What follows belongs to an exercise in optimizing a design on an open flow for small area, a short achievable clock period and few clock cycles; a production flow would make more cautious choices. The RTL was checked by simulation tests, not by an equivalence proof against the original design. Not every run is shown, and edits may drop behaviour that the tests do not exercise. No activity file was given, so power comes from the tool's default toggle rates.

`flow/design.v`:
```
module gpu_storage_register (
    input  wire         clk,
    input  wire         rst,
    input  wire         read_frame,
    input  wire [2:0]   control_in,
    input  wire [23:0]  color_in,
    input  wire [767:0] vertices_in,
    input  wire [7:0]   num_vertices_in,
    output wire [2:0]   control,
    output wire [23:0]  color,
    output wire [767:0] vertices,
    output wire [7:0]   num_vertices
);
    reg [2:0]   control_reg;
    reg [23:0]  color_reg;
    reg [767:0] vertices_reg;
    reg [7:0]   num_vertices_reg;
    always @(posedge clk or posedge rst) begin
        if (rst) begin
            control_reg      <= 3'b0;
            color_reg        <= 24'b0;
            vertices_reg     <= 768'b0;
            num_vertices_reg <= 8'b0;
        end else if (read_frame) begin
            control_reg      <= control_in;
            color_reg        <= color_in;
            vertices_reg     <= vertices_in;
            num_vertices_reg <= num_vertices_in;
        end
    end
    assign control      = control_reg;
    assign color        = color_reg;
    assign vertices     = vertices_reg;
    assign num_vertices = num_vertices_reg;
endmodule
module gpu_controller (
    input  wire       clk,
    input  wire       rst,
    input  wire       read_frame,
    input  wire [2:0] control,
    input  wire       pixel_ready,
    input  wire       data_read,
    input  wire       valid,
    input  wire       done1,
    input  wire       done2,
    output reg        start,
    output reg        data_ready,
    output reg        computation_done,
    output reg        next_pixel,
    output reg        strobe_fill,
    output reg        read_input,
    output reg        new_data,
    output reg        mode
);
    localparam IDLE      = 4'd0,
               READ      = 4'd1,
               BRANCH    = 4'd2,
               DRLN      = 4'd3,
               CHKERRL   = 4'd4,
               TR        = 4'd5,
               WAI1      = 4'd6,
               PIXELFILL = 4'd7,
               STROBE    = 4'd8,
               WAITERR   = 4'd9,
               CHKERR    = 4'd10,
               WAI2      = 4'd11,
               MWAI2     = 4'd12;
    reg [3:0] state, nextstate;
    always @(posedge clk or posedge rst) begin
        if (rst) state <= IDLE;
        else     state <= nextstate;
    end
    always @(*) begin
        nextstate = state;
        case (state)
            IDLE:      if (read_frame) nextstate = READ;
            READ:      nextstate = BRANCH;
            BRANCH:    if (control == 3'b001)      nextstate = DRLN;
                       else if (control == 3'b100) nextstate = STROBE;
                       else                        nextstate = PIXELFILL;
            DRLN:      if (done1)            nextstate = IDLE;
                       else if (pixel_ready) nextstate = CHKERRL;
            CHKERRL:   nextstate = valid ? TR : DRLN;
            TR:        if (data_read) nextstate = WAI1;
            WAI1:      nextstate = done1 ? IDLE : DRLN;
            PIXELFILL: nextstate = STROBE;
            STROBE:    nextstate = WAITERR;
            WAITERR:   nextstate = CHKERR;
            CHKERR:    nextstate = valid ? WAI2 : STROBE;
            WAI2:      if (data_read) nextstate = MWAI2;
            MWAI2:     if (done2 || control == 3'b011 || control == 3'b100) nextstate = IDLE;
                       else                                                  nextstate = STROBE;
            default:   nextstate = IDLE;
        endcase
    end
    always @(*) begin
        start            = 1'b0;
        data_ready       = 1'b0;
        computation_done = 1'b0;
        next_pixel       = 1'b0;
        strobe_fill      = 1'b0;
        read_input       = 1'b0;
        new_data         = 1'b0;
        mode             = 1'b0;
        case (state)
            IDLE:      computation_done = 1'b1;
            READ:      read_input = 1'b1;
            BRANCH:    start = (control == 3'b001);
            DRLN:      next_pixel = 1'b1;
            TR:        data_ready = 1'b1;
            PIXELFILL: begin new_data = 1'b1; mode = 1'b1; end
            STROBE:    begin strobe_fill = 1'b1; mode = 1'b1; end
            WAITERR:   mode = 1'b1;
            CHKERR:    mode = 1'b1;
            WAI2:      begin data_ready = 1'b1; mode = 1'b1; end
            MWAI2:     mode = 1'b1;
            default:   ;
        endcase
    end
endmodule
module sequencer (
    input  wire        clk,
    input  wire        rst,
    input  wire        start,
    input  wire        continue_in,
    input  wire        line_drawn,
    input  wire [7:0]  num_vertices,
    input  wire [15:0] connection,
    output reg         next_line,
    output reg         sequence_drawn,
    output wire [3:0]  addr
);
    localparam IDLE = 3'd0, FIND = 3'd1, FINDDONE = 3'd2, NLINE = 3'd3, DRAW = 3'd4, DONE = 3'd5;
    reg [2:0]  state, nextstate;
    reg [4:0]  count_reg;
    reg [15:0] mask_reg;
    reg        count_enable;
    wire       match_found;
    always @(posedge clk or posedge rst) begin
        if (rst) begin
            count_reg <= 5'b0;
            state     <= IDLE;
            mask_reg  <= 16'b0;
        end else begin
            state <= nextstate;
            if (start || continue_in) begin
                count_reg <= 5'b0;
                mask_reg  <= 16'h0001;
            end else if (count_enable) begin
                count_reg <= count_reg + 5'd1;
                mask_reg  <= {mask_reg[14:0], 1'b0};
            end
        end
    end
    always @(*) begin
        nextstate = state;
        case (state)
            IDLE:     if (start || continue_in) nextstate = FIND;
            FIND:     if (count_reg == num_vertices[4:0]) nextstate = DONE;
                      else if (match_found)               nextstate = NLINE;
                      else                                nextstate = FINDDONE;
            FINDDONE: nextstate = FIND;
            NLINE:    nextstate = DRAW;
            DRAW:     if (line_drawn) nextstate = FINDDONE;
            DONE:     nextstate = IDLE;
            default:  nextstate = IDLE;
        endcase
    end
    always @(*) begin
        next_line      = (state == NLINE);
        sequence_drawn = (state == DONE);
        count_enable   = (state == FINDDONE);
    end
    assign addr = count_reg[3:0];
    assign match_found = |(connection[7:0] & mask_reg[7:0]);
endmodule
module gpu_timer (
    input  wire       clk,
    input  wire       rst,
    input  wire       start,
    input  wire       sequence_drawn,
    input  wire [7:0] num_vertices,
    output reg        continue_out,
    output wire       done1,
    output wire [3:0] count
);
    reg  [4:0] count_reg;
    wire [4:0] count_inc = count_reg + 5'd1;
    always @(posedge clk or posedge rst) begin
        if (rst) begin
            count_reg    <= 5'b0;
            continue_out <= 1'b0;
        end else begin
            continue_out <= 1'b0;
            if (start)
                count_reg <= 5'b0;
            else if (count_reg == num_vertices[4:0])
                count_reg <= 5'b0;
            else if (sequence_drawn) begin
                count_reg <= count_inc;
                continue_out <= (count_inc != num_vertices[4:0]);
            end
        end
    end
    assign count = count_reg[3:0];
    assign done1 = (count_reg == num_vertices[4:0]);
endmodule
module coord_selector (
    input  wire         clk,
    input  wire         rst,
    input  wire         start,
    input  wire         continue_in,
    input  wire         line_drawn,
    input  wire [3:0]   count,
    input  wire [7:0]   num_vertices,
    input  wire [767:0] vertices,
    output wire [63:0]  two_points,
    output wire         next_line,
    output wire         sequence_drawn
);
    wire [3:0]  addr;
    wire [47:0] vtx [0:15];
    genvar k;
    generate
        for (k = 0; k < 16; k = k + 1) begin : g_vtx
            assign vtx[k] = vertices[767-48*k -: 48];
        end
    endgenerate
    wire [15:0] connection = vtx[count][47:32];
    wire [31:0] coord1     = vtx[count][31:0];
    wire [31:0] coord2     = vtx[addr][31:0];
    sequencer seq1 (
        .clk            (clk),
        .rst            (rst),
        .start          (start),
        .continue_in    (continue_in),
        .line_drawn     (line_drawn),
        .num_vertices   (num_vertices),
        .connection     (connection),
        .next_line      (next_line),
        .sequence_drawn (sequence_drawn),
        .addr           (addr)
    );
    assign two_points = {coord1, coord2};
endmodule
module line_alg_controller (
    input  wire       clk,
    input  wire       rst,
    input  wire       small_slope,
    input  wire       positive_slope,
    input  wire       next_line,
    input  wire       next_pixel,
    input  wire [7:0] status,
    output reg        load,
    output reg        strobe,
    output reg        read_data,
    output reg        line_drawn,
    output reg        pixel_ready,
    output reg  [3:0] enable
);
    localparam RSTIDLE = 5'd0,  LDRAWN = 5'd1,  IDLE = 5'd2,  IDLE2 = 5'd3,
               READ    = 5'd4,  READ2  = 5'd5,  BRANCH = 5'd6,
               NEL     = 5'd7,  NLP    = 5'd8,  NLW  = 5'd9,
               NES     = 5'd10, NSP    = 5'd11, NSW  = 5'd12,
               POL     = 5'd13, PLP    = 5'd14, PLW  = 5'd15,
               POS     = 5'd16, PSP    = 5'd17, PSW  = 5'd18;
    wire pos_small_pixel_rdy = status[0];
    wire pos_small_line_done = status[1];
    wire pos_large_pixel_rdy = status[2];
    wire pos_large_line_done = status[3];
    wire neg_small_pixel_rdy = status[4];
    wire neg_small_line_done = status[5];
    wire neg_large_pixel_rdy = status[6];
    wire neg_large_line_done = status[7];
    reg [4:0] state, nextstate;
    always @(posedge clk or posedge rst) begin
        if (rst) state <= RSTIDLE;
        else     state <= nextstate;
    end
    always @(*) begin
        nextstate = state;
        case (state)
            RSTIDLE: if (next_line) nextstate = IDLE2;
            LDRAWN:  nextstate = IDLE;
            IDLE:    if (next_line) nextstate = IDLE2;
            IDLE2:   nextstate = READ;
            READ:    nextstate = READ2;
            READ2:   nextstate = BRANCH;
            BRANCH:  if (positive_slope) nextstate = small_slope ? PSP : PLP;
                     else                nextstate = small_slope ? NSP : NLP;
            POS:     if (next_pixel) nextstate = pos_small_line_done ? LDRAWN : PSP;
            PSP:     if (pos_small_pixel_rdy) nextstate = PSW;
            PSW:     nextstate = POS;
            POL:     if (next_pixel) nextstate = pos_large_line_done ? LDRAWN : PLP;
            PLP:     if (pos_large_pixel_rdy) nextstate = PLW;
            PLW:     nextstate = POL;
            NES:     if (next_pixel) nextstate = neg_small_line_done ? LDRAWN : NSP;
            NSP:     if (neg_small_pixel_rdy) nextstate = NSW;
            NSW:     nextstate = NES;
            NEL:     if (next_pixel) nextstate = neg_large_line_done ? LDRAWN : NLP;
            NLP:     if (neg_large_pixel_rdy) nextstate = NLW;
            NLW:     nextstate = NEL;
            default: nextstate = RSTIDLE;
        endcase
    end
    always @(*) begin
        line_drawn  = 1'b0;
        pixel_ready = 1'b0;
        load        = 1'b0;
        strobe      = 1'b0;
        enable      = 4'b0000;
        read_data   = 1'b0;
        case (state)
            LDRAWN: line_drawn = 1'b1;
            READ:   read_data = 1'b1;
            READ2:  read_data = 1'b1;
            BRANCH: load = 1'b1;
            POS:    enable = 4'b0001;
            PSP:    begin strobe = 1'b1; enable = 4'b0001; end
            PSW:    begin pixel_ready = 1'b1; enable = 4'b0001; end
            POL:    enable = 4'b0010;
            PLP:    begin strobe = 1'b1; enable = 4'b0010; end
            PLW:    begin pixel_ready = 1'b1; enable = 4'b0010; end
            NES:    enable = 4'b0100;
            NSP:    begin strobe = 1'b1; enable = 4'b0100; end
            NSW:    begin pixel_ready = 1'b1; enable = 4'b0100; end
            NEL:    enable = 4'b1000;
            NLP:    begin strobe = 1'b1; enable = 4'b1000; end
            NLW:    begin pixel_ready = 1'b1; enable = 4'b1000; end
            default: ;
        endcase
    end
endmodule
module initial_calc (
    input  wire        clk,
    input  wire        rst,
    input  wire        read_data,
    input  wire [15:0] x1,
    input  wire [15:0] x2,
    input  wire [15:0] y1,
    input  wire [15:0] y2,
    output wire [15:0] xi,
    output wire [15:0] xf,
    output wire [15:0] yi,
    output wire [15:0] yf,
    output wire [15:0] dx,
    output wire [15:0] dy,
    output wire        positive_slope,
    output wire        small_slope
);
    reg [15:0] dx_reg, dy_reg, xi_reg, xf_reg, yi_reg, yf_reg;
    reg        small_slope_reg, positive_slope_reg;
    reg [15:0] dx_nxt, dy_nxt, xi_nxt, xf_nxt, yi_nxt, yf_nxt;
    reg        small_slope_nxt;
    wire       positive_slope_nxt;
    wire y1equaly2   = (y1 == y2);
    wire x1equalx2   = (x1 == x2);
    wire y1lessy2    = ($signed(y1) < $signed(y2));
    wire x1lessx2    = ($signed(x1) < $signed(x2));
    wire y1greatery2 = !y1lessy2 && !y1equaly2;
    wire x1greaterx2 = !x1lessx2 && !x1equalx2;
    wire x2greaterx1 = x1lessx2 && !x1equalx2;
    wire [15:0] absdx = dx_reg[15] ? (16'd0 - dx_reg) : dx_reg;
    wire [15:0] absdy = dy_reg[15] ? (16'd0 - dy_reg) : dy_reg;
    wire absdxgreaterabsdy = ($signed(absdx) >= $signed(absdy));
    assign positive_slope_nxt = (($signed(dx_reg) > 0) && ($signed(dy_reg) > 0)) ||
                                (($signed(dx_reg) < 0) && ($signed(dy_reg) < 0));
    always @(posedge clk or posedge rst) begin
        if (rst) begin
            dx_reg <= 16'b0;
            dy_reg <= 16'b0;
            xi_reg <= 16'b0;
            xf_reg <= 16'b0;
            yi_reg <= 16'b0;
            yf_reg <= 16'b0;
            positive_slope_reg <= 1'b0;
            small_slope_reg    <= 1'b0;
        end else begin
            dx_reg <= dx_nxt;
            dy_reg <= dy_nxt;
            xi_reg <= xi_nxt;
            xf_reg <= xf_nxt;
            yi_reg <= yi_nxt;
            yf_reg <= yf_nxt;
            positive_slope_reg <= positive_slope_nxt;
            small_slope_reg    <= small_slope_nxt;
        end
    end
    always @(*) begin
        xi_nxt = xi_reg;
        xf_nxt = xf_reg;
        yi_nxt = yi_reg;
        yf_nxt = yf_reg;
        small_slope_nxt = small_slope_reg;
        if (read_data) begin
            if (x1lessx2) begin xi_nxt = x1; xf_nxt = x2; end
            else          begin xi_nxt = x2; xf_nxt = x1; end
            if (y1lessy2) begin yi_nxt = y1; yf_nxt = y2; end
            else          begin yi_nxt = y2; yf_nxt = y1; end
            if (!positive_slope_nxt) begin
                if (absdxgreaterabsdy) begin
                    if (y1greatery2) begin yi_nxt = y1; yf_nxt = y2; end
                    else             begin yi_nxt = y2; yf_nxt = y1; end
                end else begin
                    if (x1greaterx2) begin xi_nxt = x1; xf_nxt = x2; end
                    else             begin xi_nxt = x2; xf_nxt = x1; end
                end
            end
            small_slope_nxt = absdxgreaterabsdy;
        end
    end
    always @(*) begin
        dx_nxt = dx_reg;
        dy_nxt = dy_reg;
        if (read_data) begin
            if (x2greaterx1 || (x1equalx2 && y1greatery2)) begin
                dx_nxt = x2 - x1;
                dy_nxt = y2 - y1;
            end else begin
                dx_nxt = x1 - x2;
                dy_nxt = y1 - y2;
            end
        end
    end
    assign positive_slope = positive_slope_reg;
    assign small_slope    = small_slope_reg;
    assign xi = xi_reg;
    assign xf = xf_reg;
    assign yi = yi_reg;
    assign yf = yf_reg;
    assign dx = dx_reg;
    assign dy = dy_reg;
endmodule
module positive_small_slope (
    input  wire        clk,
    input  wire        rst,
    input  wire        strobe,
    input  wire        load,
    input  wire        enable,
    input  wire [15:0] dx,
    input  wire [15:0] dy,
    input  wire [15:0] xi,
    input  wire [15:0] xf,
    input  wire [15:0] yi,
    input  wire [15:0] yf,
    output wire        pixel_done,
    output wire        line_done,
    output wire [15:0] x,
    output wire [15:0] y
);
    reg  [15:0] x_reg, y_reg, eps_reg, eps_plus_dy_reg;
    reg         wait_load_reg;
    reg  [15:0] x_nxt, y_nxt, eps_nxt, eps_plus_dy_nxt;
    wire        enstrobe = enable && strobe;
    wire [15:0] epsdy_min_dx     = eps_plus_dy_reg - dx;
    wire [15:0] epsdy_shift_left = {eps_plus_dy_reg[14:0], 1'b0};
    always @(posedge clk or posedge rst) begin
        if (rst) begin
            x_reg           <= 16'b0;
            y_reg           <= 16'b0;
            eps_reg         <= 16'b0;
            eps_plus_dy_reg <= 16'b0;
            wait_load_reg   <= 1'b0;
        end else begin
            x_reg           <= x_nxt;
            y_reg           <= y_nxt;
            eps_reg         <= eps_nxt;
            eps_plus_dy_reg <= eps_plus_dy_nxt;
            if (load)          wait_load_reg <= 1'b1;
            else if (enstrobe) wait_load_reg <= !wait_load_reg;
        end
    end
    always @(*) begin
        eps_plus_dy_nxt = eps_plus_dy_reg;
        if (!wait_load_reg) eps_plus_dy_nxt = eps_reg + dy;
        if (load)           eps_plus_dy_nxt = dy;
    end
    always @(*) begin
        x_nxt   = x_reg;
        y_nxt   = y_reg;
        eps_nxt = eps_reg;
        if (enstrobe) begin
            if (!wait_load_reg && (x_reg < xf))
                x_nxt = x_reg + 16'd1;
            if ((epsdy_shift_left >= dx) && !eps_plus_dy_reg[15]) begin
                eps_nxt = epsdy_min_dx;
                if (!wait_load_reg) y_nxt = y_reg + 16'd1;
            end else begin
                eps_nxt = eps_plus_dy_reg;
            end
        end
        if (load) begin
            x_nxt   = xi;
            y_nxt   = yi;
            eps_nxt = 16'b0;
        end
    end
    assign line_done  = (x_reg == xf);
    assign pixel_done = !wait_load_reg;
    assign x = x_reg;
    assign y = y_reg;
endmodule
module negative_small_slope (
    input  wire        clk,
    input  wire        rst,
    input  wire        strobe,
    input  wire        load,
    input  wire        enable,
    input  wire [15:0] dx,
    input  wire [15:0] dy,
    input  wire [15:0] xi,
    input  wire [15:0] xf,
    input  wire [15:0] yi,
    input  wire [15:0] yf,
    output wire        pixel_done,
    output wire        line_done,
    output wire [15:0] x,
    output wire [15:0] y
);
    reg  [15:0] x_reg, y_reg, eps_reg, eps_plus_dy_reg;
    reg         wait_load_reg;
    reg  [15:0] x_nxt, y_nxt, eps_nxt, eps_plus_dy_nxt;
    wire        enstrobe = enable && strobe;
    wire [15:0] epsdy_plus_dx    = eps_plus_dy_reg + dx;
    wire [15:0] epsdy_shift_left = {eps_plus_dy_reg[14:0], 1'b0};
    wire [15:0] neg_dx           = 16'd0 - dx;
    always @(posedge clk or posedge rst) begin
        if (rst) begin
            x_reg           <= 16'b0;
            y_reg           <= 16'b0;
            eps_reg         <= 16'b0;
            eps_plus_dy_reg <= 16'b0;
            wait_load_reg   <= 1'b0;
        end else begin
            x_reg           <= x_nxt;
            y_reg           <= y_nxt;
            eps_reg         <= eps_nxt;
            eps_plus_dy_reg <= eps_plus_dy_nxt;
            if (load)          wait_load_reg <= 1'b1;
            else if (enstrobe) wait_load_reg <= !wait_load_reg;
        end
    end
    always @(*) begin
        eps_plus_dy_nxt = eps_plus_dy_reg;
        if (!wait_load_reg) eps_plus_dy_nxt = eps_reg + dy;
        if (load)           eps_plus_dy_nxt = dy;
    end
    always @(*) begin
        x_nxt   = x_reg;
        y_nxt   = y_reg;
        eps_nxt = eps_reg;
        if (enstrobe) begin
            if (!wait_load_reg && ($signed(x_reg) < $signed(xf)))
                x_nxt = x_reg + 16'd1;
            if ($signed(epsdy_shift_left) <= $signed(neg_dx)) begin
                eps_nxt = epsdy_plus_dx;
                if (!wait_load_reg) y_nxt = y_reg - 16'd1;
            end else begin
                eps_nxt = eps_plus_dy_reg;
            end
        end
        if (load) begin
            x_nxt   = xi;
            y_nxt   = yi;
            eps_nxt = 16'b0;
        end
    end
    assign line_done  = (x_reg == xf);
    assign pixel_done = !wait_load_reg;
    assign x = x_reg;
    assign y = y_reg;
endmodule
module line_draw_algorithm (
    input  wire        clk,
    input  wire        rst,
    input  wire        next_line,
    input  wire        next_pixel,
    input  wire [63:0] twopoints,
    output wire        pixel_ready,
    output wire        line_drawn,
    output wire [31:0] line_coord
);
    wire [15:0] xps, xpl, xns, xnl, yps, ypl, yns, ynl;
    wire [3:0]  enable;
    wire [7:0]  status;
    wire        read_data, strobe, load;
    wire [15:0] xi, xf, yi, yf, dx, dy;
    wire        positive_slope, small_slope;
    wire [15:0] x1 = twopoints[63:48];
    wire [15:0] y1 = twopoints[47:32];
    wire [15:0] x2 = twopoints[31:16];
    wire [15:0] y2 = twopoints[15:0];
    wire [15:0] negdx = 16'd0 - dx;
    wire [15:0] negdy = 16'd0 - dy;
    positive_small_slope pos_small_slope (
        .clk(clk), .rst(rst), .strobe(strobe), .load(load), .enable(enable[0]),
        .dx(dx), .dy(dy), .xi(xi), .xf(xf), .yi(yi), .yf(yf),
        .pixel_done(status[0]), .line_done(status[1]), .x(xps), .y(yps)
    );
    positive_small_slope pos_large_slope (
        .clk(clk), .rst(rst), .strobe(strobe), .load(load), .enable(enable[1]),
        .dx(dy), .dy(dx), .xi(yi), .xf(yf), .yi(xi), .yf(xf),
        .pixel_done(status[2]), .line_done(status[3]), .x(ypl), .y(xpl)
    );
    negative_small_slope neg_small_slope (
        .clk(clk), .rst(rst), .strobe(strobe), .load(load), .enable(enable[2]),
        .dx(dx), .dy(dy), .xi(xi), .xf(xf), .yi(yi), .yf(yf),
        .pixel_done(status[4]), .line_done(status[5]), .x(xns), .y(yns)
    );
    negative_small_slope neg_large_slope (
        .clk(clk), .rst(rst), .strobe(strobe), .load(load), .enable(enable[3]),
        .dx(negdy), .dy(negdx), .xi(yi), .xf(yf), .yi(xi), .yf(xf),
        .pixel_done(status[6]), .line_done(status[7]), .x(ynl), .y(xnl)
    );
    line_alg_controller line_alg_cntr (
        .clk(clk), .rst(rst),
        .small_slope(small_slope), .positive_slope(positive_slope),
        .next_line(next_line), .next_pixel(next_pixel), .status(status),
        .load(load), .strobe(strobe), .read_data(read_data),
        .line_drawn(line_drawn), .pixel_ready(pixel_ready), .enable(enable)
    );
    initial_calc init_calc (
        .clk(clk), .rst(rst), .read_data(read_data),
        .x1(x1), .x2(x2), .y1(y1), .y2(y2),
        .xi(xi), .xf(xf), .yi(yi), .yf(yf), .dx(dx), .dy(dy),
        .positive_slope(positive_slope), .small_slope(small_slope)
    );
    wire [15:0] x_l = (enable == 4'b0001) ? xps :
                      (enable == 4'b0010) ? xpl :
                      (enable == 4'b0100) ? xns :
                      (enable == 4'b1000) ? xnl : 16'b0;
    wire [15:0] y_l = (enable == 4'b0001) ? yps :
                      (enable == 4'b0010) ? ypl :
                      (enable == 4'b0100) ? yns :
                      (enable == 4'b1000) ? ynl : 16'b0;
    assign line_coord = {x_l, y_l};
endmodule
module pixel_fill (
    input  wire        clk,
    input  wire        rst,
    input  wire        strobe_fill,
    input  wire        new_data,
    input  wire [15:0] xi,
    input  wire [15:0] yi,
    input  wire [15:0] w,
    input  wire [15:0] h,
    output wire        done2,
    output wire [15:0] x,
    output wire [15:0] y
);
    reg [15:0] countx_reg, county_reg;
    reg        strobe_d;
    wire       y_pulse = (countx_reg == w) && strobe_d;
    always @(posedge clk or posedge rst) begin
        if (rst) begin
            countx_reg <= 16'b0;
            county_reg <= 16'b0;
            strobe_d   <= 1'b0;
        end else begin
            strobe_d <= strobe_fill;
            if (new_data)         countx_reg <= xi;
            else if (strobe_fill) countx_reg <= countx_reg + 16'd1;
            else if (y_pulse)     countx_reg <= 16'b0;
            if (new_data)         county_reg <= yi;
            else if (y_pulse)     county_reg <= county_reg + 16'd1;
        end
    end
    assign x     = countx_reg;
    assign y     = county_reg;
    assign done2 = (county_reg == h);
endmodule
module coord_to_address (
    input  wire [31:0] fill_coord,
    input  wire [31:0] line_coord,
    input  wire        mode,
    output wire        valid_address,
    output wire [19:0] address
);
    wire [15:0] x_fill = fill_coord[31:16];
    wire [15:0] y_fill = fill_coord[15:0];
    wire [15:0] x_line = line_coord[31:16];
    wire [15:0] y_line = line_coord[15:0];
    wire x_fill_valid = !x_fill[15] && ($signed(x_fill) <= $signed(16'h02D0));
    wire y_fill_valid = !y_fill[15] && ($signed(y_fill) <= $signed(16'h01E0));
    wire x_line_valid = !x_line[15] && ($signed(x_line) <= $signed(16'h02D0));
    wire y_line_valid = !y_line[15] && ($signed(y_line) <= $signed(16'h01E0));
    wire [19:0] fill_addr = y_fill[15:0] * 20'd480 + {{4{x_fill[15]}}, x_fill};
    wire [19:0] line_addr = y_line[15:0] * 20'd480 + {{4{x_line[15]}}, x_line};
    assign valid_address = mode ? (x_fill_valid && y_fill_valid) : (x_line_valid && y_line_valid);
    assign address       = mode ? fill_addr : line_addr;
endmodule
module drawlogic_block (
    input  wire         clk,
    input  wire         rst,
    input  wire         start,
    input  wire         new_data,
    input  wire         strobe_fill,
    input  wire         next_pixel,
    input  wire [7:0]   num_vertices,
    input  wire [767:0] vertices,
    output wire         done1,
    output wire         done2,
    output wire         pixel_ready,
    output wire [31:0]  fill_coord,
    output wire [31:0]  line_coord
);
    wire [15:0] xi = vertices[767:752];
    wire [15:0] yi = vertices[751:736];
    wire [15:0] w  = vertices[735:720];
    wire [15:0] h  = vertices[719:704];
    wire [15:0] x, y;
    wire        sequence_drawn, line_drawn, next_line, continue_sig;
    wire [3:0]  count;
    wire [63:0] two_points;
    pixel_fill drw_pixel_fill (
        .clk(clk), .rst(rst), .strobe_fill(strobe_fill), .new_data(new_data),
        .xi(xi), .yi(yi), .w(w), .h(h), .done2(done2), .x(x), .y(y)
    );
    gpu_timer drw_gpu_timer (
        .clk(clk), .rst(rst), .start(start), .sequence_drawn(sequence_drawn),
        .num_vertices(num_vertices), .continue_out(continue_sig), .done1(done1), .count(count)
    );
    line_draw_algorithm drw_line_draw_algorithm (
        .clk(clk), .rst(rst), .next_line(next_line), .next_pixel(next_pixel),
        .twopoints(two_points), .pixel_ready(pixel_ready), .line_drawn(line_drawn),
        .line_coord(line_coord)
    );
    coord_selector drw_coord_selector (
        .clk(clk), .rst(rst), .start(start), .continue_in(continue_sig),
        .line_drawn(line_drawn), .count(count), .num_vertices(num_vertices),
        .vertices(vertices), .two_points(two_points), .next_line(next_line),
        .sequence_drawn(sequence_drawn)
    );
    assign fill_coord = {x, y};
endmodule
module gpu_block (
    input  wire         clk,
    input  wire         rst,
    input  wire         read_frame,
    input  wire         pixel_done,
    input  wire [2:0]   control_in,
    input  wire [7:0]   num_vertices_in,
    input  wire [23:0]  color_in,
    input  wire [767:0] vertices_in,
    output wire         computation_done,
    output wire         pixel_ready,
    output wire [23:0]  data_in,
    output wire [19:0]  address_in
);
    wire [2:0]   control;
    wire [23:0]  color;
    wire [767:0] vertices;
    wire [7:0]   num_vertices;
    wire         valid, done1, done2, start, data_ready, next_pixel;
    wire         strobe_fill, read_input, new_data, mode;
    wire [31:0]  fill_coord, line_coord;
    wire [19:0]  address;
    gpu_storage_register COMstorage_register (
        .clk(clk), .rst(rst), .read_frame(read_frame),
        .control_in(control_in), .color_in(color_in), .vertices_in(vertices_in),
        .num_vertices_in(num_vertices_in),
        .control(control), .color(color), .vertices(vertices), .num_vertices(num_vertices)
    );
    gpu_controller COMgpu_controller (
        .clk(clk), .rst(rst), .read_frame(read_frame), .control(control),
        .pixel_ready(data_ready), .data_read(pixel_done), .valid(valid),
        .done1(done1), .done2(done2),
        .start(start), .data_ready(pixel_ready), .computation_done(computation_done),
        .next_pixel(next_pixel), .strobe_fill(strobe_fill), .read_input(read_input),
        .new_data(new_data), .mode(mode)
    );
    drawlogic_block COMdrawlogic_block (
        .clk(clk), .rst(rst), .start(start), .new_data(new_data),
        .strobe_fill(strobe_fill), .next_pixel(next_pixel),
        .num_vertices(num_vertices), .vertices(vertices),
        .done1(done1), .done2(done2), .pixel_ready(data_ready),
        .fill_coord(fill_coord), .line_coord(line_coord)
    );
    coord_to_address COMcoord_to_address (
        .fill_coord(fill_coord), .line_coord(line_coord), .mode(mode),
        .valid_address(valid), .address(address)
    );
    assign data_in    = color;
    assign address_in = address;
endmodule
```
`flow/run.sh`:
```
#!/bin/bash
# synth_recipe.tcl (not shown) runs the flow's synth.tcl, then flattens the netlist and writes it again
# the make line also repeats each setting of config.mk as NAME=value (left out here)
make -C /OpenROAD-flow-scripts/flow DESIGN_CONFIG=/design/flow/config.mk WORK_HOME=/design/flow/orfs CLKGATE_MAP_FILE= SYNTH_SCRIPT=/design/flow/synth_recipe.tcl finish
```
`flow/config.mk`:
```
export PLATFORM = sky130hd
export DESIGN_NAME = gpu_block
export DESIGN_NICKNAME = gpu_block
export VERILOG_FILES = /design/flow/design.v
export SDC_FILE = /design/flow/constraint.sdc
export NUM_CORES = 4
export LEC_CHECK = 0
export CAP_MARGIN = 20
export CORE_MARGIN = 2
export CORE_UTILIZATION = 40
export PLACE_DENSITY = 0.6
export SLEW_MARGIN = 20
```
`flow/constraint.sdc`:
```
create_clock -name core_clock -period 9.5 [get_ports {clk}]
set_input_delay 1.9000 -clock core_clock [delete_from_list [all_inputs] [get_ports {clk}]]
set_output_delay 1.9000 -clock core_clock [all_outputs]
set_load 0.01 [all_outputs]
```
Figure 1. Layout detail (run 1).
Window x 199 to 229, y 284 to 314 um. Cells in gray, sequential cells in the stronger gray; small squares are vias.
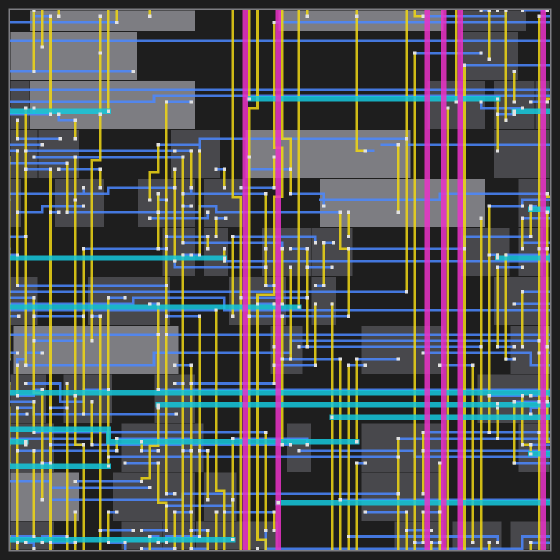
layer	color
M3	cyan
M2	yellow
M1	blue
M4	magenta
cells with their middle in the window	46
sequential cells in the window	5
most frequent	ha_1 (7), and3_1 (6)
netlist names of flops here include	`COMdrawlogic_block.drw_line_draw_algorithm.neg_small_slope.x_reg` (4), `COMstorage_register.vertices_reg` (1)

Figure 2. Metal 4 (run 1).
Bar = 100 um.
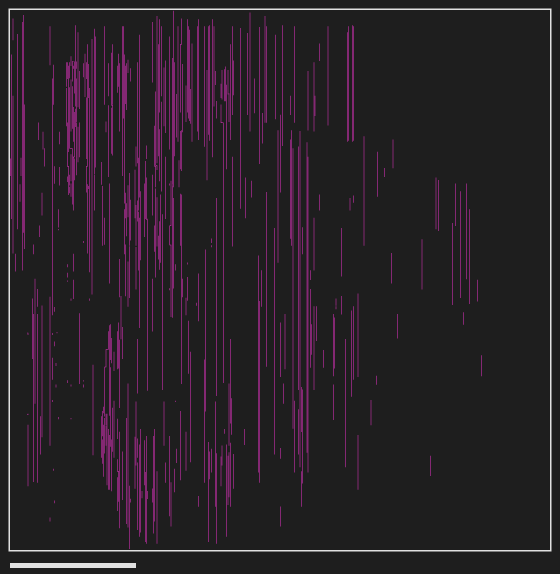
wire length on this layer	19600 um
share of all routed wire	6.4%
via total after detailed routing: 64420
sum of routed wire length over all layers: 306.6 mm

Figure 3. Hierarchy map of the flops (run 1).
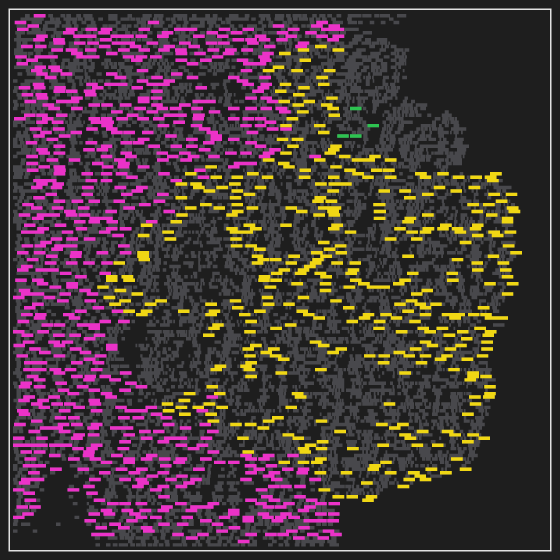
scope	color	placed flops
`COMgpu_controller`	green	4
`COMstorage_register`	magenta	688
`COMdrawlogic_block`	yellow	414
fin util: 48.41%
post-layout instance count excluding filler cells: 10330
total die area: 182700 um^2

run 1: metal layers:
layer  GRT usage (%)  vias up  wire length [um]
met5               0        -               431
met4           18.21       56             19610
met3           9.193      897             30930
met2           50.81     3501            137300
met1           41.23    31840            118300
li1                -    28120                 -
run 1: worst reg2reg max path: stages (launching register included):
cell	delay, ps
dfrtp_1	380
nor2b_1	850
and2_2	720
buf_4	550
a22o_1	290
a221oi_1	50
a41oi_1	590
buf_4	290
inv_1	100
fa_1	420
nor2b_1	180
o31a_1	160
o21ai_1	140
o21a_1	270
o2111ai_2	540
nand3_4	510
mux2_1	510
o2111a_1	240
or3b_1	370
run 1: power groups by stage:
stage	combinational, mW	clock, mW	sequential, mW
2_1_floorplan	16.6	0	6.64
3_3_place_gp	22.5	0	7.36
3_5_place_dp	22.8	0	7.38
4_1_cts	23.0	5.38	7.31
5_1_grt	25.4	5.57	7.47
6_report	23.3	5.32	7.35
run 1: cells by family after synthesis:
family	count (synthesis)	synth area share (%)
buffers and inverters	754	4.152
and+or+nand+nor	1851	13.17
xor gates and xnor gates	355	4.335
DFF	1106	38.59
AOI/OAI and AO/OA	1880	18.21
adders and majority gates	485	9.040
muxes	808	12.50
==> impl_metrics.env, run 1 <==
export IMPL_p_per_area_nw_per_um2=417.4
export IMPL_postSynthRegisterBits=1106
export IMPL_drt_first_iter_violations=7917
export IMPL_clkcell_share_pct=5.216
export IMPL_path_max_fanout=17
export IMPL_synth_ff_type="dfrtp_1"
export IMPL_slew_headroom_pct=14.65
export IMPL_number_of_gates_given_a_new_drive_strength_after_cts=8
export IMPL_clkLatencyLatePin_ps=830
export IMPL_finalCriticalPeriod_ps=9025
export IMPL_place_port_buffers=737
export IMPL_gp_congestion=0.9802
export IMPL_critPathTopFamily="compound AO/OA/AOI/OAI gates"
export IMPL_final_setup_worst_slack_ps=475.1
export IMPL_timing_clock_skew_ps=45.85
export IMPL_hp_start="COMstorage_register.vertices_reg[763]"
export IMPL_achievable_frequency_ghz=0.1108
export IMPL_area_taken_by_multi_input_logic_gates_um2=41230
export IMPL_route_detailed_drc=0
export IMPL_die_span_y_um=427.4
export IMPL_crit_path_end="address_in[18]"
export IMPL_pwr_share_seq_pct=20.4
export IMPL_final_net_count=9094
export IMPL_drtAntennaViolNets=0
export IMPL_min_to="COMdrawlogic_block.drw_pixel_fill.countx_reg[11]"
export IMPL_netlist_area_um2=71720
export IMPL_rrSetupSlack_ps=2220
export IMPL_p_leak_nw=36.56
export IMPL_signal_buffer_area_fraction_pct=9.944
export IMPL_largest_class="multi-input gates"
export IMPL_fillerInstances=16520
export IMPL_ys_async_rst_share_pct=100.0
export IMPL_postPlaceCellArea_um2=81460
export IMPL_crit_cells=23
export IMPL_cell_taking_the_most_area_after_synthesis="dfrtp_1"
export IMPL_netSwitchingFraction_pct=49.52
export IMPL_post_cts_repair_setup_buffers=1
export IMPL_effective_utilization_at_floorplan_pct=40.24
export IMPL_synth_yosys_warnings=10
export IMPL_min_delay_path_class="reg -> reg"
export IMPL_status="no timing/DRC/antenna violations"
export IMPL_core_region_area_um2=178200
export IMPL_synth_enable_flop_cells=0
export IMPL_multi_input_logic_portion_of_the_cell_area_pct=47.79
export IMPL_layout_cell_area_non_filler_um2=86280
export IMPL_post_synth_most_frequent_cells="dfrtp_1, mux2_2, nor2_1"
export IMPL_cts_buffers_inserted=133
export IMPL_power_frac_comb_pct=64.8
export IMPL_netlist_area_leader_share_pct=38.59
export IMPL_internal_power_mw=18.18
export IMPL_worstSetupPathType="reg -> out"
export IMPL_crit_share_post_route_pct=95.00
export IMPL_area_overhead_vs_synth_pct=20.30
export IMPL_timing_setup_tns_ps=0
export IMPL_ff2ff_path_depth=18
export IMPL_hold_depth=2
export IMPL_diodes=65
export IMPL_clkbuf_count=191
export IMPL_postSynthAreaPerCell_um2=9.907
export IMPL_worst_path_largest_cell_delay_ps=610
export IMPL_total_power_mw=36.02
export IMPL_sh_seq_area_pct=32.08
export IMPL_fraction_of_layout_instances_using_a_drive_strength_above_1_pct=14.73
export IMPL_detailed_place_hpwl_mm=229.1
export IMPL_number_of_rows_in_the_core_area=155
export IMPL_top_level_ports=853
export IMPL_grt_overflow=0
export IMPL_syn_inst=7239
Testbench counts for the RTL of run 1, summed over its fixed seeds: cycles 861,451.
--- run 2 (changed files replaced; the others as in run 1) ---
==> flow/design.v <==
module gpu_block (
    input  wire         clk,
    input  wire         rst,
    input  wire         read_frame,
    input  wire         pixel_done,
    input  wire [2:0]   control_in,
    input  wire [7:0]   num_vertices_in,
    input  wire [23:0]  color_in,
    input  wire [767:0] vertices_in,
    output wire         computation_done,
    output wire         pixel_ready,
    output wire [23:0]  data_in,
    output wire [19:0]  address_in
);
    localparam S_IDLE  = 4'd0,
               S_START = 4'd1,
               S_VTX   = 4'd2,
               S_L1    = 4'd3,
               S_L2    = 4'd4,
               S_L3    = 4'd5,
               S_L4    = 4'd6,
               S_STEP  = 4'd7,
               S_FSTEP = 4'd8,
               S_FIN   = 4'd9;
    reg [3:0] state;
    reg [175:0] vxs, vys;      
    reg [127:0] vcs;           
    reg [1:0]   v0c_hi;        
    reg         v1c_hi;        
    reg [23:0]  color;
    reg [2:0]   ctl;
    reg [4:0]   nv;
    integer k;
    always @(posedge clk) begin
        if (state == S_IDLE) begin
            for (k = 0; k < 16; k = k + 1) begin
                vcs[8*k +: 8]  <= vertices_in[752-48*k +: 8];
                vxs[11*k +: 11] <= vertices_in[736-48*k +: 11];
                vys[11*k +: 11] <= vertices_in[720-48*k +: 11];
            end
            v0c_hi <= vertices_in[761:760];
            v1c_hi <= vertices_in[712];
            color  <= color_in;
            ctl    <= control_in;
            nv     <= num_vertices_in[4:0];
        end
    end
    wire        lmode      = (ctl == 3'b001);
    wire        first_only = (ctl == 3'b011) || (ctl == 3'b100);
    wire [9:0]  f_xi = {v0c_hi, vcs[7:0]};
    wire [8:0]  f_yi = vxs[8:0];
    wire [9:0]  f_w  = vys[9:0];
    wire [8:0]  f_h  = {v1c_hi, vcs[15:8]};
    reg  [4:0]  i;             
    reg  [7:0]  rem;           
    reg  [2:0]  jreg;          
    reg  [10:0] x1, y1;        
    wire [3:0]  sel  = (state == S_VTX) ? i[3:0] : {1'b0, jreg};
    wire [10:0] sx   = vxs[11*sel +: 11];
    wire [10:0] sy   = vys[11*sel +: 11];
    wire [7:0]  sc   = vcs[8*sel +: 8];
    wire [7:0]  jmask;
    genvar g;
    generate
        for (g = 0; g < 8; g = g + 1) begin : g_jm
            assign jmask[g] = (nv > g);
        end
    endgenerate
    function [2:0] lowbit;
        input [7:0] m;
        begin
            casez (m)
                8'b???????1: lowbit = 3'd0;
                8'b??????10: lowbit = 3'd1;
                8'b?????100: lowbit = 3'd2;
                8'b????1000: lowbit = 3'd3;
                8'b???10000: lowbit = 3'd4;
                8'b??100000: lowbit = 3'd5;
                8'b?1000000: lowbit = 3'd6;
                default:     lowbit = 3'd7;
            endcase
        end
    endfunction
    wire [7:0]  vtx_m    = sc & jmask;
    wire [7:0]  rem_next = rem & ~(8'd1 << jreg);
    wire [4:0]  i_inc    = i + 5'd1;
    wire        last_i   = (i_inc == nv);
    reg  signed [11:0] lx, ly;     
    reg  signed [11:0] u;          
    reg  [10:0] k1;                
    reg  signed [11:0] k2;         
    reg  [10:0] r;                 
    reg  [10:0] tdx, tdy;          
    reg         negx, negy, zx, zy;
    reg         sm, s, minc, cand;
    wire signed [11:0] ddx = {1'b0, lx[10:0]} - {1'b0, x1};
    wire signed [11:0] ddy = {1'b0, ly[10:0]} - {1'b0, y1};
    wire [11:0] adx = ddx[11] ? -ddx : ddx;
    wire [11:0] ady = ddy[11] ? -ddy : ddy;
    wire        is_small  = (tdx >= tdy);
    wire        pos    = !zx && !zy && (negx == negy);
    wire [10:0] xmin   = negx ? lx[10:0] : x1;
    wire [10:0] xmax   = negx ? x1 : lx[10:0];
    wire [10:0] ymin   = negy ? ly[10:0] : y1;
    wire [10:0] ymax   = negy ? y1 : ly[10:0];
    wire [10:0] dmaj   = sm ? tdx : tdy;
    wire        c      = !u[11];
    reg  [9:0]  fx;
    reg  [8:0]  fy;
    wire [9:0]  fx1    = fx + 10'd1;
    wire        fvalid = (fx <= 10'd720) && (fy <= 9'd480);
    wire        lvalid = !lx[11] && !ly[11] && (lx <= 12'sd720) && (ly <= 12'sd480);
    wire        fterm  = cand && fvalid && (first_only || (fy == f_h));
    reg         out_valid;
    reg  [17:0] out_addr;
    wire        adv = !out_valid || pixel_done;
    wire [9:0]  ax = lmode ? lx[9:0] : fx;
    wire [8:0]  ay = lmode ? ly[8:0] : fy;
    wire [12:0] ahi = {ay, 4'b0} - {4'b0, ay} + {8'b0, ax[9:5]};
    wire [17:0] addr_calc = {ahi, ax[4:0]};
    always @(posedge clk or posedge rst) begin
        if (rst) begin
            out_valid <= 1'b0;
        end else if (adv) begin
            out_valid <= cand && (((state == S_STEP) && lvalid) ||
                                  ((state == S_FSTEP) && fvalid));
        end
    end
    always @(posedge clk) begin
        if (adv) out_addr <= addr_calc;
    end
    always @(posedge clk or posedge rst) begin
        if (rst) begin
            state <= S_IDLE;
            cand  <= 1'b0;
            fx    <= 10'd0;
            fy    <= 9'd0;
        end else begin
            case (state)
                S_IDLE: if (read_frame) state <= S_START;
                S_START: begin
                    cand <= 1'b0;
                    if (lmode) begin
                        state <= (nv == 5'd0) ? S_FIN : S_VTX;
                    end else begin
                        if (ctl != 3'b100) begin
                            fx <= f_xi;
                            fy <= f_yi;
                        end
                        state <= S_FSTEP;
                    end
                end
                S_VTX: begin
                    if (vtx_m != 8'd0)  state <= S_L1;
                    else if (last_i)    state <= S_FIN;
                end
                S_L1: state <= S_L2;
                S_L2: state <= S_L3;
                S_L3: state <= S_L4;
                S_L4: state <= S_STEP;
                S_STEP: if (adv) begin
                    if (r != 11'd0) begin
                        cand <= 1'b1;
                    end else begin
                        cand <= 1'b0;
                        if (rem != 8'd0)  state <= S_L1;
                        else if (last_i)  state <= S_FIN;
                        else              state <= S_VTX;
                    end
                end
                S_FSTEP: if (adv) begin
                    if (fterm) begin
                        state <= S_FIN;
                    end else begin
                        cand <= 1'b1;
                        if (fx1 == f_w) begin
                            fx <= 10'd0;
                            fy <= fy + 9'd1;
                        end else begin
                            fx <= fx1;
                        end
                    end
                end
                S_FIN: if (adv) state <= S_IDLE;
                default: state <= S_IDLE;
            endcase
        end
    end
    always @(posedge clk) begin
        case (state)
            S_START: i <= 5'd0;
            S_VTX: begin
                x1   <= sx;
                y1   <= sy;
                rem  <= vtx_m;
                jreg <= lowbit(vtx_m);
                if (vtx_m == 8'd0) i <= i_inc;
            end
            S_L1: begin
                lx   <= {1'b0, sx};
                ly   <= {1'b0, sy};
                rem  <= rem_next;
                jreg <= lowbit(rem_next);
            end
            S_L2: begin
                tdx  <= adx[10:0];
                tdy  <= ady[10:0];
                negx <= ddx[11];
                negy <= ddy[11];
                zx   <= (ddx == 12'sd0);
                zy   <= (ddy == 12'sd0);
            end
            S_L3: begin
                sm   <= is_small;
                s    <= pos;
                minc <= is_small ? (tdx != 11'd0) : (tdy != 11'd0);
                k1   <= is_small ? tdy : tdx;
                k2   <= is_small ? ({1'b0, tdy} - {1'b0, tdx}) : ({1'b0, tdx} - {1'b0, tdy});
                r    <= is_small ? ((tdx == 11'd0) ? 11'd1 : tdx) : tdy;
                lx   <= {1'b0, (is_small || pos) ? xmin : xmax};
                ly   <= {1'b0, (!is_small || pos) ? ymin : ymax};
            end
            S_L4: begin
                u    <= {1'b0, k1} - {2'b0, dmaj[10:1]} - {11'b0, dmaj[0]};
            end
            S_STEP: if (adv && (r != 11'd0)) begin
                r <= r - 11'd1;
                u <= u + (c ? k2 : {1'b0, k1});
                if (sm) begin
                    if (minc) lx <= lx + 12'sd1;
                    if (c)    ly <= s ? ly + 12'sd1 : ly - 12'sd1;
                end else begin
                    if (minc) ly <= ly + 12'sd1;
                    if (c)    lx <= s ? lx + 12'sd1 : lx - 12'sd1;
                end
            end
            S_FIN: ;
            default: ;
        endcase
        if (state == S_STEP && adv && r == 11'd0) begin
            if (rem == 8'd0 && !last_i) i <= i_inc;
        end
    end
    assign computation_done = (state == S_IDLE);
    assign pixel_ready      = out_valid;
    assign data_in          = color;
    assign address_in       = {2'b00, out_addr};
endmodule
Figure 4. Metal 4 (run 2).
Bar = 100 um.
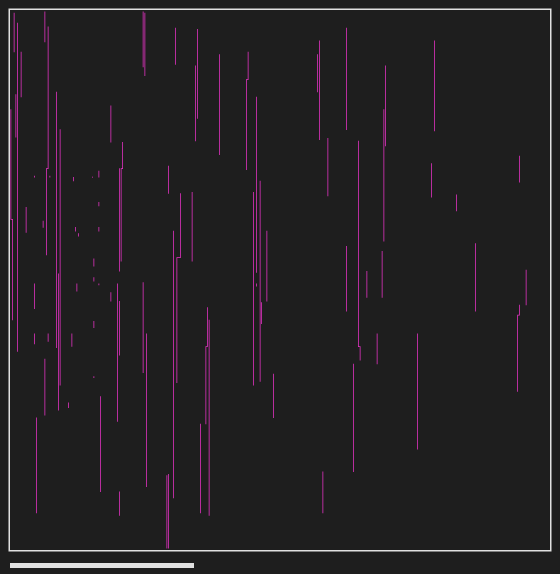
via total after detailed routing: 24720
sum of routed wire length over all layers: 112.0 mm

==> run 2 against run 1 <==
Maximum frequency is 70% higher. Critical path depth decreased by 10. Routed wire length is 63% lower. Non-clock buffer count fell by 275. Critical endpoint is now i[1]. Register-to-register slack improved by 2000 ps. Largest cell class is now sequential cells.
==> impl_metrics.env, run 2 <==
export IMPL_switchingPower_mw=5.886
export IMPL_grt_use_met1_pct=34.90
export IMPL_clkLatencyLatePin_ps=670
export IMPL_fp_dieArea_um2=85890
export IMPL_dp_worst_setup_slack_ps=4067
export IMPL_met1Wirelength_mm=47.04
export IMPL_hold_depth=1
export IMPL_netlist_area_um2=33420
export IMPL_die_span_y_um=293.1
export IMPL_synth_xor_area_share_pct=3.276
export IMPL_critical_path_data_arrival_time_ps=5820
export IMPL_gr_usage_met2_pct=40.24
export IMPL_finalSetupViolCount=0
export IMPL_number_of_rows_in_the_core_area=106
export IMPL_r2r_start="state[1]"
export IMPL_hold_worst_slack_ps=567.7
export IMPL_place_port_buffers=562
export IMPL_grt_overflow=0
export IMPL_synth_mux_area_share_pct=3.006
export IMPL_cell_taking_the_most_area_after_synthesis="edfxtp_1"
export IMPL_detailed_place_hpwl_mm=83.78
export IMPL_critPathTopFamily="buffers and inverters"
export IMPL_layout_cells_most_common="edfxtp_1"
export IMPL_ff2ff_path_depth=13
export IMPL_rrSetupSlack_ps=4200
export IMPL_ys_async_rst_share_pct=3.597
export IMPL_combinational_family_with_the_most_area_after_synthesis="simple AND/OR/NAND/NOR gates"
export IMPL_path_max_fanout=57
export IMPL_p_per_area_nw_per_um2=344.4
export IMPL_postSynthRegisterBits=695
export IMPL_p_seq_mw=5.51
export IMPL_p_leak_nw=15.76
export IMPL_syn_inst=2910
export IMPL_antenna_found_initial=48
export IMPL_clockBufferDepth=3
export IMPL_fraction_of_layout_instances_using_a_drive_strength_above_1_pct=5.538
export IMPL_min_delay_path_class="reg -> reg"
export IMPL_hp_start="zx"
export IMPL_critPathMostFrequentCell="buf_4"
export IMPL_route_detailed_drc=0
export IMPL_effective_utilization_at_floorplan_pct=40.19
export IMPL_top_level_ports=853
export IMPL_area_fraction_in_compound_gates_after_synthesis_pct=8.322
export IMPL_synth_yosys_warnings=1
export IMPL_area_overhead_vs_synth_pct=28.16
export IMPL_netlist_area_leader_share_pct=59.75
export IMPL_die_width_um=293.1
export IMPL_internal_power_mw=8.865
export IMPL_met2_wirelength_mm=51.50
export IMPL_synth_top_cells_by_area="edfxtp_1, nand2_1, ha_1, nand3_1, xnor2_1"
export IMPL_netSwitchingFraction_pct=39.90
export IMPL_post_synth_most_frequent_cells="edfxtp_1, nand2_1, nand3_1"
export IMPL_layout_top_registers="vxs x176, vys x176, vcs x128"
export IMPL_p_comb_mw=6.23
export IMPL_drt_first_iter_violations=2397
export IMPL_number_of_gates_given_a_new_drive_strength_after_cts=0
export IMPL_adder_cell_share_of_the_synthesized_area_pct=4.545
export IMPL_detailroute_wirelength_met3_mm=9.657
export IMPL_achievable_frequency_ghz=0.1886
export IMPL_final_setup_worst_slack_ps=4197
export IMPL_gp_congestion=0.8695
export IMPL_power_frac_comb_pct=42.2
export IMPL_crit_share_post_route_pct=55.82
export IMPL_final_net_count=4363
export IMPL_worst_path_largest_cell_delay_ps=800
export IMPL_synthSimpleGateAreaFrac_pct=15.56
export IMPL_gr_usage_met3_pct=6.339
export IMPL_drtAntennaViolNets=0
export IMPL_post_cts_repair_setup_buffers=0
export IMPL_power_top_group="combinational logic"
export IMPL_hold_viol=0
export IMPL_grt_busiest_layer="met2"
export IMPL_slew_headroom_pct=30.86
export IMPL_postSynthAreaPerCell_um2=11.49
export IMPL_synth_enable_flop_cells=665
export IMPL_clock_power_share_pct=20.4
export IMPL_pwr_share_seq_pct=37.4
export IMPL_dr_max_layer_used="met5"
export IMPL_required_ps=10020
export IMPL_first_global_vias=23890
export IMPL_worstSetupPathType="reg -> reg"
export IMPL_finalMaxSlewViolations=0
export IMPL_synth_ff_type="edfxtp_1"
export IMPL_tritoncts="built"
export IMPL_ys_types=74
export IMPL_status="no timing/DRC/antenna violations"
export IMPL_maximum_vdd_drop_mv=0.2615
export IMPL_worstPathCellList="buf_4 -> nor4b_4 -> buf_4 -> mux2i_4 -> buf_4 -> nor2_2 -> a32oi_1 -> a31oi_1 -> nor2_1 -> o21ai_0 -> nand4_2 -> nand2_1 -> a21bo_1"
export IMPL_min_to="s"
export IMPL_core_region_area_um2=83160
export IMPL_finalCriticalPeriod_ps=5303
Testbench counts for the RTL of run 2, summed over its fixed seeds: cycles 148,238.
Figure 5. Clock wiring as the flow saved it (run 2).
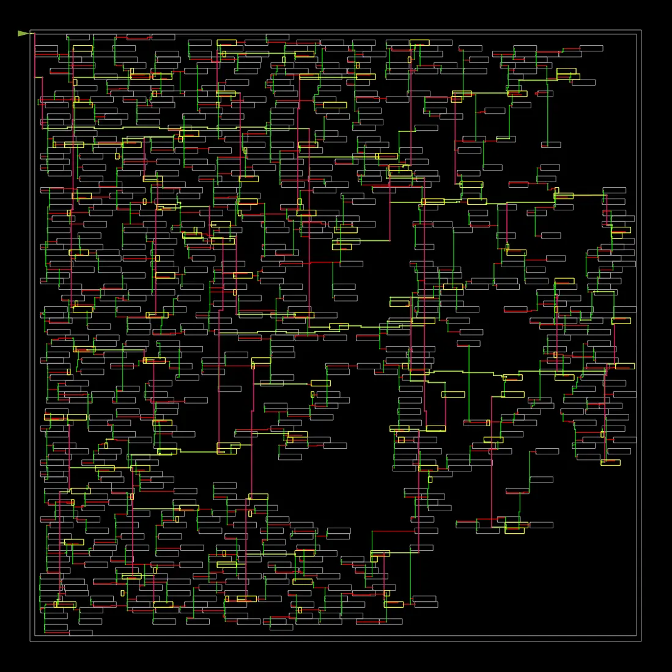
Post-Route Skew: 42.85 ps
reported clock group power: 3.02 mW
number of buffers created by CTS: 79
final-layout clock buffer total: 105
seq_cells: 695

[run 2: per-stage QoR]
stage | std cells | utilization [%] | area [um^2] | power [mW] | TNS, ps
final | 4612 | 51.51 | 42840 | 14.75 | 0
after floorplan | 2911 | - | 33450 | 9.909 | -2048460
after CTS | 4583 | 51.42 | 42760 | 14.85 | 0
after detailed placement | 4439 | 48.34 | 40190 | 11.80 | 0
after global placement | 4438 | 48.32 | 40180 | 11.73 | 0
after global routing | 4595 | 51.46 | 42790 | 15.70 | 0
[run 2: worst max path at each step]
stage | slack [ps] | startpoint | end | cells past startpoint
final | 4200 | state[1] | i[1] | 13
after global routing | 3790 | state[1] | i[1] | 13
after CTS | 4070 | state[1] | i[1] | 13
after detailed placement | 4070 | state[1] | i[1] | 13
after global placement | 4020 | state[1] | i[1] | 13
after floorplan | -4940 | state[2] | computation_done | 3
[run 2: final cells by class]
cell class	instances	area (um^2)
Sequential cell	695	20700
Fill cell	7297	40320
Timing Repair Buffer	595	5918
Multi-Input combinational cell	1929	11710
Inverter	140	525.5
Clock buffer	105	2095
Antenna cell	29	72.57
Tap cell	1080	1351
Clock inverter	39	467.9
## Run 3: files that changed since run 2, shown whole
==> flow/design.v <==
module gpu_block (
    input  wire         clk,
    input  wire         rst,
    input  wire         read_frame,
    input  wire         pixel_done,
    input  wire [2:0]   control_in,
    input  wire [7:0]   num_vertices_in,
    input  wire [23:0]  color_in,
    input  wire [767:0] vertices_in,
    output wire         computation_done,
    output wire         pixel_ready,
    output wire [23:0]  data_in,
    output wire [19:0]  address_in
);
    localparam S_IDLE  = 4'd0,
               S_START = 4'd1,
               S_VTX   = 4'd2,
               S_VTX2  = 4'd3,
               S_L1    = 4'd4,
               S_L2    = 4'd5,
               S_L3    = 4'd6,
               S_L4    = 4'd7,
               S_STEP  = 4'd8,
               S_FSTEP = 4'd9,
               S_FIN   = 4'd10;
    reg [3:0] state;
    reg       idle;            
    reg [175:0] vxs, vys;      
    reg [127:0] vcs;           
    reg [1:0]   v0c_hi;        
    reg         v1c_hi;        
    reg [23:0]  color;
    reg [2:0]   ctl;
    reg [4:0]   nv;
    integer k;
    always @(posedge clk) begin
        if (idle) begin
            for (k = 0; k < 16; k = k + 1) begin
                vcs[8*k +: 8]  <= vertices_in[752-48*k +: 8];
                vxs[11*k +: 11] <= vertices_in[736-48*k +: 11];
                vys[11*k +: 11] <= vertices_in[720-48*k +: 11];
            end
            v0c_hi <= vertices_in[761:760];
            v1c_hi <= vertices_in[712];
            color  <= color_in;
            ctl    <= control_in;
            nv     <= num_vertices_in[4:0];
        end
    end
    wire        lmode      = (ctl == 3'b001);
    wire        first_only = (ctl == 3'b011) || (ctl == 3'b100);
    wire [9:0]  f_xi = {v0c_hi, vcs[7:0]};
    wire [8:0]  f_yi = vxs[8:0];
    wire [9:0]  f_w  = vys[9:0];
    wire [8:0]  f_h  = {v1c_hi, vcs[15:8]};
    reg  [4:0]  i;             
    reg  [7:0]  rem;           
    reg  [3:0]  sel;           
    reg  [10:0] x1, y1;        
    wire [10:0] sx   = vxs[11*sel +: 11];
    wire [10:0] sy   = vys[11*sel +: 11];
    wire [7:0]  sc   = vcs[8*sel +: 8];
    wire [7:0]  jmask;
    genvar g;
    generate
        for (g = 0; g < 8; g = g + 1) begin : g_jm
            assign jmask[g] = (nv > g);
        end
    endgenerate
    function [2:0] lowbit;
        input [7:0] m;
        begin
            casez (m)
                8'b???????1: lowbit = 3'd0;
                8'b??????10: lowbit = 3'd1;
                8'b?????100: lowbit = 3'd2;
                8'b????1000: lowbit = 3'd3;
                8'b???10000: lowbit = 3'd4;
                8'b??100000: lowbit = 3'd5;
                8'b?1000000: lowbit = 3'd6;
                default:     lowbit = 3'd7;
            endcase
        end
    endfunction
    wire [2:0]  jnext    = lowbit(rem);
    wire [7:0]  rem_next = rem & ~(8'd1 << jnext);
    wire [4:0]  i_inc    = i + 5'd1;
    wire        last_i   = (i_inc == nv);
    reg  signed [11:0] lx, ly;     
    reg  signed [11:0] u;          
    reg  [10:0] k1;                
    reg  signed [11:0] k2;         
    reg  [10:0] r;                 
    reg  [10:0] tdx, tdy;          
    reg         negx, negy, zx, zy;
    reg         sm, s, minc, cand;
    wire [11:0] pdx = {1'b0, lx[10:0]} - {1'b0, x1};
    wire [11:0] ndx = {1'b0, x1} - {1'b0, lx[10:0]};
    wire [11:0] pdy = {1'b0, ly[10:0]} - {1'b0, y1};
    wire [11:0] ndy = {1'b0, y1} - {1'b0, ly[10:0]};
    wire [11:0] dxy = {1'b0, tdx} - {1'b0, tdy};
    wire [11:0] dyx = {1'b0, tdy} - {1'b0, tdx};
    wire        is_small = !dxy[11];
    wire        pos    = !zx && !zy && (negx == negy);
    wire [10:0] xmin   = negx ? lx[10:0] : x1;
    wire [10:0] xmax   = negx ? x1 : lx[10:0];
    wire [10:0] ymin   = negy ? ly[10:0] : y1;
    wire [10:0] ymax   = negy ? y1 : ly[10:0];
    wire [10:0] dmaj   = sm ? tdx : tdy;
    wire        c      = !u[11];
    wire signed [11:0] u_k1 = u + {1'b0, k1};
    wire signed [11:0] u_k2 = u + k2;
    wire signed [11:0] lx_inc = lx + 12'sd1;
    wire signed [11:0] ly_inc = ly + 12'sd1;
    wire signed [11:0] lx_min = s ? lx_inc : lx - 12'sd1;
    wire signed [11:0] ly_min = s ? ly_inc : ly - 12'sd1;
    reg  [9:0]  fx;
    reg  [8:0]  fy;
    wire [9:0]  fx1    = fx + 10'd1;
    wire        fvalid = (fx <= 10'd720) && (fy <= 9'd480);
    wire        lvalid = !lx[11] && !ly[11] && (lx <= 12'sd720) && (ly <= 12'sd480);
    wire        fterm  = cand && fvalid && (first_only || (fy == f_h));
    reg         out_valid;
    reg  [17:0] out_addr;
    wire        adv = !out_valid || pixel_done;
    wire [9:0]  ax = lmode ? lx[9:0] : fx;
    wire [8:0]  ay = lmode ? ly[8:0] : fy;
    wire [12:0] ahi = {ay, 4'b0} - {4'b0, ay} + {8'b0, ax[9:5]};
    wire [17:0] addr_calc = {ahi, ax[4:0]};
    always @(posedge clk or posedge rst) begin
        if (rst) begin
            out_valid <= 1'b0;
        end else if (adv) begin
            out_valid <= cand && (((state == S_STEP) && lvalid) ||
                                  ((state == S_FSTEP) && fvalid));
        end
    end
    always @(posedge clk) begin
        if (adv) out_addr <= addr_calc;
    end
    always @(posedge clk or posedge rst) begin
        if (rst) begin
            state <= S_IDLE;
            idle  <= 1'b1;
            cand  <= 1'b0;
            fx    <= 10'd0;
            fy    <= 9'd0;
        end else begin
            case (state)
                S_IDLE: if (read_frame) begin
                    state <= S_START;
                    idle  <= 1'b0;
                end
                S_START: begin
                    cand <= 1'b0;
                    if (lmode) begin
                        state <= (nv == 5'd0) ? S_FIN : S_VTX;
                    end else begin
                        if (ctl != 3'b100) begin
                            fx <= f_xi;
                            fy <= f_yi;
                        end
                        state <= S_FSTEP;
                    end
                end
                S_VTX: state <= S_VTX2;
                S_VTX2: begin
                    if (rem != 8'd0)  state <= S_L1;
                    else if (last_i)  state <= S_FIN;
                    else              state <= S_VTX;
                end
                S_L1: state <= S_L2;
                S_L2: state <= S_L3;
                S_L3: state <= S_L4;
                S_L4: state <= S_STEP;
                S_STEP: if (adv) begin
                    if (r != 11'd0) begin
                        cand <= 1'b1;
                    end else begin
                        cand <= 1'b0;
                        state <= S_VTX2;
                    end
                end
                S_FSTEP: if (adv) begin
                    if (fterm) begin
                        state <= S_FIN;
                    end else begin
                        cand <= 1'b1;
                        if (fx1 == f_w) begin
                            fx <= 10'd0;
                            fy <= fy + 9'd1;
                        end else begin
                            fx <= fx1;
                        end
                    end
                end
                S_FIN: if (adv) begin
                    state <= S_IDLE;
                    idle  <= 1'b1;
                end
                default: begin
                    state <= S_IDLE;
                    idle  <= 1'b1;
                end
            endcase
        end
    end
    always @(posedge clk) begin
        case (state)
            S_START: begin
                i   <= 5'd0;
                sel <= 4'd0;
            end
            S_VTX: begin
                x1  <= sx;
                y1  <= sy;
                rem <= sc & jmask;
            end
            S_VTX2: begin
                if (rem != 8'd0) begin
                    sel <= {1'b0, jnext};
                    rem <= rem_next;
                end else begin
                    i   <= i_inc;
                    sel <= i_inc[3:0];
                end
            end
            S_L1: begin
                lx   <= {1'b0, sx};
                ly   <= {1'b0, sy};
            end
            S_L2: begin
                negx <= pdx[11];
                negy <= pdy[11];
                tdx  <= pdx[11] ? ndx[10:0] : pdx[10:0];
                tdy  <= pdy[11] ? ndy[10:0] : pdy[10:0];
                zx   <= (lx[10:0] == x1);
                zy   <= (ly[10:0] == y1);
            end
            S_L3: begin
                sm   <= is_small;
                s    <= pos;
                minc <= is_small ? (tdx != 11'd0) : 1'b1;
                k1   <= is_small ? tdy : tdx;
                k2   <= is_small ? dyx : dxy;
                r    <= is_small ? ((tdx == 11'd0) ? 11'd1 : tdx) : tdy;
                lx   <= {1'b0, (is_small || pos) ? xmin : xmax};
                ly   <= {1'b0, (!is_small || pos) ? ymin : ymax};
            end
            S_L4: begin
                u    <= {1'b0, k1} - {2'b0, dmaj[10:1]} - {11'b0, dmaj[0]};
            end
            S_STEP: if (adv && (r != 11'd0)) begin
                r <= r - 11'd1;
                u <= c ? u_k2 : u_k1;
                if (sm) begin
                    if (minc) lx <= lx_inc;
                    if (c)    ly <= ly_min;
                end else begin
                    ly <= ly_inc;
                    if (c)    lx <= lx_min;
                end
            end
            default: ;
        endcase
    end
    assign computation_done = idle;
    assign pixel_ready      = out_valid;
    assign data_in          = color;
    assign address_in       = {2'b00, out_addr};
endmodule
Figure 6. Gate families picked out (run 3).
Bar = 100 um.
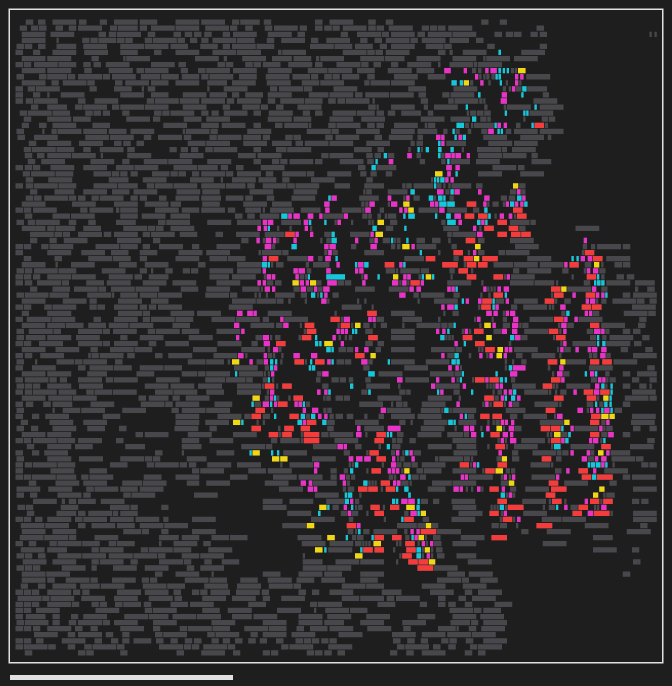
family	color	cells	most used
aoi and oai cells	magenta	353	o21ai_0
non-inverting ao/oa cells	yellow	56	a21o_1
nor cells	cyan	217	nor2_1
fa/ha/maj cells	red	147	ha_1

==> run 3 against run 2 <==
Final area fell by 0.13%. Highest routed layer unchanged. Global-route usage decreased by 1.1 points. Die area down 0.44%. Via count decreased by 11%. Routed wire length down 5.3%. Worst setup slack better by 1100 ps. Sequential cell count is 2 higher. Still clean on timing, DRC and antenna. Critical path type is now reg -> out.
==> impl_metrics.env, run 3 <==
export IMPL_status="no timing/DRC/antenna violations"
export IMPL_avgViaCountPerCell=5.526
export IMPL_gp_congestion=0.8886
export IMPL_ys_async_rst_share_pct=3.730
export IMPL_synth_xor_area_share_pct=3.211
export IMPL_clockBufferDepth=3
export IMPL_path_max_fanout=40
export IMPL_worstSetupPathType="reg -> out"
export IMPL_cts_sinks=697
export IMPL_cts_hold_fix_buffers=0
export IMPL_synth_mux_area_share_pct=11.35
export IMPL_postSynthAreaPerCell_um2=14.77
export IMPL_post_place_cells=3811
export IMPL_netlist_area_leader_share_pct=60.56
export IMPL_critPathSlowestCell="dfstp_4"
export IMPL_clock_tree_root_cell="clkbuf_16"
export IMPL_endpoint_kind_of_the_worst_setup_timing_path="output port"
export IMPL_clock_power_share_pct=22.1
export IMPL_achievable_frequency_ghz=0.2355
export IMPL_detailed_place_hpwl_mm=81.27
export IMPL_fp_dieArea_um2=85510
export IMPL_area_fraction_in_compound_gates_after_synthesis_pct=7.792
export IMPL_cts_htree_levels=3
export IMPL_power_frac_comb_pct=37.6
export IMPL_min_delay_path_class="reg -> reg"
export IMPL_max_cap_violations=0
export IMPL_synth_yosys_warnings=1
export IMPL_finalSetupViolCount=0
export IMPL_worst_pin_slew_ps=1082
export IMPL_finalMaxSlewViolations=0
export IMPL_first_global_vias=22360
export IMPL_crit_share_post_route_pct=44.70
export IMPL_synth_top_cells_by_area="edfxtp_1, mux4_2, ha_1, o21ai_0, xnor2_1"
export IMPL_total_power_mw=14.03
export IMPL_final_setup_worst_slack_ps=5253
export IMPL_effective_utilization_at_floorplan_pct=40.46
export IMPL_netlist_area_um2=33270
export IMPL_post_cts_repair_setup_buffers=0
export IMPL_post_synth_most_frequent_cells="edfxtp_1, mux4_2, inv_1"
export IMPL_number_of_gates_given_a_new_drive_strength_after_cts=0
export IMPL_core_region_area_um2=82240
export IMPL_synth_enable_flop_cells=671
export IMPL_timing_setup_tns_ps=0
export IMPL_cell_taking_the_most_area_after_synthesis="edfxtp_1"
export IMPL_post_synth_top_count_cell="edfxtp_1"
export IMPL_slew_headroom_pct=27.77
export IMPL_route_detailed_drc=0
export IMPL_netSwitchingFraction_pct=35.86
export IMPL_drt_first_iter_violations=1850
export IMPL_finalCriticalPeriod_ps=4247
export IMPL_grt_max_degree=184
export IMPL_layoutNonFillerInstCount=3974
export IMPL_area_overhead_vs_synth_pct=28.58
export IMPL_combinational_family_with_the_most_area_after_synthesis="multiplexers"
export IMPL_post_drt_wl_per_cell_um=26.68
export IMPL_p_seq_mw=5.65
export IMPL_number_of_rows_in_the_core_area=105
export IMPL_tritoncts="built"
export IMPL_grt_overflow=0
export IMPL_layout_top_registers="vxs x176, vys x176, vcs x128"
export IMPL_final_net_count=3777
export IMPL_p_per_area_nw_per_um2=328.0
export IMPL_grtUsageTotal_pct=24.57
export IMPL_worstSetupStartpointType="flip-flop"
export IMPL_p_comb_mw=5.28
export IMPL_postSynthRegisterBits=697
export IMPL_timing_clock_skew_ps=52.59
export IMPL_cts_buffers_inserted=80
export IMPL_firstDrtPassIters=7
export IMPL_cts_clk_slew_worst_paths_ps=60
export IMPL_worst_path_largest_cell_delay_ps=1040
export IMPL_synth_ff_type="edfxtp_1"
export IMPL_top_level_ports=853
export IMPL_place_port_buffers=562
export IMPL_critical_path_data_arrival_time_ps=2350
export IMPL_critPathTopFamily="flip-flops"
export IMPL_rrSetupSlack_ps=5480
export IMPL_synth_yosys_seq_area_share_pct=62.52
export IMPL_die_span_y_um=292.4
export IMPL_grt_pass1_wl_mm=151.5
export IMPL_rsz0062_at_grt="false"
export IMPL_clkLatencyLatePin_ps=670
export IMPL_antenna_found_initial=43
export IMPL_internal_power_mw=9.001
export IMPL_dp_worst_setup_slack_ps=5048
export IMPL_drtAntennaViolNets=0
export IMPL_syn_inst=2252
export IMPL_fraction_of_layout_instances_using_a_drive_strength_above_1_pct=11.09
export IMPL_maximum_vdd_drop_mv=0.2619
export IMPL_die_width_um=292.4
export IMPL_required_ps=7600
export IMPL_fillerInstances=6808
export IMPL_switchingPower_mw=5.033
export IMPL_p_leak_nw=15.43
export IMPL_worstPathBufferInverterCount=1
export IMPL_most_common_layout_cells="edfxtp_1, clkdlybuf4s50_1, mux4_2"
export IMPL_pwr_share_seq_pct=40.3
export IMPL_worstPathCellList="clkdlybuf4s50_1"
export IMPL_layout_cells_most_common="edfxtp_1"
export IMPL_synthSimpleGateAreaFrac_pct=6.532
export IMPL_adder_cell_share_of_the_synthesized_area_pct=5.799
export IMPL_ys_types=82
export IMPL_power_top_group="sequential cells"
export IMPL_power_clock_mw=3.10
export IMPL_hold_viol=0
Testbench counts for the RTL of run 3, summed over its fixed seeds: cycles 149,243.
Figure 7. Metal 3 (run 3).
Cells faint in the background.
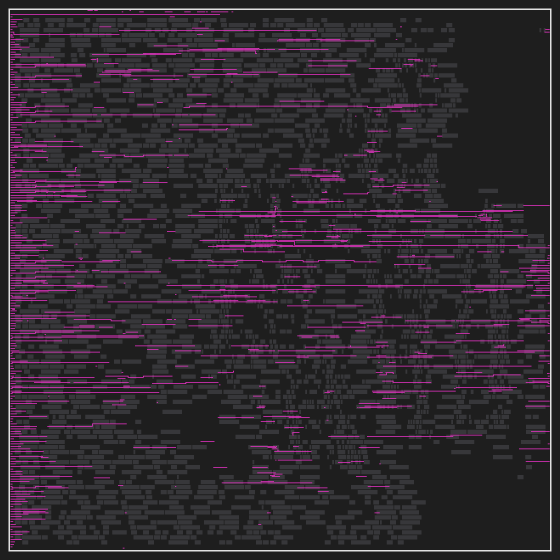
main direction	horizontal
nets with wire on the layer	478
sum of routed wire length over all layers: 106.0 mm
via total after detailed routing: 21960
global routing met3 resource utilization: 5.805%

[run 3: area by class of cell]
cell class,instances,area [um^2],area share [%]
Antenna cell,18,45.04,0.1053
Clock buffer,102,2147,5.019
Clock inverter,43,481.7,1.126
Inverter,141,529.3,1.237
Multi-Input combinational cell,1318,11600,27.11
Sequential cell,697,20810,48.63
Tap cell,1070,1339,3.129
Timing Repair Buffer,585,5836,13.64
[run 3: path summary, 6_finish.rpt]
check | to | startpoint | cells after the start
max | computation_done | idle | 1
min | fy[8] | vxs[8] | 2
max reg2reg | out_addr[16] | ctl[2] | 16
min reg2reg | fy[8] | vxs[8] | 2
max in group asynchronous | state[2] | rst | 2
min in group asynchronous | out_valid | rst | 2
[run 3: through the flow]
| stage | instance area [um^2] | utilization (%) | hold WS (ps) |
|---|---|---|---|
| after global routing | 42750 | 51.98 | 614.9 |
| after CTS | 42730 | 51.96 | 583.2 |
| after detailed placement | 40100 | 48.76 | 570.6 |
| after floorplan | 33280 | - | 445.9 |
| final | 42780 | 52.02 | 580.4 |
| after global placement | 40100 | 48.76 | 539.6 |
[run 3: layer usage]
layer	global-route usage, %	wire (um)
met5	0	186
met4	7.205	3194
met3	5.805	9135
met2	39.90	50170
met1	32.94	43360
## Run 4: what changed since run 3
==> flow/flow/run.sh (new file) <==
#!/bin/bash
# Standard layout, but with the smallest plain buffer as every port's buffer
# instead of the delay-buffer cell buffer_ports picks by default.
set -euo pipefail
export BUFFER_PORTS_ARGS="-buffer_cell sky130_fd_sc_hd__buf_1"
bash standard.sh > standard.log 2>&1
==> flow/standard.sh (new file) <==
#!/bin/bash
# synth_recipe.tcl (not shown) runs the flow's synth.tcl, then flattens the netlist and writes it again
# the make line also repeats each setting of config.mk as NAME=value (left out here)
make -C /OpenROAD-flow-scripts/flow DESIGN_CONFIG=/design/flow/config.mk WORK_HOME=/design/flow/orfs CLKGATE_MAP_FILE= SYNTH_SCRIPT=/design/flow/synth_recipe.tcl "${@:-finish}"
removed: flow/run.sh
Figure 8. Metal 4 (run 4).
Bar = 100 um.
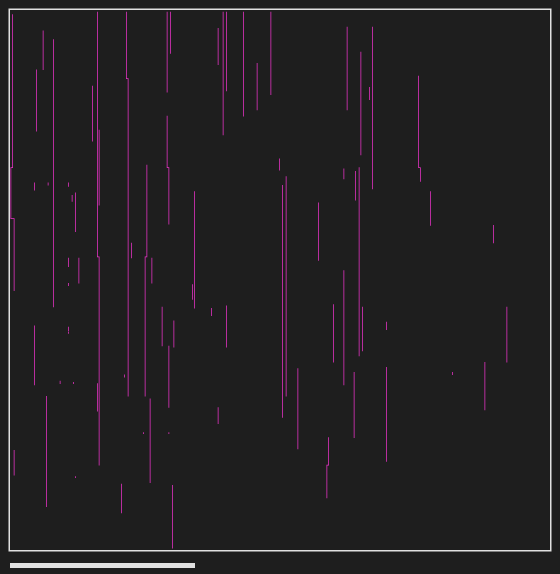
via total after detailed routing: 21830
sum of routed wire length over all layers: 102.3 mm

==> run 4 against run 3 <==
Final area fell by 8.0%. Via count fell by 0.60%. Global-route usage fell by 0.88 points. Total power fell by 1.6%. First-iteration DRC count rose by 7.0%. Sequential power barely moved. Clock skew fell by 0.98 ps. Cell count barely moved. Critical path depth rose by 15.
==> impl_metrics.env, run 4 <==
export IMPL_crit_path_end="out_addr[16]"
export IMPL_layout_cells_most_common="edfxtp_1"
export IMPL_post_place_cells=3813
export IMPL_critPathSlowestCell="edfxtp_1"
export IMPL_synth_enable_flop_cells=671
export IMPL_synth_top_cells_by_area="edfxtp_1, mux4_2, ha_1, o21ai_0, xnor2_1"
export IMPL_pwr_share_seq_pct=41.1
export IMPL_firstDrtPassIters=8
export IMPL_final_setup_worst_slack_ps=5379
export IMPL_final_net_count=3777
export IMPL_cts_clk_slew_worst_paths_ps=60
export IMPL_layout_cell_area_non_filler_um2=39340
export IMPL_drtAntennaViolNets=0
export IMPL_synth_yosys_seq_area_share_pct=62.52
export IMPL_worstPathCellList="nor2_1 -> and2_1 -> buf_4 -> nand2_1 -> o21ai_0 -> ha_1 -> ha_1 -> fa_1 -> a21o_1 -> a21oi_1 -> o21bai_1 -> a21oi_1 -> o21ai_0 -> a21o_1 -> a21oi_1 -> xnor2_1"
export IMPL_finalCriticalPeriod_ps=4121
export IMPL_top_level_ports=853
export IMPL_postSynthRegisterBits=697
export IMPL_p_comb_mw=5.01
export IMPL_power_frac_comb_pct=36.3
export IMPL_clock_tree_root_cell="clkbuf_16"
export IMPL_avgViaCountPerCell=5.494
export IMPL_power_top_group="sequential cells"
export IMPL_crit_cells=16
export IMPL_n_sequential_cell=697
export IMPL_die_span_y_um=292.4
export IMPL_number_of_gates_given_a_new_drive_strength_after_cts=0
export IMPL_ff2ff_path_depth=16
export IMPL_postPlaceCellArea_um2=36600
export IMPL_tritoncts="built"
export IMPL_grt_pass1_wl_mm=146.6
export IMPL_p_per_area_nw_per_um2=351.0
export IMPL_slew_headroom_pct=31.81
export IMPL_critPathTopFamily="compound AO/OA/AOI/OAI gates"
export IMPL_grt_overflow=0
export IMPL_worst_path_largest_cell_delay_ps=430
export IMPL_layout_top_registers="vxs x176, vys x176, vcs x128"
export IMPL_synth_xor_area_share_pct=3.211
export IMPL_finalSetupViolCount=0
export IMPL_synth_mux_area_share_pct=11.35
export IMPL_layoutNonFillerInstCount=3973
export IMPL_multi_input_logic_portion_of_the_cell_area_pct=29.49
export IMPL_clock_power_share_pct=22.6
export IMPL_first_global_vias=22050
export IMPL_most_common_layout_cells="edfxtp_1, buf_1, mux4_2"
export IMPL_sh_seq_area_pct=52.88
export IMPL_clkbuf_count=88
export IMPL_cts_hold_fix_buffers=0
export IMPL_rsz0062_at_grt="false"
export IMPL_number_of_rows_in_the_core_area=105
export IMPL_fraction_of_layout_instances_using_a_drive_strength_above_1_pct=11.47
export IMPL_sequential_cell_area_um2=20810
export IMPL_floorplan_tapcells=1070
export IMPL_netlist_area_leader_share_pct=60.56
export IMPL_min_delay_path_class="reg -> reg"
export IMPL_status="no timing/DRC/antenna violations"
export IMPL_post_cts_repair_setup_buffers=0
export IMPL_clkcell_share_pct=6.771
export IMPL_grtUsageTotal_pct=23.68
export IMPL_syn_inst=2252
export IMPL_drt_first_iter_violations=1979
export IMPL_fillerInstances=7204
export IMPL_hold_depth=2
export IMPL_combinational_family_with_the_most_area_after_synthesis="multiplexers"
export IMPL_fp_dieArea_um2=85510
export IMPL_place_port_buffers=562
export IMPL_cts_buffers_inserted=77
export IMPL_hold_worst_slack_ps=564.1
export IMPL_switchingPower_mw=5.021
export IMPL_route_detailed_drc=0
export IMPL_hp_start="fx[1]"
export IMPL_worstPathBufferInverterCount=1
export IMPL_synthSimpleGateAreaFrac_pct=6.532
export IMPL_dp_worst_setup_slack_ps=5265
export IMPL_timing_setup_tns_ps=0
export IMPL_gp_congestion=0.9259
export IMPL_internal_power_mw=8.789
export IMPL_diodes=16
export IMPL_critPathMostFrequentCell="a21oi_1"
export IMPL_worst_pin_slew_ps=1023
export IMPL_postSynthAreaPerCell_um2=14.77
export IMPL_adder_cell_share_of_the_synthesized_area_pct=5.799
export IMPL_area_fraction_in_compound_gates_after_synthesis_pct=7.792
export IMPL_post_synth_most_frequent_cells="edfxtp_1, mux4_2, inv_1"
export IMPL_non_clock_inverter_count=141
export IMPL_core_region_area_um2=82240
export IMPL_clockBufferDepth=3
export IMPL_grt_max_degree=213
export IMPL_netlist_area_um2=33270
export IMPL_timing_clock_skew_ps=51.61
export IMPL_critical_path_data_arrival_time_ps=4470
export IMPL_achievable_frequency_ghz=0.2427
export IMPL_post_synth_top_count_cell="edfxtp_1"
export IMPL_crit_share_post_route_pct=43.38
export IMPL_ys_async_rst_share_pct=3.730
export IMPL_path_max_fanout=31
export IMPL_signal_buffer_area_fraction_pct=6.005
export IMPL_worstSetupPathType="reg -> reg"
export IMPL_min_to="fx[1]"
export IMPL_area_overhead_vs_synth_pct=18.23
export IMPL_startpoint="ctl[2]"
export IMPL_die_width_um=292.4
export IMPL_largest_class="sequential cells"
export IMPL_area_taken_by_multi_input_logic_gates_um2=11600
export IMPL_hold_viol=0
export IMPL_cts_sinks=697
Figure 9. Clock wiring as the flow saved it (run 4).
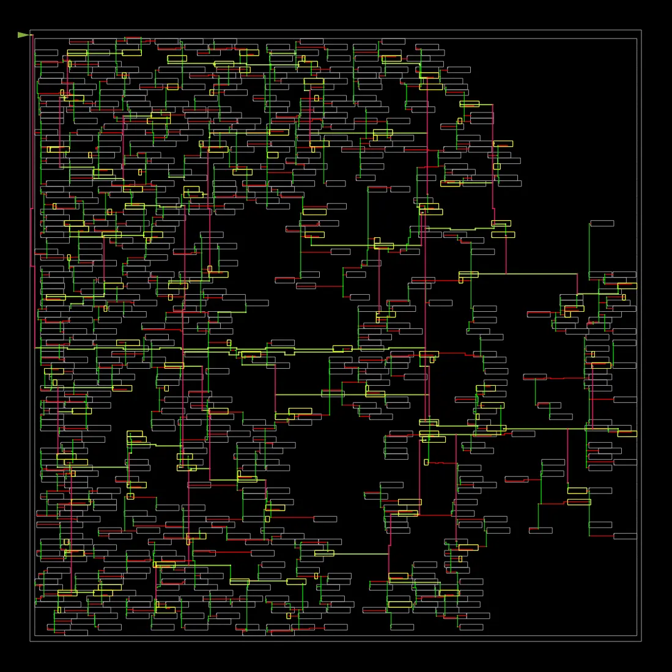
reported clock group power: 3.12 mW
clock insertion delay at the later pin of the skew report: 650 ps

[run 4: cell types whose count changed in the layout (fill, tap and decap cells not counted), moves of 2 or more]
| cell | before | now |
|---|---|---|
| clkinv_16 | 2 | 4 |
| clkinv_4 | 3 | 1 |
| clkdlybuf4s50_1 | 562 | 0 |
| clkbuf_16 | 82 | 77 |
| bufinv_16 | 7 | 10 |
| clkinv_2 | 10 | 20 |
| clkbuf_1 | 18 | 8 |
| diode_2 | 18 | 16 |
| buf_1 | 0 | 562 |
| buf_4 | 20 | 22 |
[run 4: logic make-up (layout without fill, tap and decap cells)]
group	count (synthesis)	count (layout)
AOI/OAI and AO/OA	409	409
xor gates and xnor gates	122	122
adders and majority gates	147	147
buffers and inverters	238	872
DFF	697	697
muxes	190	190
other	1	18
and+or+nand+nor	448	448
[run 4: routing by layer]
layer,global-route usage (%),up-vias,share of wire [%]
met4,7.117,24,2.8
met3,5.714,166,7.6
li1,-,9863,-
met1,32.27,10850,42
met2,37.73,922,47
met5,0,-,0.15
## Run 5: what changed since run 4
--- a/flow/design.v
+++ b/flow/design.v
@@ -27,2 +27,3 @@
     reg       idle;            
+    reg       cdone;           
     reg [175:0] vxs, vys;      
@@ -33,2 +34,3 @@
     reg [2:0]   ctl;
+    reg         lmode, first_only, is_cont;
     reg [4:0]   nv;
@@ -46,2 +48,5 @@
             ctl    <= control_in;
+            lmode  <= (control_in == 3'b001);
+            first_only <= (control_in == 3'b011) || (control_in == 3'b100);
+            is_cont <= (control_in == 3'b100);
             nv     <= num_vertices_in[4:0];
@@ -49,4 +54,2 @@
     end
-    wire        lmode      = (ctl == 3'b001);
-    wire        first_only = (ctl == 3'b011) || (ctl == 3'b100);
     wire [9:0]  f_xi = {v0c_hi, vcs[7:0]};
@@ -144,2 +147,3 @@
             idle  <= 1'b1;
+            cdone <= 1'b1;
             cand  <= 1'b0;
@@ -152,2 +156,3 @@
                     idle  <= 1'b0;
+                    cdone <= 1'b0;
                 end
@@ -158,3 +163,3 @@
                     end else begin
-                        if (ctl != 3'b100) begin
+                        if (!is_cont) begin
                             fx <= f_xi;
@@ -199,2 +204,3 @@
                     idle  <= 1'b1;
+                    cdone <= 1'b1;
                 end
@@ -203,2 +209,3 @@
                     idle  <= 1'b1;
+                    cdone <= 1'b1;
                 end
@@ -266,3 +273,3 @@
     end
-    assign computation_done = idle;
+    assign computation_done = cdone;
     assign pixel_ready      = out_valid;
--- a/flow/config.mk
+++ b/flow/config.mk
@@ -10,2 +10,3 @@
 export CORE_UTILIZATION = 40
+export CTS_BUF_LIST = sky130_fd_sc_hd__clkbuf_8
 export PLACE_DENSITY = 0.6
Figure 10. Gate families picked out (run 5).
Bar = 100 um.
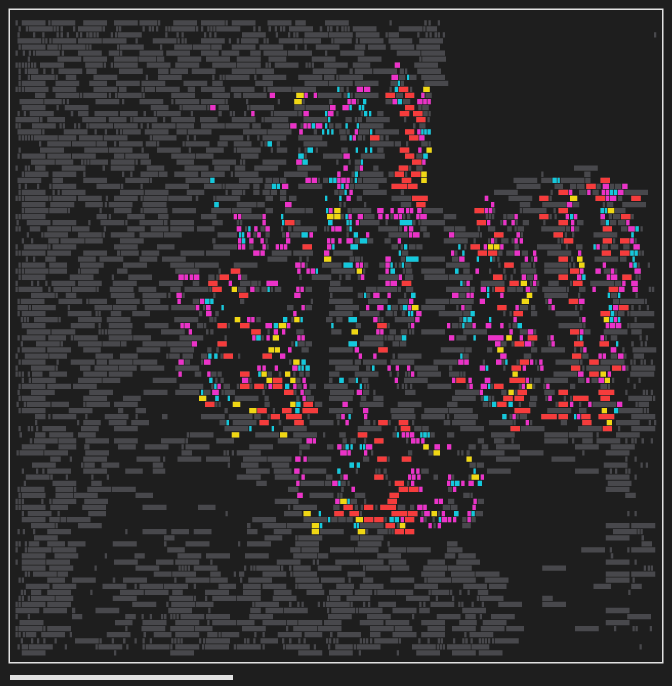
most common cell after layout, fill and taps aside: edfxtp_1
multi-input logic portion of the cell area: 29.83%
post-layout instance count excluding filler cells: 4037

==> run 5 against run 4 <==
Core utilization down 0.63 points. Total power down 4.1%. Largest cell class unchanged. Cell count up 1.6%. Maximum frequency up 1.6%. Routed wire length up 4.7%. Sequential share of layout area up 0.71 points. Still clean on timing, DRC and antenna. Register-to-register slack better by 60 ps.
==> impl_metrics.env, run 5 <==
export IMPL_clockBufferDepth=3
export IMPL_ff2ff_path_depth=3
export IMPL_max_cap_violations=0
export IMPL_startpoint="cdone"
export IMPL_worst_pin_slew_ps=1088
export IMPL_avgViaCountPerCell=5.579
export IMPL_antenna_found_initial=36
export IMPL_post_synth_top_count_cell="edfxtp_1"
export IMPL_critPathSlowestCell="dfstp_4"
export IMPL_rsz0062_at_grt="false"
export IMPL_post_drt_wl_per_cell_um=26.53
export IMPL_maximum_vdd_drop_mv=0.2491
export IMPL_met2_wirelength_mm=46.54
export IMPL_hold_depth=2
export IMPL_postSynthRegisterBits=697
export IMPL_post_cts_repair_setup_buffers=0
export IMPL_crit_share_post_route_pct=42.70
export IMPL_cts_buffers_inserted=117
export IMPL_hold_worst_slack_ps=580.0
export IMPL_die_span_y_um=292.7
export IMPL_finalSetupViolCount=0
export IMPL_postPlaceCellArea_um2=36570
export IMPL_postSynthAreaPerCell_um2=14.79
export IMPL_achievable_frequency_ghz=0.2465
export IMPL_r2r_start="cdone"
export IMPL_crit_cells=3
export IMPL_fraction_of_layout_instances_using_a_drive_strength_above_1_pct=11.86
export IMPL_dp_worst_setup_slack_ps=5029
export IMPL_synth_yosys_warnings=1
export IMPL_ys_types=80
export IMPL_synth_yosys_seq_area_share_pct=62.39
export IMPL_crit_path_end="vys[58]"
export IMPL_final_setup_worst_slack_ps=5443
export IMPL_detailed_place_hpwl_mm=81.95
export IMPL_netlist_area_leader_share_pct=60.44
export IMPL_slew_headroom_pct=27.01
export IMPL_cell_taking_the_most_area_after_synthesis="edfxtp_1"
export IMPL_hp_start="v0c_hi[1]"
export IMPL_critical_path_data_arrival_time_ps=4410
export IMPL_p_per_area_nw_per_um2=341.2
export IMPL_cts_sinks=697
export IMPL_number_of_rows_in_the_core_area=105
export IMPL_synth_enable_flop_cells=671
export IMPL_cts_hold_fix_buffers=0
export IMPL_core_region_area_um2=82240
export IMPL_reg2reg_to="vys[58]"
export IMPL_layout_cell_area_non_filler_um2=38820
export IMPL_cts_htree_levels=3
export IMPL_most_common_layout_cells="edfxtp_1, buf_1, inv_1"
export IMPL_timing_setup_tns_ps=0
export IMPL_grt_pass1_wl_mm=153.4
export IMPL_place_port_buffers=562
export IMPL_endpoint_kind_of_the_worst_setup_timing_path="flip-flop"
export IMPL_fillerInstances=7334
export IMPL_post_synth_most_frequent_cells="edfxtp_1, mux4_2, inv_1"
export IMPL_cts_clk_slew_worst_paths_ps=70
export IMPL_path_max_fanout=157
export IMPL_number_of_gates_given_a_new_drive_strength_after_cts=0
export IMPL_met1Wirelength_mm=47.51
export IMPL_fp_dieArea_um2=85670
export IMPL_grt_use_met1_pct=36.18
export IMPL_total_power_mw=13.24
export IMPL_tritoncts="built"
export IMPL_grtUsageTotal_pct=24.85
export IMPL_area_overhead_vs_synth_pct=16.44
export IMPL_finalCriticalPeriod_ps=4057
export IMPL_post_place_cells=3810
export IMPL_final_core_util_pct=47.20
export IMPL_dr_max_layer_used="met5"
export IMPL_rrSetupSlack_ps=5440
export IMPL_worstPathBufferInverterCount=3
export IMPL_status="no timing/DRC/antenna violations"
export IMPL_detailroute_wirelength_met3_mm=10.27
export IMPL_grt_max_degree=158
export IMPL_drtAntennaViolNets=0
export IMPL_worstPathCellList="buf_12 -> buf_4 -> buf_4"
export IMPL_route_detailed_drc=0
export IMPL_firstDrtPassIters=6
export IMPL_clock_tree_root_cell="clkbuf_8"
export IMPL_critPathMostFrequentCell="buf_4"
export IMPL_worstSetupPathType="reg -> reg"
export IMPL_grt_busiest_layer="met2"
export IMPL_finalMaxSlewViolations=0
export IMPL_hold_viol=0
export IMPL_worstSetupStartpointType="flip-flop"
Testbench counts for the RTL of run 5, summed over its fixed seeds: cycles 149,243.
Figure 11. Metal 3 (run 5).
Cells faint in the background.
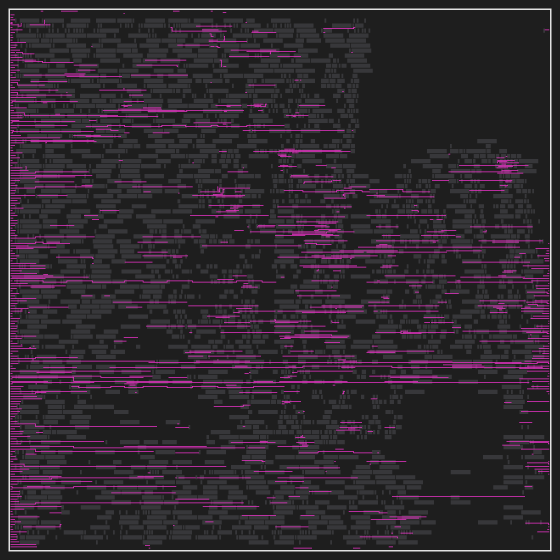
global routing met3 resource utilization: 7.110%
via total after detailed routing: 22520
sum of routed wire length over all layers: 107.1 mm

## run 5: cells by family (layout without fill, tap and decap cells)
group           Yosys count  in the layout  share of synthesized area [%]
xor+xnor                129            129                          3.389
fa+ha+maj               148            148                          5.825
mux                     193            193                          11.30
flops                   697            697                          62.39
compound gates          439            439                          8.339
buf+inv                 246            941                          3.002
other cells               1             19                        0.01125
simple gates            401            401                          5.738
## run 5: cell type report
type | instances | area, um^2 | share of cell area, %
Clock buffer | 117 | 1610 | 4.148
Tap cell | 1070 | 1339 | 3.449
Antenna cell | 17 | 42.54 | 0.1096
Sequential cell | 697 | 20810 | 53.60
Timing Repair Buffer | 586 | 2315 | 5.963
Multi-Input combinational cell | 1312 | 11580 | 29.83
Clock inverter | 92 | 579.3 | 1.492
Inverter | 146 | 548.0 | 1.412
## run 5: report_power, final
| group | leakage, nW | switching [mW] | internal [mW] | total, mW |
|---|---|---|---|---|
| registers | 6.83 | 0.770 | 4.86 | 5.63 |
| logic | 5.84 | 2.99 | 2.06 | 5.05 |
| clock network | 1.25 | 1.27 | 1.30 | 2.57 |
## run 5: worst min-delay path, stage by stage, from the launching register on
cell	delay, ps
edfxtp_1	340
a32oi_1	60
o22ai_1	140
## Run 6: what changed since run 5
==> flow/flow/run.sh (replaced) <==
#!/bin/bash
set -euo pipefail
export BUFFER_PORTS_ARGS="-buffer_cell sky130_fd_sc_hd__buf_1"
export SETUP_SLACK_MARGIN=6.0
bash standard.sh > standard.log 2>&1
--- a/flow/config.mk
+++ b/flow/config.mk
@@ -7,2 +7,3 @@
 export LEC_CHECK = 0
+export ABC_CLOCK_PERIOD_IN_PS = 3500
 export CAP_MARGIN = 20
Figure 12. Clock wiring as the flow saved it (run 6).
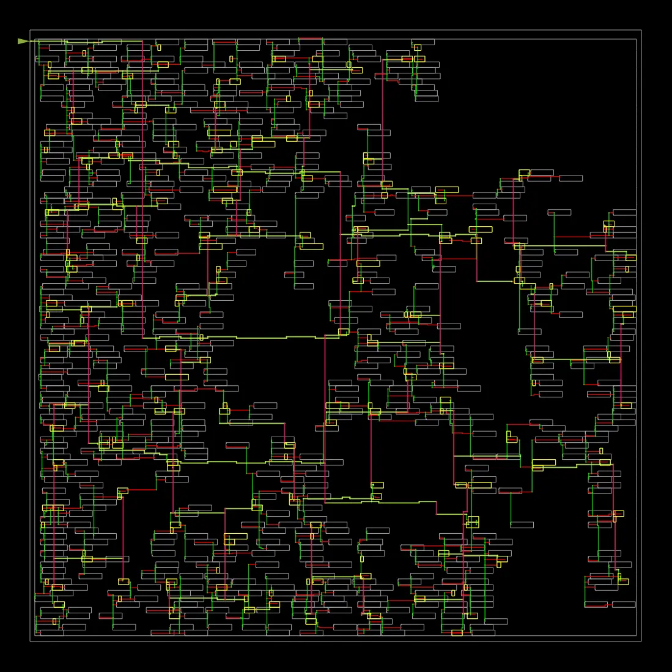
reported clock group power: 2.83 mW
number of buffers created by CTS: 115
CTS sink cnt: 697
final-layout clock buffer total: 116
Post-Route Skew: 50.90 ps

==> run 6 against run 5 <==
Largest power group unchanged. Highest routed layer unchanged. Routed wire length rose by 1.7%. Non-clock buffer count rose by 26. Clock skew fell by 29 ps. Sequential power barely moved. Cell count rose by 0.77%. Maximum frequency rose by 16%.
==> impl_metrics.env, run 6 <==
export IMPL_p_per_area_nw_per_um2=347.4
export IMPL_crit_share_post_route_pct=36.66
export IMPL_effective_utilization_at_floorplan_pct=40.54
export IMPL_timing_setup_tns_ps=0
export IMPL_antenna_found_initial=36
export IMPL_drt_first_iter_violations=2105
export IMPL_crit_path_end="computation_done"
export IMPL_clockBufferDepth=3
export IMPL_dp_worst_setup_slack_ps=5377
export IMPL_die_width_um=292.7
export IMPL_drt_wl_total_mm=108.9
export IMPL_top_level_ports=853
export IMPL_avgViaCountPerCell=5.528
export IMPL_non_clk_bufs=612
export IMPL_synth_enable_flop_cells=671
export IMPL_finalCriticalPeriod_ps=3482
export IMPL_hold_viol=0
export IMPL_min_delay_path_class="reg -> reg"
export IMPL_postSynthAreaPerCell_um2=14.79
export IMPL_gp_congestion=0.9458
export IMPL_synth_yosys_seq_area_share_pct=62.39
export IMPL_fp_dieArea_um2=85670
export IMPL_status="no timing/DRC/antenna violations"
export IMPL_largest_class="sequential cells"
export IMPL_grtUsageTotal_pct=24.97
export IMPL_synth_mux_area_share_pct=11.30
export IMPL_r2r_start="lmode"
export IMPL_cts_htree_levels=3
export IMPL_final_setup_worst_slack_ps=6018
export IMPL_worstSetupPathType="reg -> out"
export IMPL_adder_cell_share_of_the_synthesized_area_pct=5.825
export IMPL_netlist_area_leader_share_pct=60.44
export IMPL_pwr_share_seq_pct=41.0
export IMPL_grt_overflow=0
export IMPL_clkcell_share_pct=6.200
export IMPL_critPathSlowestCell="dfstp_4"
export IMPL_area_overhead_vs_synth_pct=18.40
export IMPL_internal_power_mw=8.571
export IMPL_area_fraction_in_compound_gates_after_synthesis_pct=8.339
export IMPL_most_common_layout_cells="edfxtp_1, buf_1, inv_1"
export IMPL_grt_max_degree=193
export IMPL_core_region_area_um2=82240
export IMPL_power_frac_comb_pct=38.4
export IMPL_post_cts_repair_setup_buffers=10
export IMPL_firstDrtPassIters=7
export IMPL_hp_start="fx[9]"
export IMPL_required_ps=7600
export IMPL_worst_path_largest_cell_delay_ps=660
export IMPL_cell_taking_the_most_area_after_synthesis="edfxtp_1"
export IMPL_startpoint="cdone"
export IMPL_synth_ff_type="edfxtp_1"
export IMPL_netSwitchingFraction_pct=37.50
export IMPL_ys_types=80
export IMPL_synth_top_cells_by_area="edfxtp_1, mux4_2, ha_1, xnor2_1, dfrtp_1"
export IMPL_rrSetupSlack_ps=6070
export IMPL_cts_clk_slew_worst_paths_ps=60
export IMPL_layout_cells_most_common="edfxtp_1"
export IMPL_worst_pin_slew_ps=1088
export IMPL_critPathTopFamily="flip-flops"
export IMPL_max_cap_violations=0
export IMPL_reg2reg_to="out_addr[16]"
export IMPL_sh_seq_area_pct=52.71
export IMPL_maximum_vdd_drop_mv=0.3379
export IMPL_place_port_buffers=562
export IMPL_area_taken_by_multi_input_logic_gates_um2=11660
export IMPL_synth_xor_area_share_pct=3.389
export IMPL_finalSetupViolCount=0
export IMPL_finalMaxSlewViolations=0
export IMPL_clkLatencyLatePin_ps=790
export IMPL_layout_top_registers="vxs x176, vys x176, vcs x128"
export IMPL_synthSimpleGateAreaFrac_pct=5.738
export IMPL_detailed_place_hpwl_mm=82.10
export IMPL_die_span_y_um=292.7
export IMPL_syn_inst=2254
export IMPL_worstPathCellList="buf_6"
export IMPL_synth_yosys_warnings=1
export IMPL_endpoint_kind_of_the_worst_setup_timing_path="output port"
export IMPL_post_drt_wl_per_cell_um=26.77
export IMPL_dr_total_vias=22490
export IMPL_multi_input_logic_portion_of_the_cell_area_pct=29.55
export IMPL_postSynthRegisterBits=697
export IMPL_diodes=15
export IMPL_ys_async_rst_share_pct=3.730
export IMPL_netlist_area_um2=33340
export IMPL_non_clock_inverter_count=146
export IMPL_clock_tree_root_cell="clkbuf_8"
export IMPL_p_leak_nw=14.21
export IMPL_floorplan_tapcells=1070
export IMPL_clock_power_share_pct=20.7
Figure 13. Gate families picked out (run 6).
Bar = 100 um.
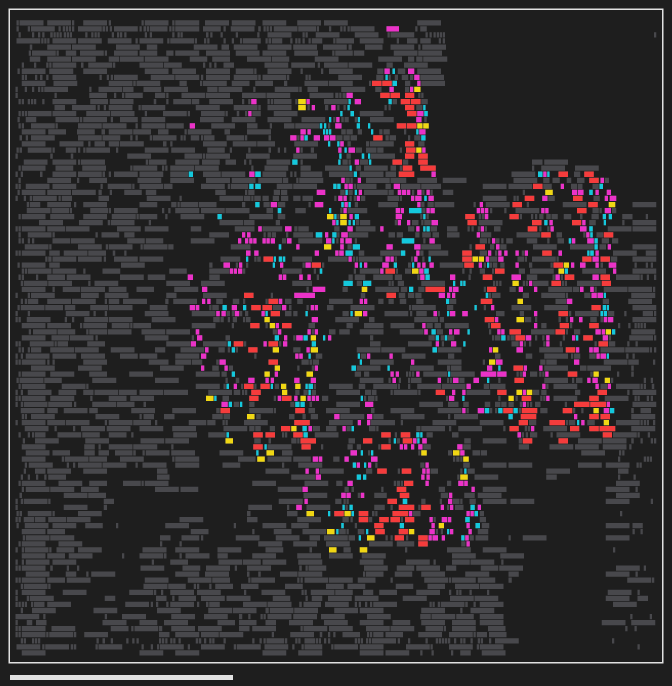
family	color	cells	most used
non-inverting ao/oa cells	yellow	62	a21o_1
fa/ha/maj cells	red	148	ha_1
aoi and oai cells	magenta	377	o21ai_0
nor cells	cyan	191	nor2_1

## run 6: cell counts after synthesis
No cell type changed its count.
## run 6: through the flow
step / utilization (%) / total power, mW / instance area (um^2)
detailed placement: 44.48 / 10.70 / 36580
global placement: 44.48 / 10.58 / 36580
global route: 47.98 / 14.46 / 39460
CTS: 47.66 / 13.65 / 39200
floorplan: - / 9.000 / 33350
finish: 48.00 / 13.71 / 39470
## run 6: power by group through the flow
stage	logic (mW)	registers (mW)	clock network [mW]
2_1_floorplan	3.38	5.62	0
3_3_place_gp	4.91	5.67	0
3_5_place_dp	4.99	5.70	0
4_1_cts	5.15	5.61	2.89
5_1_grt	5.75	5.69	3.02
6_report	5.26	5.62	2.83
## run 6: cell families (layout without fill, tap and decap cells)
| group | Yosys count | after routing |
|---|---|---|
| xor+xnor | 129 | 129 |
| fa+ha+maj | 148 | 148 |
| simple gates | 401 | 401 |
| compound gates | 439 | 439 |
| flops | 697 | 697 |
| other cells | 1 | 17 |
| mux | 193 | 193 |
| buf+inv | 246 | 974 |
## run 6: layer usage
layer	wire, um	vias to the layer above	GRT usage [%]
li1	-	10020	-
met4	3481	32	7.580
met2	47320	1002	36.68
met3	10580	212	8.256
met1	47290	11230	35.17
met5	218	-	0
## Run 7: what changed since run 6
--- a/flow/design.v
+++ b/flow/design.v
@@ -16,5 +16,3 @@
                S_START = 4'd1,
-               S_VTX   = 4'd2,
-               S_VTX2  = 4'd3,
-               S_L1    = 4'd4,
+               S_LWAIT = 4'd2,
                S_L2    = 4'd5,
@@ -28,4 +26,3 @@
     reg       cdone;           
-    reg [175:0] vxs, vys;      
-    reg [127:0] vcs;           
+    reg [29:0]  ring [0:15];
     reg [1:0]   v0c_hi;        
@@ -38,8 +35,10 @@
     always @(posedge clk) begin
+        for (k = 0; k < 16; k = k + 1) begin
+            if (idle)
+                ring[k] <= {vertices_in[752-48*k +: 8], vertices_in[736-48*k +: 11],
+                            vertices_in[720-48*k +: 11]};
+            else
+                ring[k] <= ring[(k+1) % 16];
+        end
         if (idle) begin
-            for (k = 0; k < 16; k = k + 1) begin
-                vcs[8*k +: 8]  <= vertices_in[752-48*k +: 8];
-                vxs[11*k +: 11] <= vertices_in[736-48*k +: 11];
-                vys[11*k +: 11] <= vertices_in[720-48*k +: 11];
-            end
             v0c_hi <= vertices_in[761:760];
@@ -54,13 +53,17 @@
     end
-    wire [9:0]  f_xi = {v0c_hi, vcs[7:0]};
-    wire [8:0]  f_yi = vxs[8:0];
-    wire [9:0]  f_w  = vys[9:0];
-    wire [8:0]  f_h  = {v1c_hi, vcs[15:8]};
+    wire [29:0] ring0 = ring[0];
+    wire [29:0] ring1 = ring[1];
+    wire [9:0]  f_xi = {v0c_hi, ring0[29:22]};
+    wire [8:0]  f_yi = ring0[19:11];
+    wire [9:0]  f_w_in = ring0[9:0];
+    wire [8:0]  f_h_in = {v1c_hi, ring1[29:22]};
     reg  [4:0]  i;             
     reg  [7:0]  rem;           
-    reg  [3:0]  sel;           
     reg  [10:0] x1, y1;        
-    wire [10:0] sx   = vxs[11*sel +: 11];
-    wire [10:0] sy   = vys[11*sel +: 11];
-    wire [7:0]  sc   = vcs[8*sel +: 8];
+    reg  [3:0]  tv;            
+    reg         havev;         
+    reg         havej;         
+    reg         fin_l;         
+    wire [29:0] tap15 = ring[15];
+    wire [29:0] tap7  = ring[7];
     wire [7:0]  jmask;
@@ -91,2 +94,11 @@
     wire        last_i   = (i_inc == nv);
+    wire [3:0]  want  = havev ? {1'b0, jnext} : i[3:0];
+    wire        avail = (tv[2:0] == want[2:0]);
+    wire [29:0] tap   = (tv[3] == want[3]) ? tap15 : tap7;
+    wire [10:0] sx    = tap[21:11];
+    wire [10:0] sy    = tap[10:0];
+    wire [7:0]  vtx_m = tap[29:22] & jmask;
+    wire        fe    = (state == S_LWAIT) || (state == S_STEP);
+    wire        fetch_v = fe && !havev && !havej && !fin_l && avail;
+    wire        fetch_j = fe && havev && !havej && avail;
     reg  signed [11:0] lx, ly;     
@@ -99,6 +111,6 @@
     reg         sm, s, minc, cand;
-    wire [11:0] pdx = {1'b0, lx[10:0]} - {1'b0, x1};
-    wire [11:0] ndx = {1'b0, x1} - {1'b0, lx[10:0]};
-    wire [11:0] pdy = {1'b0, ly[10:0]} - {1'b0, y1};
-    wire [11:0] ndy = {1'b0, y1} - {1'b0, ly[10:0]};
+    wire [11:0] pdx = {1'b0, tdx} - {1'b0, x1};
+    wire [11:0] ndx = {1'b0, x1} - {1'b0, tdx};
+    wire [11:0] pdy = {1'b0, tdy} - {1'b0, y1};
+    wire [11:0] ndy = {1'b0, y1} - {1'b0, tdy};
     wire [11:0] dxy = {1'b0, tdx} - {1'b0, tdy};
@@ -124,2 +136,4 @@
     wire        lvalid = !lx[11] && !ly[11] && (lx <= 12'sd720) && (ly <= 12'sd480);
+    wire [9:0]  f_w    = k1[9:0];
+    wire [8:0]  f_h    = r[8:0];
     wire        fterm  = cand && fvalid && (first_only || (fy == f_h));
@@ -161,3 +175,3 @@
                     if (lmode) begin
-                        state <= (nv == 5'd0) ? S_FIN : S_VTX;
+                        state <= (nv == 5'd0) ? S_FIN : S_LWAIT;
                     end else begin
@@ -170,9 +184,6 @@
                 end
-                S_VTX: state <= S_VTX2;
-                S_VTX2: begin
-                    if (rem != 8'd0)  state <= S_L1;
-                    else if (last_i)  state <= S_FIN;
-                    else              state <= S_VTX;
-                end
-                S_L1: state <= S_L2;
+                S_LWAIT: begin
+                    if (havej)       state <= S_L2;
+                    else if (fin_l)  state <= S_FIN;
+                end
                 S_L2: state <= S_L3;
@@ -185,3 +196,5 @@
                         cand <= 1'b0;
-                        state <= S_VTX2;
+                        if (havej)       state <= S_L2;
+                        else if (fin_l)  state <= S_FIN;
+                        else             state <= S_LWAIT;
                     end
@@ -217,30 +230,12 @@
             S_START: begin
-                i   <= 5'd0;
-                sel <= 4'd0;
-            end
-            S_VTX: begin
-                x1  <= sx;
-                y1  <= sy;
-                rem <= sc & jmask;
-            end
-            S_VTX2: begin
-                if (rem != 8'd0) begin
-                    sel <= {1'b0, jnext};
-                    rem <= rem_next;
-                end else begin
-                    i   <= i_inc;
-                    sel <= i_inc[3:0];
-                end
-            end
-            S_L1: begin
-                lx   <= {1'b0, sx};
-                ly   <= {1'b0, sy};
+                k1[9:0] <= f_w_in;
+                r[8:0]  <= f_h_in;
             end
             S_L2: begin
+                lx   <= {1'b0, tdx};
+                ly   <= {1'b0, tdy};
                 negx <= pdx[11];
                 negy <= pdy[11];
-                tdx  <= pdx[11] ? ndx[10:0] : pdx[10:0];
-                tdy  <= pdy[11] ? ndy[10:0] : pdy[10:0];
-                zx   <= (lx[10:0] == x1);
-                zy   <= (ly[10:0] == y1);
+                zx   <= (tdx == x1);
+                zy   <= (tdy == y1);
             end
@@ -273,2 +268,32 @@
     end
+    always @(posedge clk) begin
+        tv <= idle ? 4'd15 : tv + 4'd1;
+        if (state == S_START) begin
+            i     <= 5'd0;
+            havev <= 1'b0;
+            havej <= 1'b0;
+            fin_l <= 1'b0;
+        end else if (state == S_L2) begin
+            havej <= 1'b0;
+            tdx   <= pdx[11] ? ndx[10:0] : pdx[10:0];
+            tdy   <= pdy[11] ? ndy[10:0] : pdy[10:0];
+        end else if (fetch_v) begin
+            x1 <= sx;
+            y1 <= sy;
+            rem <= vtx_m;
+            if (vtx_m != 8'd0) havev <= 1'b1;
+            else if (last_i)   fin_l <= 1'b1;
+            else               i <= i_inc;
+        end else if (fetch_j) begin
+            tdx   <= sx;
+            tdy   <= sy;
+            rem   <= rem_next;
+            havej <= 1'b1;
+            if (rem_next == 8'd0) begin
+                havev <= 1'b0;
+                if (last_i) fin_l <= 1'b1;
+                else        i <= i_inc;
+            end
+        end
+    end
     assign computation_done = cdone;
Figure 14. Gate families picked out (run 7).
Bar = 100 um.
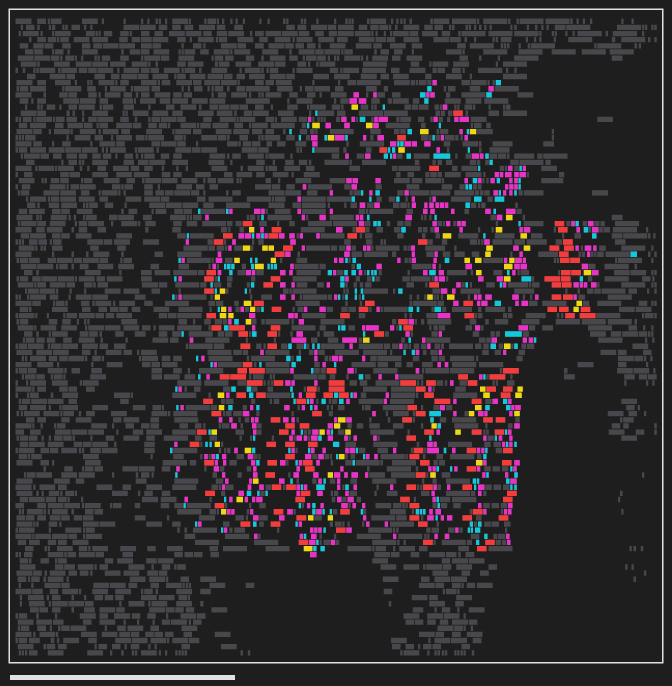
family	color	cells	most used
non-inverting ao/oa cells	yellow	70	a21o_1
fa/ha/maj cells	red	152	ha_1
aoi and oai cells	magenta	435	o21ai_0
nor cells	cyan	244	nor2_1

==> run 7 against run 6 <==
Critical endpoint unchanged. Non-clock buffer count shrank 8. Die area down 2.3%. Still clean. Core utilization decreased by 0.41 points. Clock skew grew 36 ps. Synthesized cell count increased by 29%. Sequential power down 4%.
==> impl_metrics.env, run 7 <==
export IMPL_grt_max_degree=185
export IMPL_worst_pin_slew_ps=1021
export IMPL_layout_cell_area_non_filler_um2=38330
export IMPL_drt_wl_total_mm=102.4
export IMPL_timing_setup_tns_ps=0
export IMPL_maximum_vdd_drop_mv=0.2422
export IMPL_worstSetupPathType="reg -> out"
export IMPL_met1Wirelength_mm=46.02
export IMPL_worstPathCellList="buf_4"
export IMPL_place_port_buffers=562
export IMPL_gr_usage_met2_pct=33.53
export IMPL_finalCriticalPeriod_ps=3413
export IMPL_final_core_util_pct=47.59
export IMPL_dr_max_layer_used="met5"
export IMPL_crit_share_post_route_pct=35.93
export IMPL_drt_first_iter_violations=1986
export IMPL_grt_overflow=0
export IMPL_ys_async_rst_share_pct=3.714
export IMPL_postSynthRegisterBits=700
export IMPL_rrSetupSlack_ps=6130
export IMPL_synth_mux_area_share_pct=19.58
export IMPL_detailed_place_hpwl_mm=79.69
export IMPL_fp_dieArea_um2=83660
export IMPL_drtAntennaViolNets=0
export IMPL_netlist_area_um2=32550
export IMPL_min_to="ring[7][21]"
export IMPL_p_per_area_nw_per_um2=320.3
export IMPL_number_of_gates_given_a_new_drive_strength_after_cts=14
export IMPL_hp_start="ring[8][21]"
export IMPL_worstPathBufferInverterCount=1
export IMPL_combinational_family_with_the_most_area_after_synthesis="multiplexers"
export IMPL_grt_pass1_wl_mm=146.2
export IMPL_cell_taking_the_most_area_after_synthesis="dfxtp_1"
export IMPL_p_leak_nw=15.13
export IMPL_final_net_count=4422
export IMPL_clock_tree_root_cell="clkbuf_8"
export IMPL_effective_utilization_at_floorplan_pct=40.41
export IMPL_synth_ff_type="dfxtp_1"
export IMPL_cts_hold_fix_buffers=0
export IMPL_post_place_cells=4386
export IMPL_fillerInstances=7543
export IMPL_top_level_ports=853
export IMPL_grt_use_met1_pct=33.66
export IMPL_achievable_frequency_ghz=0.2930
export IMPL_grtUsageTotal_pct=23.58
export IMPL_dr_total_vias=24390
export IMPL_synth_xor_area_share_pct=3.160
export IMPL_critPathSlowestCell="dfstp_4"
export IMPL_grt_busiest_layer="met1"
export IMPL_cts_clk_slew_worst_paths_ps=70
export IMPL_hold_depth=1
export IMPL_number_of_rows_in_the_core_area=104
export IMPL_synthSimpleGateAreaFrac_pct=8.792
export IMPL_core_region_area_um2=80550
export IMPL_antenna_found_initial=55
export IMPL_met2_wirelength_mm=43.24
export IMPL_finalSetupViolCount=0
export IMPL_path_max_fanout=2
export IMPL_status="no timing/DRC/antenna violations"
export IMPL_area_fraction_in_compound_gates_after_synthesis_pct=9.930
export IMPL_layoutNonFillerInstCount=4645
Testbench counts for the RTL of run 7, summed over its fixed seeds: cycles 148,045.
Figure 15. Clock wiring as the flow saved it (run 7).
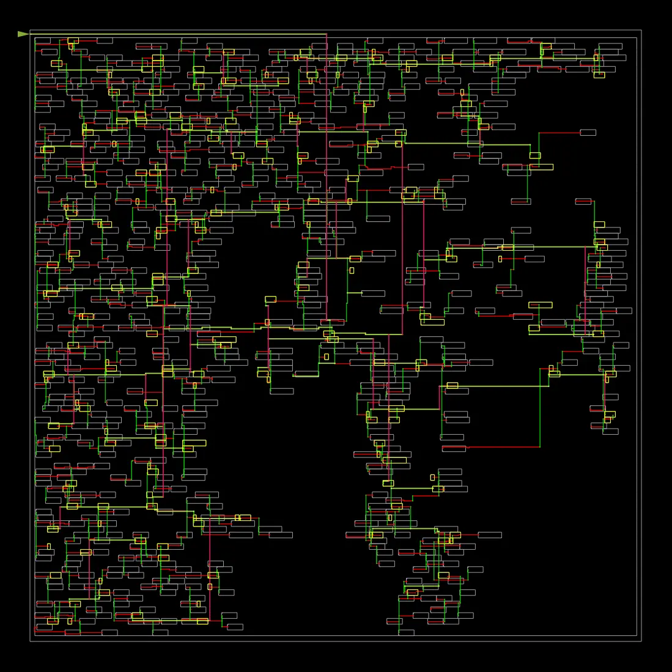
CTS sink cnt: 700
Post-Route Skew: 87.04 ps
number of buffers created by CTS: 116
reported clock group power: 2.70 mW

==> run 7: cell count changes in the layout (fill, tap and decap cells not counted), sizes merged, moves of 14 or more <==
cell | previous run | this run
nand2 | 119 | 156
edfxtp | 671 | 182
nor2 | 108 | 147
mux2i | 40 | 55
nand2b | 13 | 27
dfxtp | 0 | 492
clkinv | 52 | 22
nand3 | 29 | 46
xnor2 | 87 | 64
mux4 | 146 | 0
mux2 | 7 | 517
clkbuf | 119 | 134
o21ai | 121 | 139
==> run 7: area by class of cell <==
class,count,area share (%)
Antenna cell,24,0.1567
Clock buffer,134,4.811
Clock inverter,80,1.400
Inverter,124,1.237
Multi-Input combinational cell,1919,40.70
Sequential cell,700,41.66
Tap cell,1060,3.460
Timing Repair Buffer,604,6.568
==> run 7: how the worst max path moves through the flow <==
| stage | end | cells past startpoint |
|---|---|---|
| final | computation_done | 1 |
| after global placement | r[4] | 5 |
| after floorplan | ly[0] | 6 |
| after CTS | computation_done | 1 |
| after detailed placement | r[4] | 5 |
| after global routing | x1[0] | 7 |
==> run 7: power by group <==
part | switching (mW) | internal, mW
sequential | 0.899 | 4.52
combinational | 2.02 | 2.14
clock | 1.26 | 1.43
total | 4.19 | 8.09
## Run 8: what changed since run 7
--- a/flow/design.v
+++ b/flow/design.v
@@ -26,2 +26,3 @@
     reg       cdone;           
+    reg       ld;              
     reg [29:0]  ring [0:15];
@@ -36,3 +37,3 @@
         for (k = 0; k < 16; k = k + 1) begin
-            if (idle)
+            if (ld)
                 ring[k] <= {vertices_in[752-48*k +: 8], vertices_in[736-48*k +: 11],
@@ -162,2 +163,3 @@
             cdone <= 1'b1;
+            ld    <= 1'b1;
             cand  <= 1'b0;
@@ -171,2 +173,3 @@
                     cdone <= 1'b0;
+                    ld    <= 1'b0;
                 end
@@ -176,2 +179,3 @@
                         state <= (nv == 5'd0) ? S_FIN : S_LWAIT;
+                        ld    <= (nv == 5'd0);
                     end else begin
@@ -186,3 +190,6 @@
                     if (havej)       state <= S_L2;
-                    else if (fin_l)  state <= S_FIN;
+                    else if (fin_l) begin
+                        state <= S_FIN;
+                        ld    <= 1'b1;
+                    end
                 end
@@ -197,4 +204,6 @@
                         if (havej)       state <= S_L2;
-                        else if (fin_l)  state <= S_FIN;
-                        else             state <= S_LWAIT;
+                        else if (fin_l) begin
+                            state <= S_FIN;
+                            ld    <= 1'b1;
+                        end else         state <= S_LWAIT;
                     end
@@ -204,2 +213,3 @@
                         state <= S_FIN;
+                        ld    <= 1'b1;
                     end else begin
@@ -223,2 +233,3 @@
                     cdone <= 1'b1;
+                    ld    <= 1'b1;
                 end
==> flow/flow/run.sh (replaced) <==
#!/bin/bash
set -euo pipefail
export BUFFER_PORTS_ARGS="-buffer_cell sky130_fd_sc_hd__buf_1"
export SETUP_SLACK_MARGIN=6.3
bash standard.sh > standard.log 2>&1
Figure 16. Metal 4 (run 8).
Bar = 100 um.
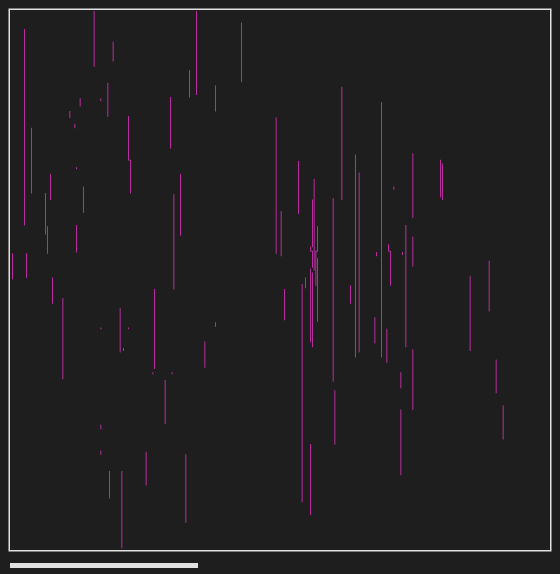
main direction	vertical
nets with wire on the layer	52
longest straight run	135 um
share of all routed wire	2.2%
sum of routed wire length over all layers: 104.7 mm
via total after detailed routing: 23970

==> run 8 against run 7 <==
Hold slack gained 3.8 ps. Sequential power increased by 3%. Synthesized cell count decreased by 3.1%. Via count fell by 1.7%. Worst setup slack improved by 52 ps. Sequential cell count is 1 higher. Total power rose by 3.9%. Count of clock-buffer cells in the layout increased by 8. Combinational power grew 3%. Routed wire length is 2.2% higher. Non-clock buffer count up 20. Critical path type unchanged. Largest power group unchanged.
==> impl_metrics.env, run 8 <==
export IMPL_status="no timing/DRC/antenna violations"
export IMPL_worst_path_largest_cell_delay_ps=630
export IMPL_syn_inst=2807
export IMPL_grt_use_met1_pct=34.63
export IMPL_p_seq_mw=5.57
export IMPL_grt_pass1_wl_mm=149.2
export IMPL_layoutNonFillerInstCount=4574
export IMPL_cts_clk_slew_worst_paths_ps=60
export IMPL_finalSetupViolCount=0
export IMPL_antenna_found_initial=47
export IMPL_number_of_rows_in_the_core_area=103
export IMPL_synth_enable_flop_cells=182
export IMPL_layout_top_registers="ring x480, color x24, out_addr x18"
export IMPL_clkLatencyLatePin_ps=790
export IMPL_synth_yosys_warnings=2
export IMPL_worstSetupStartpointType="flip-flop"
export IMPL_finalMaxSlewViolations=0
export IMPL_crit_share_post_route_pct=35.39
export IMPL_cts_buffers_inserted=119
export IMPL_path_max_fanout=2
export IMPL_netlist_area_leader_share_pct=30.82
export IMPL_area_overhead_vs_synth_pct=20.58
export IMPL_layout_cells_most_common="buf_1"
export IMPL_power_frac_comb_pct=33.7
export IMPL_gr_usage_met3_pct=8.569
export IMPL_worst_pin_slew_ps=1040
export IMPL_synth_top_cells_by_area="dfxtp_1, mux2_2, edfxtp_1, ha_1, o21ai_0"
export IMPL_die_span_y_um=286.7
export IMPL_number_of_gates_given_a_new_drive_strength_after_cts=24
export IMPL_clock_tree_root_cell="clkbuf_8"
export IMPL_final_core_util_pct=48.78
export IMPL_dp_worst_setup_slack_ps=5144
export IMPL_power_clock_mw=2.89
export IMPL_netlist_area_um2=31960
export IMPL_ys_async_rst_share_pct=3.852
export IMPL_met2_wirelength_mm=43.66
export IMPL_switchingPower_mw=4.384
export IMPL_synth_ff_type="dfxtp_1"
export IMPL_max_flop_register="ring"
export IMPL_detailroute_wirelength_met3_mm=11.55
export IMPL_post_synth_most_frequent_cells="mux2_2, dfxtp_1, edfxtp_1"
export IMPL_critPathSlowestCell="dfstp_4"
export IMPL_met1Wirelength_mm=46.97
export IMPL_worstPathBufferInverterCount=1
export IMPL_place_port_buffers=562
export IMPL_endpoint_kind_of_the_worst_setup_timing_path="output port"
export IMPL_drt_first_iter_violations=1794
export IMPL_dr_max_layer_used="met5"
export IMPL_internal_power_mw=8.370
export IMPL_finalCriticalPeriod_ps=3362
export IMPL_gp_congestion=0.9218
export IMPL_layout_cell_area_non_filler_um2=38540
export IMPL_clockBufferDepth=3
export IMPL_total_power_mw=12.75
export IMPL_achievable_frequency_ghz=0.2975
export IMPL_fp_dieArea_um2=82180
export IMPL_critPathTopFamily="flip-flops"
export IMPL_fraction_of_layout_instances_using_a_drive_strength_above_1_pct=25.05
export IMPL_clock_power_share_pct=22.7
export IMPL_core_region_area_um2=79000
export IMPL_fillerInstances=7391
export IMPL_post_synth_top_count_cell="mux2_2"
export IMPL_first_global_vias=23400
export IMPL_p_comb_mw=4.29
export IMPL_grt_busiest_layer="met2"
export IMPL_grtUsageTotal_pct=24.60
export IMPL_p_per_area_nw_per_um2=330.9
export IMPL_min_delay_path_class="reg -> reg"
export IMPL_max_cap_violations=0
export IMPL_cts_hold_fix_buffers=0
export IMPL_final_net_count=4376
export IMPL_postPlaceCellArea_um2=35050
export IMPL_worstPathCellList="buf_6"
export IMPL_drtAntennaViolNets=0
export IMPL_cts_htree_levels=3
export IMPL_hold_viol=0
export IMPL_timing_setup_tns_ps=0
export IMPL_post_cts_repair_setup_buffers=26
export IMPL_cell_taking_the_most_area_after_synthesis="dfxtp_1"
export IMPL_largest_register_ff_count=480
export IMPL_effective_utilization_at_floorplan_pct=40.46
export IMPL_timing_clock_skew_ps=85.31
export IMPL_required_ps=7600
export IMPL_post_drt_wl_per_cell_um=22.88
export IMPL_rsz0062_at_grt="true"
export IMPL_top_level_ports=853
export IMPL_final_setup_worst_slack_ps=6138
export IMPL_netSwitchingFraction_pct=34.38
export IMPL_p_leak_nw=15.09
export IMPL_slew_headroom_pct=30.64
export IMPL_cts_sinks=701
export IMPL_route_detailed_drc=0
export IMPL_detailed_place_hpwl_mm=79.96
export IMPL_post_place_cells=4298
export IMPL_ys_types=91
export IMPL_gr_usage_met2_pct=35.85
export IMPL_tritoncts="built"
export IMPL_pwr_share_seq_pct=43.7
export IMPL_power_top_group="sequential cells"
export IMPL_synth_yosys_seq_area_share_pct=50.04
export IMPL_postSynthRegisterBits=701
export IMPL_maximum_vdd_drop_mv=0.2430
export IMPL_hold_worst_slack_ps=425.8
export IMPL_grt_overflow=0
export IMPL_firstDrtPassIters=5
export IMPL_critical_path_data_arrival_time_ps=1460
export IMPL_avgViaCountPerCell=5.241
export IMPL_grt_max_degree=181
export IMPL_most_common_layout_cells="buf_1, mux2_2, dfxtp_1"
export IMPL_worstSetupPathType="reg -> out"
export IMPL_die_width_um=286.7
export IMPL_postSynthAreaPerCell_um2=11.39
Testbench counts for the RTL of run 8, summed over its fixed seeds: cycles 148,045.
Figure 17. Layout detail (run 8).
Window x 128 to 158, y 186 to 216 um. Cells in gray, sequential cells in the stronger gray; small squares are vias.
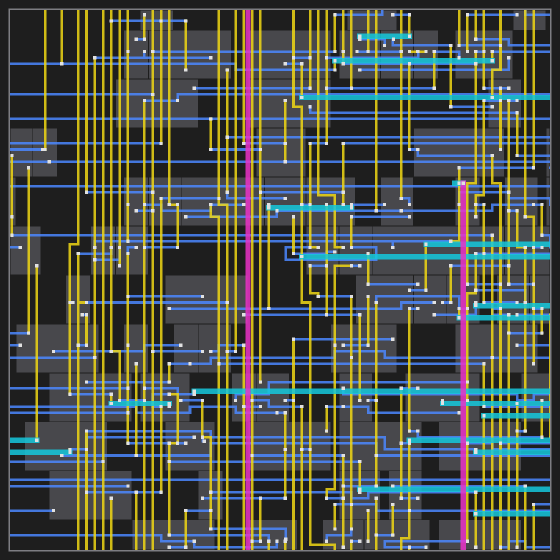
layer	color
M2	yellow
M1	blue
M4	magenta
M3	cyan
sequential cells in the window	0
most frequent	ha_1 (16), a21oi_1 (10), nor2_1 (5)
cells with their middle in the window	60

==> run 8: area by class of cell <==
cell class	count	area (um^2)	share of cell area, %
clock inverters	73	626.9	1.627
flip-flops and latches	701	16000	41.53
well taps	1050	1314	3.409
clock buffers	142	1954	5.071
multi-input cells	1839	15310	39.74
inverters	134	506.7	1.315
repair buffers	624	2791	7.243
diodes	11	27.53	0.07143
==> run 8: kinds of logic after synthesis <==
family	count (synthesis)	share of synthesized area [%]
other cells	1	0.01173
xor+xnor	129	3.559
buf+inv	269	3.269
simple gates	495	7.670
mux	553	19.34
compound gates	509	9.956
fa+ha+maj	150	6.154
flops	701	50.04
==> run 8: worst paths after layout <==
| path | startpoint | to | slack [ps] | depth (start not counted) |
|---|---|---|---|---|
| worst min-delay path | ring[1][18] | ring[0][18] | 430 | 1 |
| worst max register to register | tdx[1] | k2[10] | 6370 | 12 |
| max in group asynchronous | rst | cdone | 7950 | 3 |
| worst max-delay path | cdone | computation_done | 6140 | 1 |
| worst min register to register | ring[1][18] | ring[0][18] | 430 | 1 |
| min in group asynchronous | rst | fy[8] | 1200 | 3 |

==> notes/layouts.md <==
Pictures saved along the way, in no particular order.

Clock wiring as the flow saved it.
picture 1
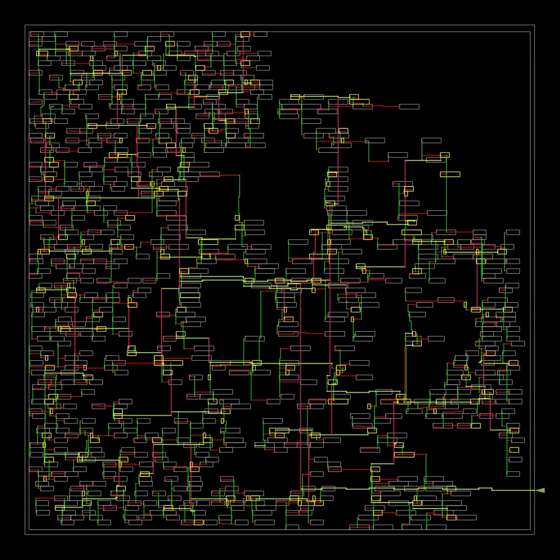
picture 2
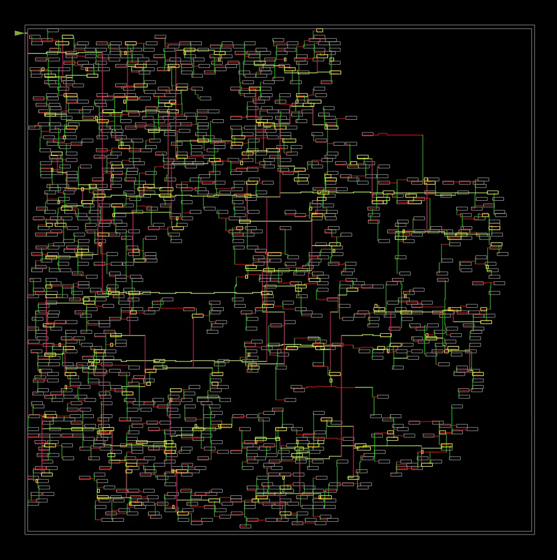
picture 3
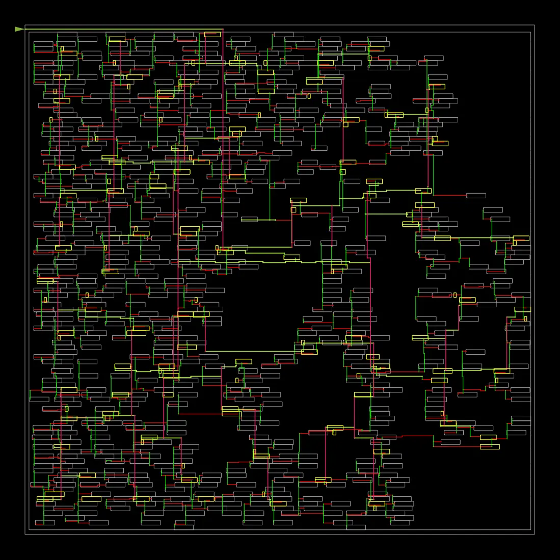
picture 4
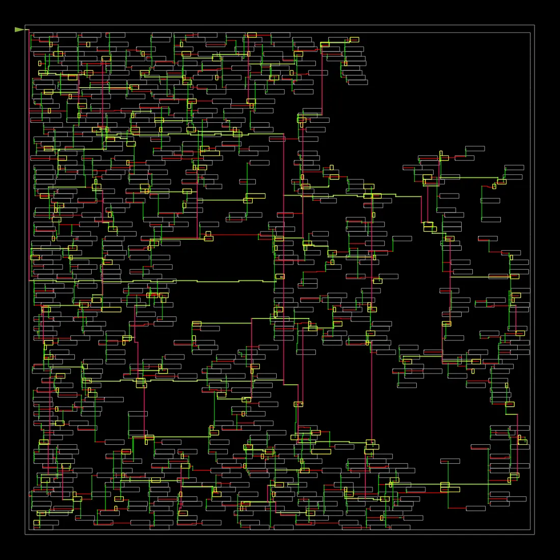
run 5 -> picture 4
run 1 -> picture 2
run 8 -> picture 1
run 3 -> picture 3
- most clock buffers: picture 2

==> separate check: timing with driven ports <==
The flow's constraints put no driver on any port. The routed layouts listed below were extracted and timed again, unchanged, in two steps. Step 1 assumes that a clkbuf_16 drives the clock port and a buf_2 every other input. Step 2 moves the port delays by t, midway between the first and last clock arrival at a register: inputs arrive t later, outputs are due t later. That takes back most of the time a late clock gives input paths. a / b / c = no drivers / after step 1 / after step 2; a / b = the first two.
| run | t (ns) | setup WS [ns] | hold WS [ns] | worst register clock-pin slew, ns |
|---|---|---|---|---|
| run 1 | 0.901 | 0.475 / 0.376 / 1.277 | 0.472 / 0.472 / 0.472 | 0.07 / 0.07 |
| run 2 | 0.714 | 4.197 / 4.197 / 4.197 | 0.568 / 0.568 / 0.568 | 0.06 / 0.06 |
| run 3 | 0.714 | 5.253 / 5.179 / 5.022 | 0.580 / 0.580 / 0.580 | 0.07 / 0.07 |
| run 4 | 0.707 | 5.379 / 5.379 / 5.274 | 0.564 / 0.564 / 0.564 | 0.07 / 0.07 |
| run 5 | 0.839 | 5.443 / 5.443 / 4.855 | 0.580 / 0.580 / 0.580 | 0.08 / 0.08 |
| run 6 | 0.836 | 6.018 / 5.948 / 5.336 | 0.608 / 0.608 / 0.608 | 0.07 / 0.07 |
| run 7 | 0.794 | 6.087 / 6.016 / 5.504 | 0.422 / 0.422 / 0.422 | 0.07 / 0.07 |
| run 8 | 0.812 | 6.138 / 6.073 / 5.657 | 0.426 / 0.426 / 0.426 | 0.07 / 0.07 |
After both steps every run listed still meets setup and hold. For run 6, which loses most, drivers alone change the setup slack by -0.070 ns; drivers and shift together by -0.682 ns.
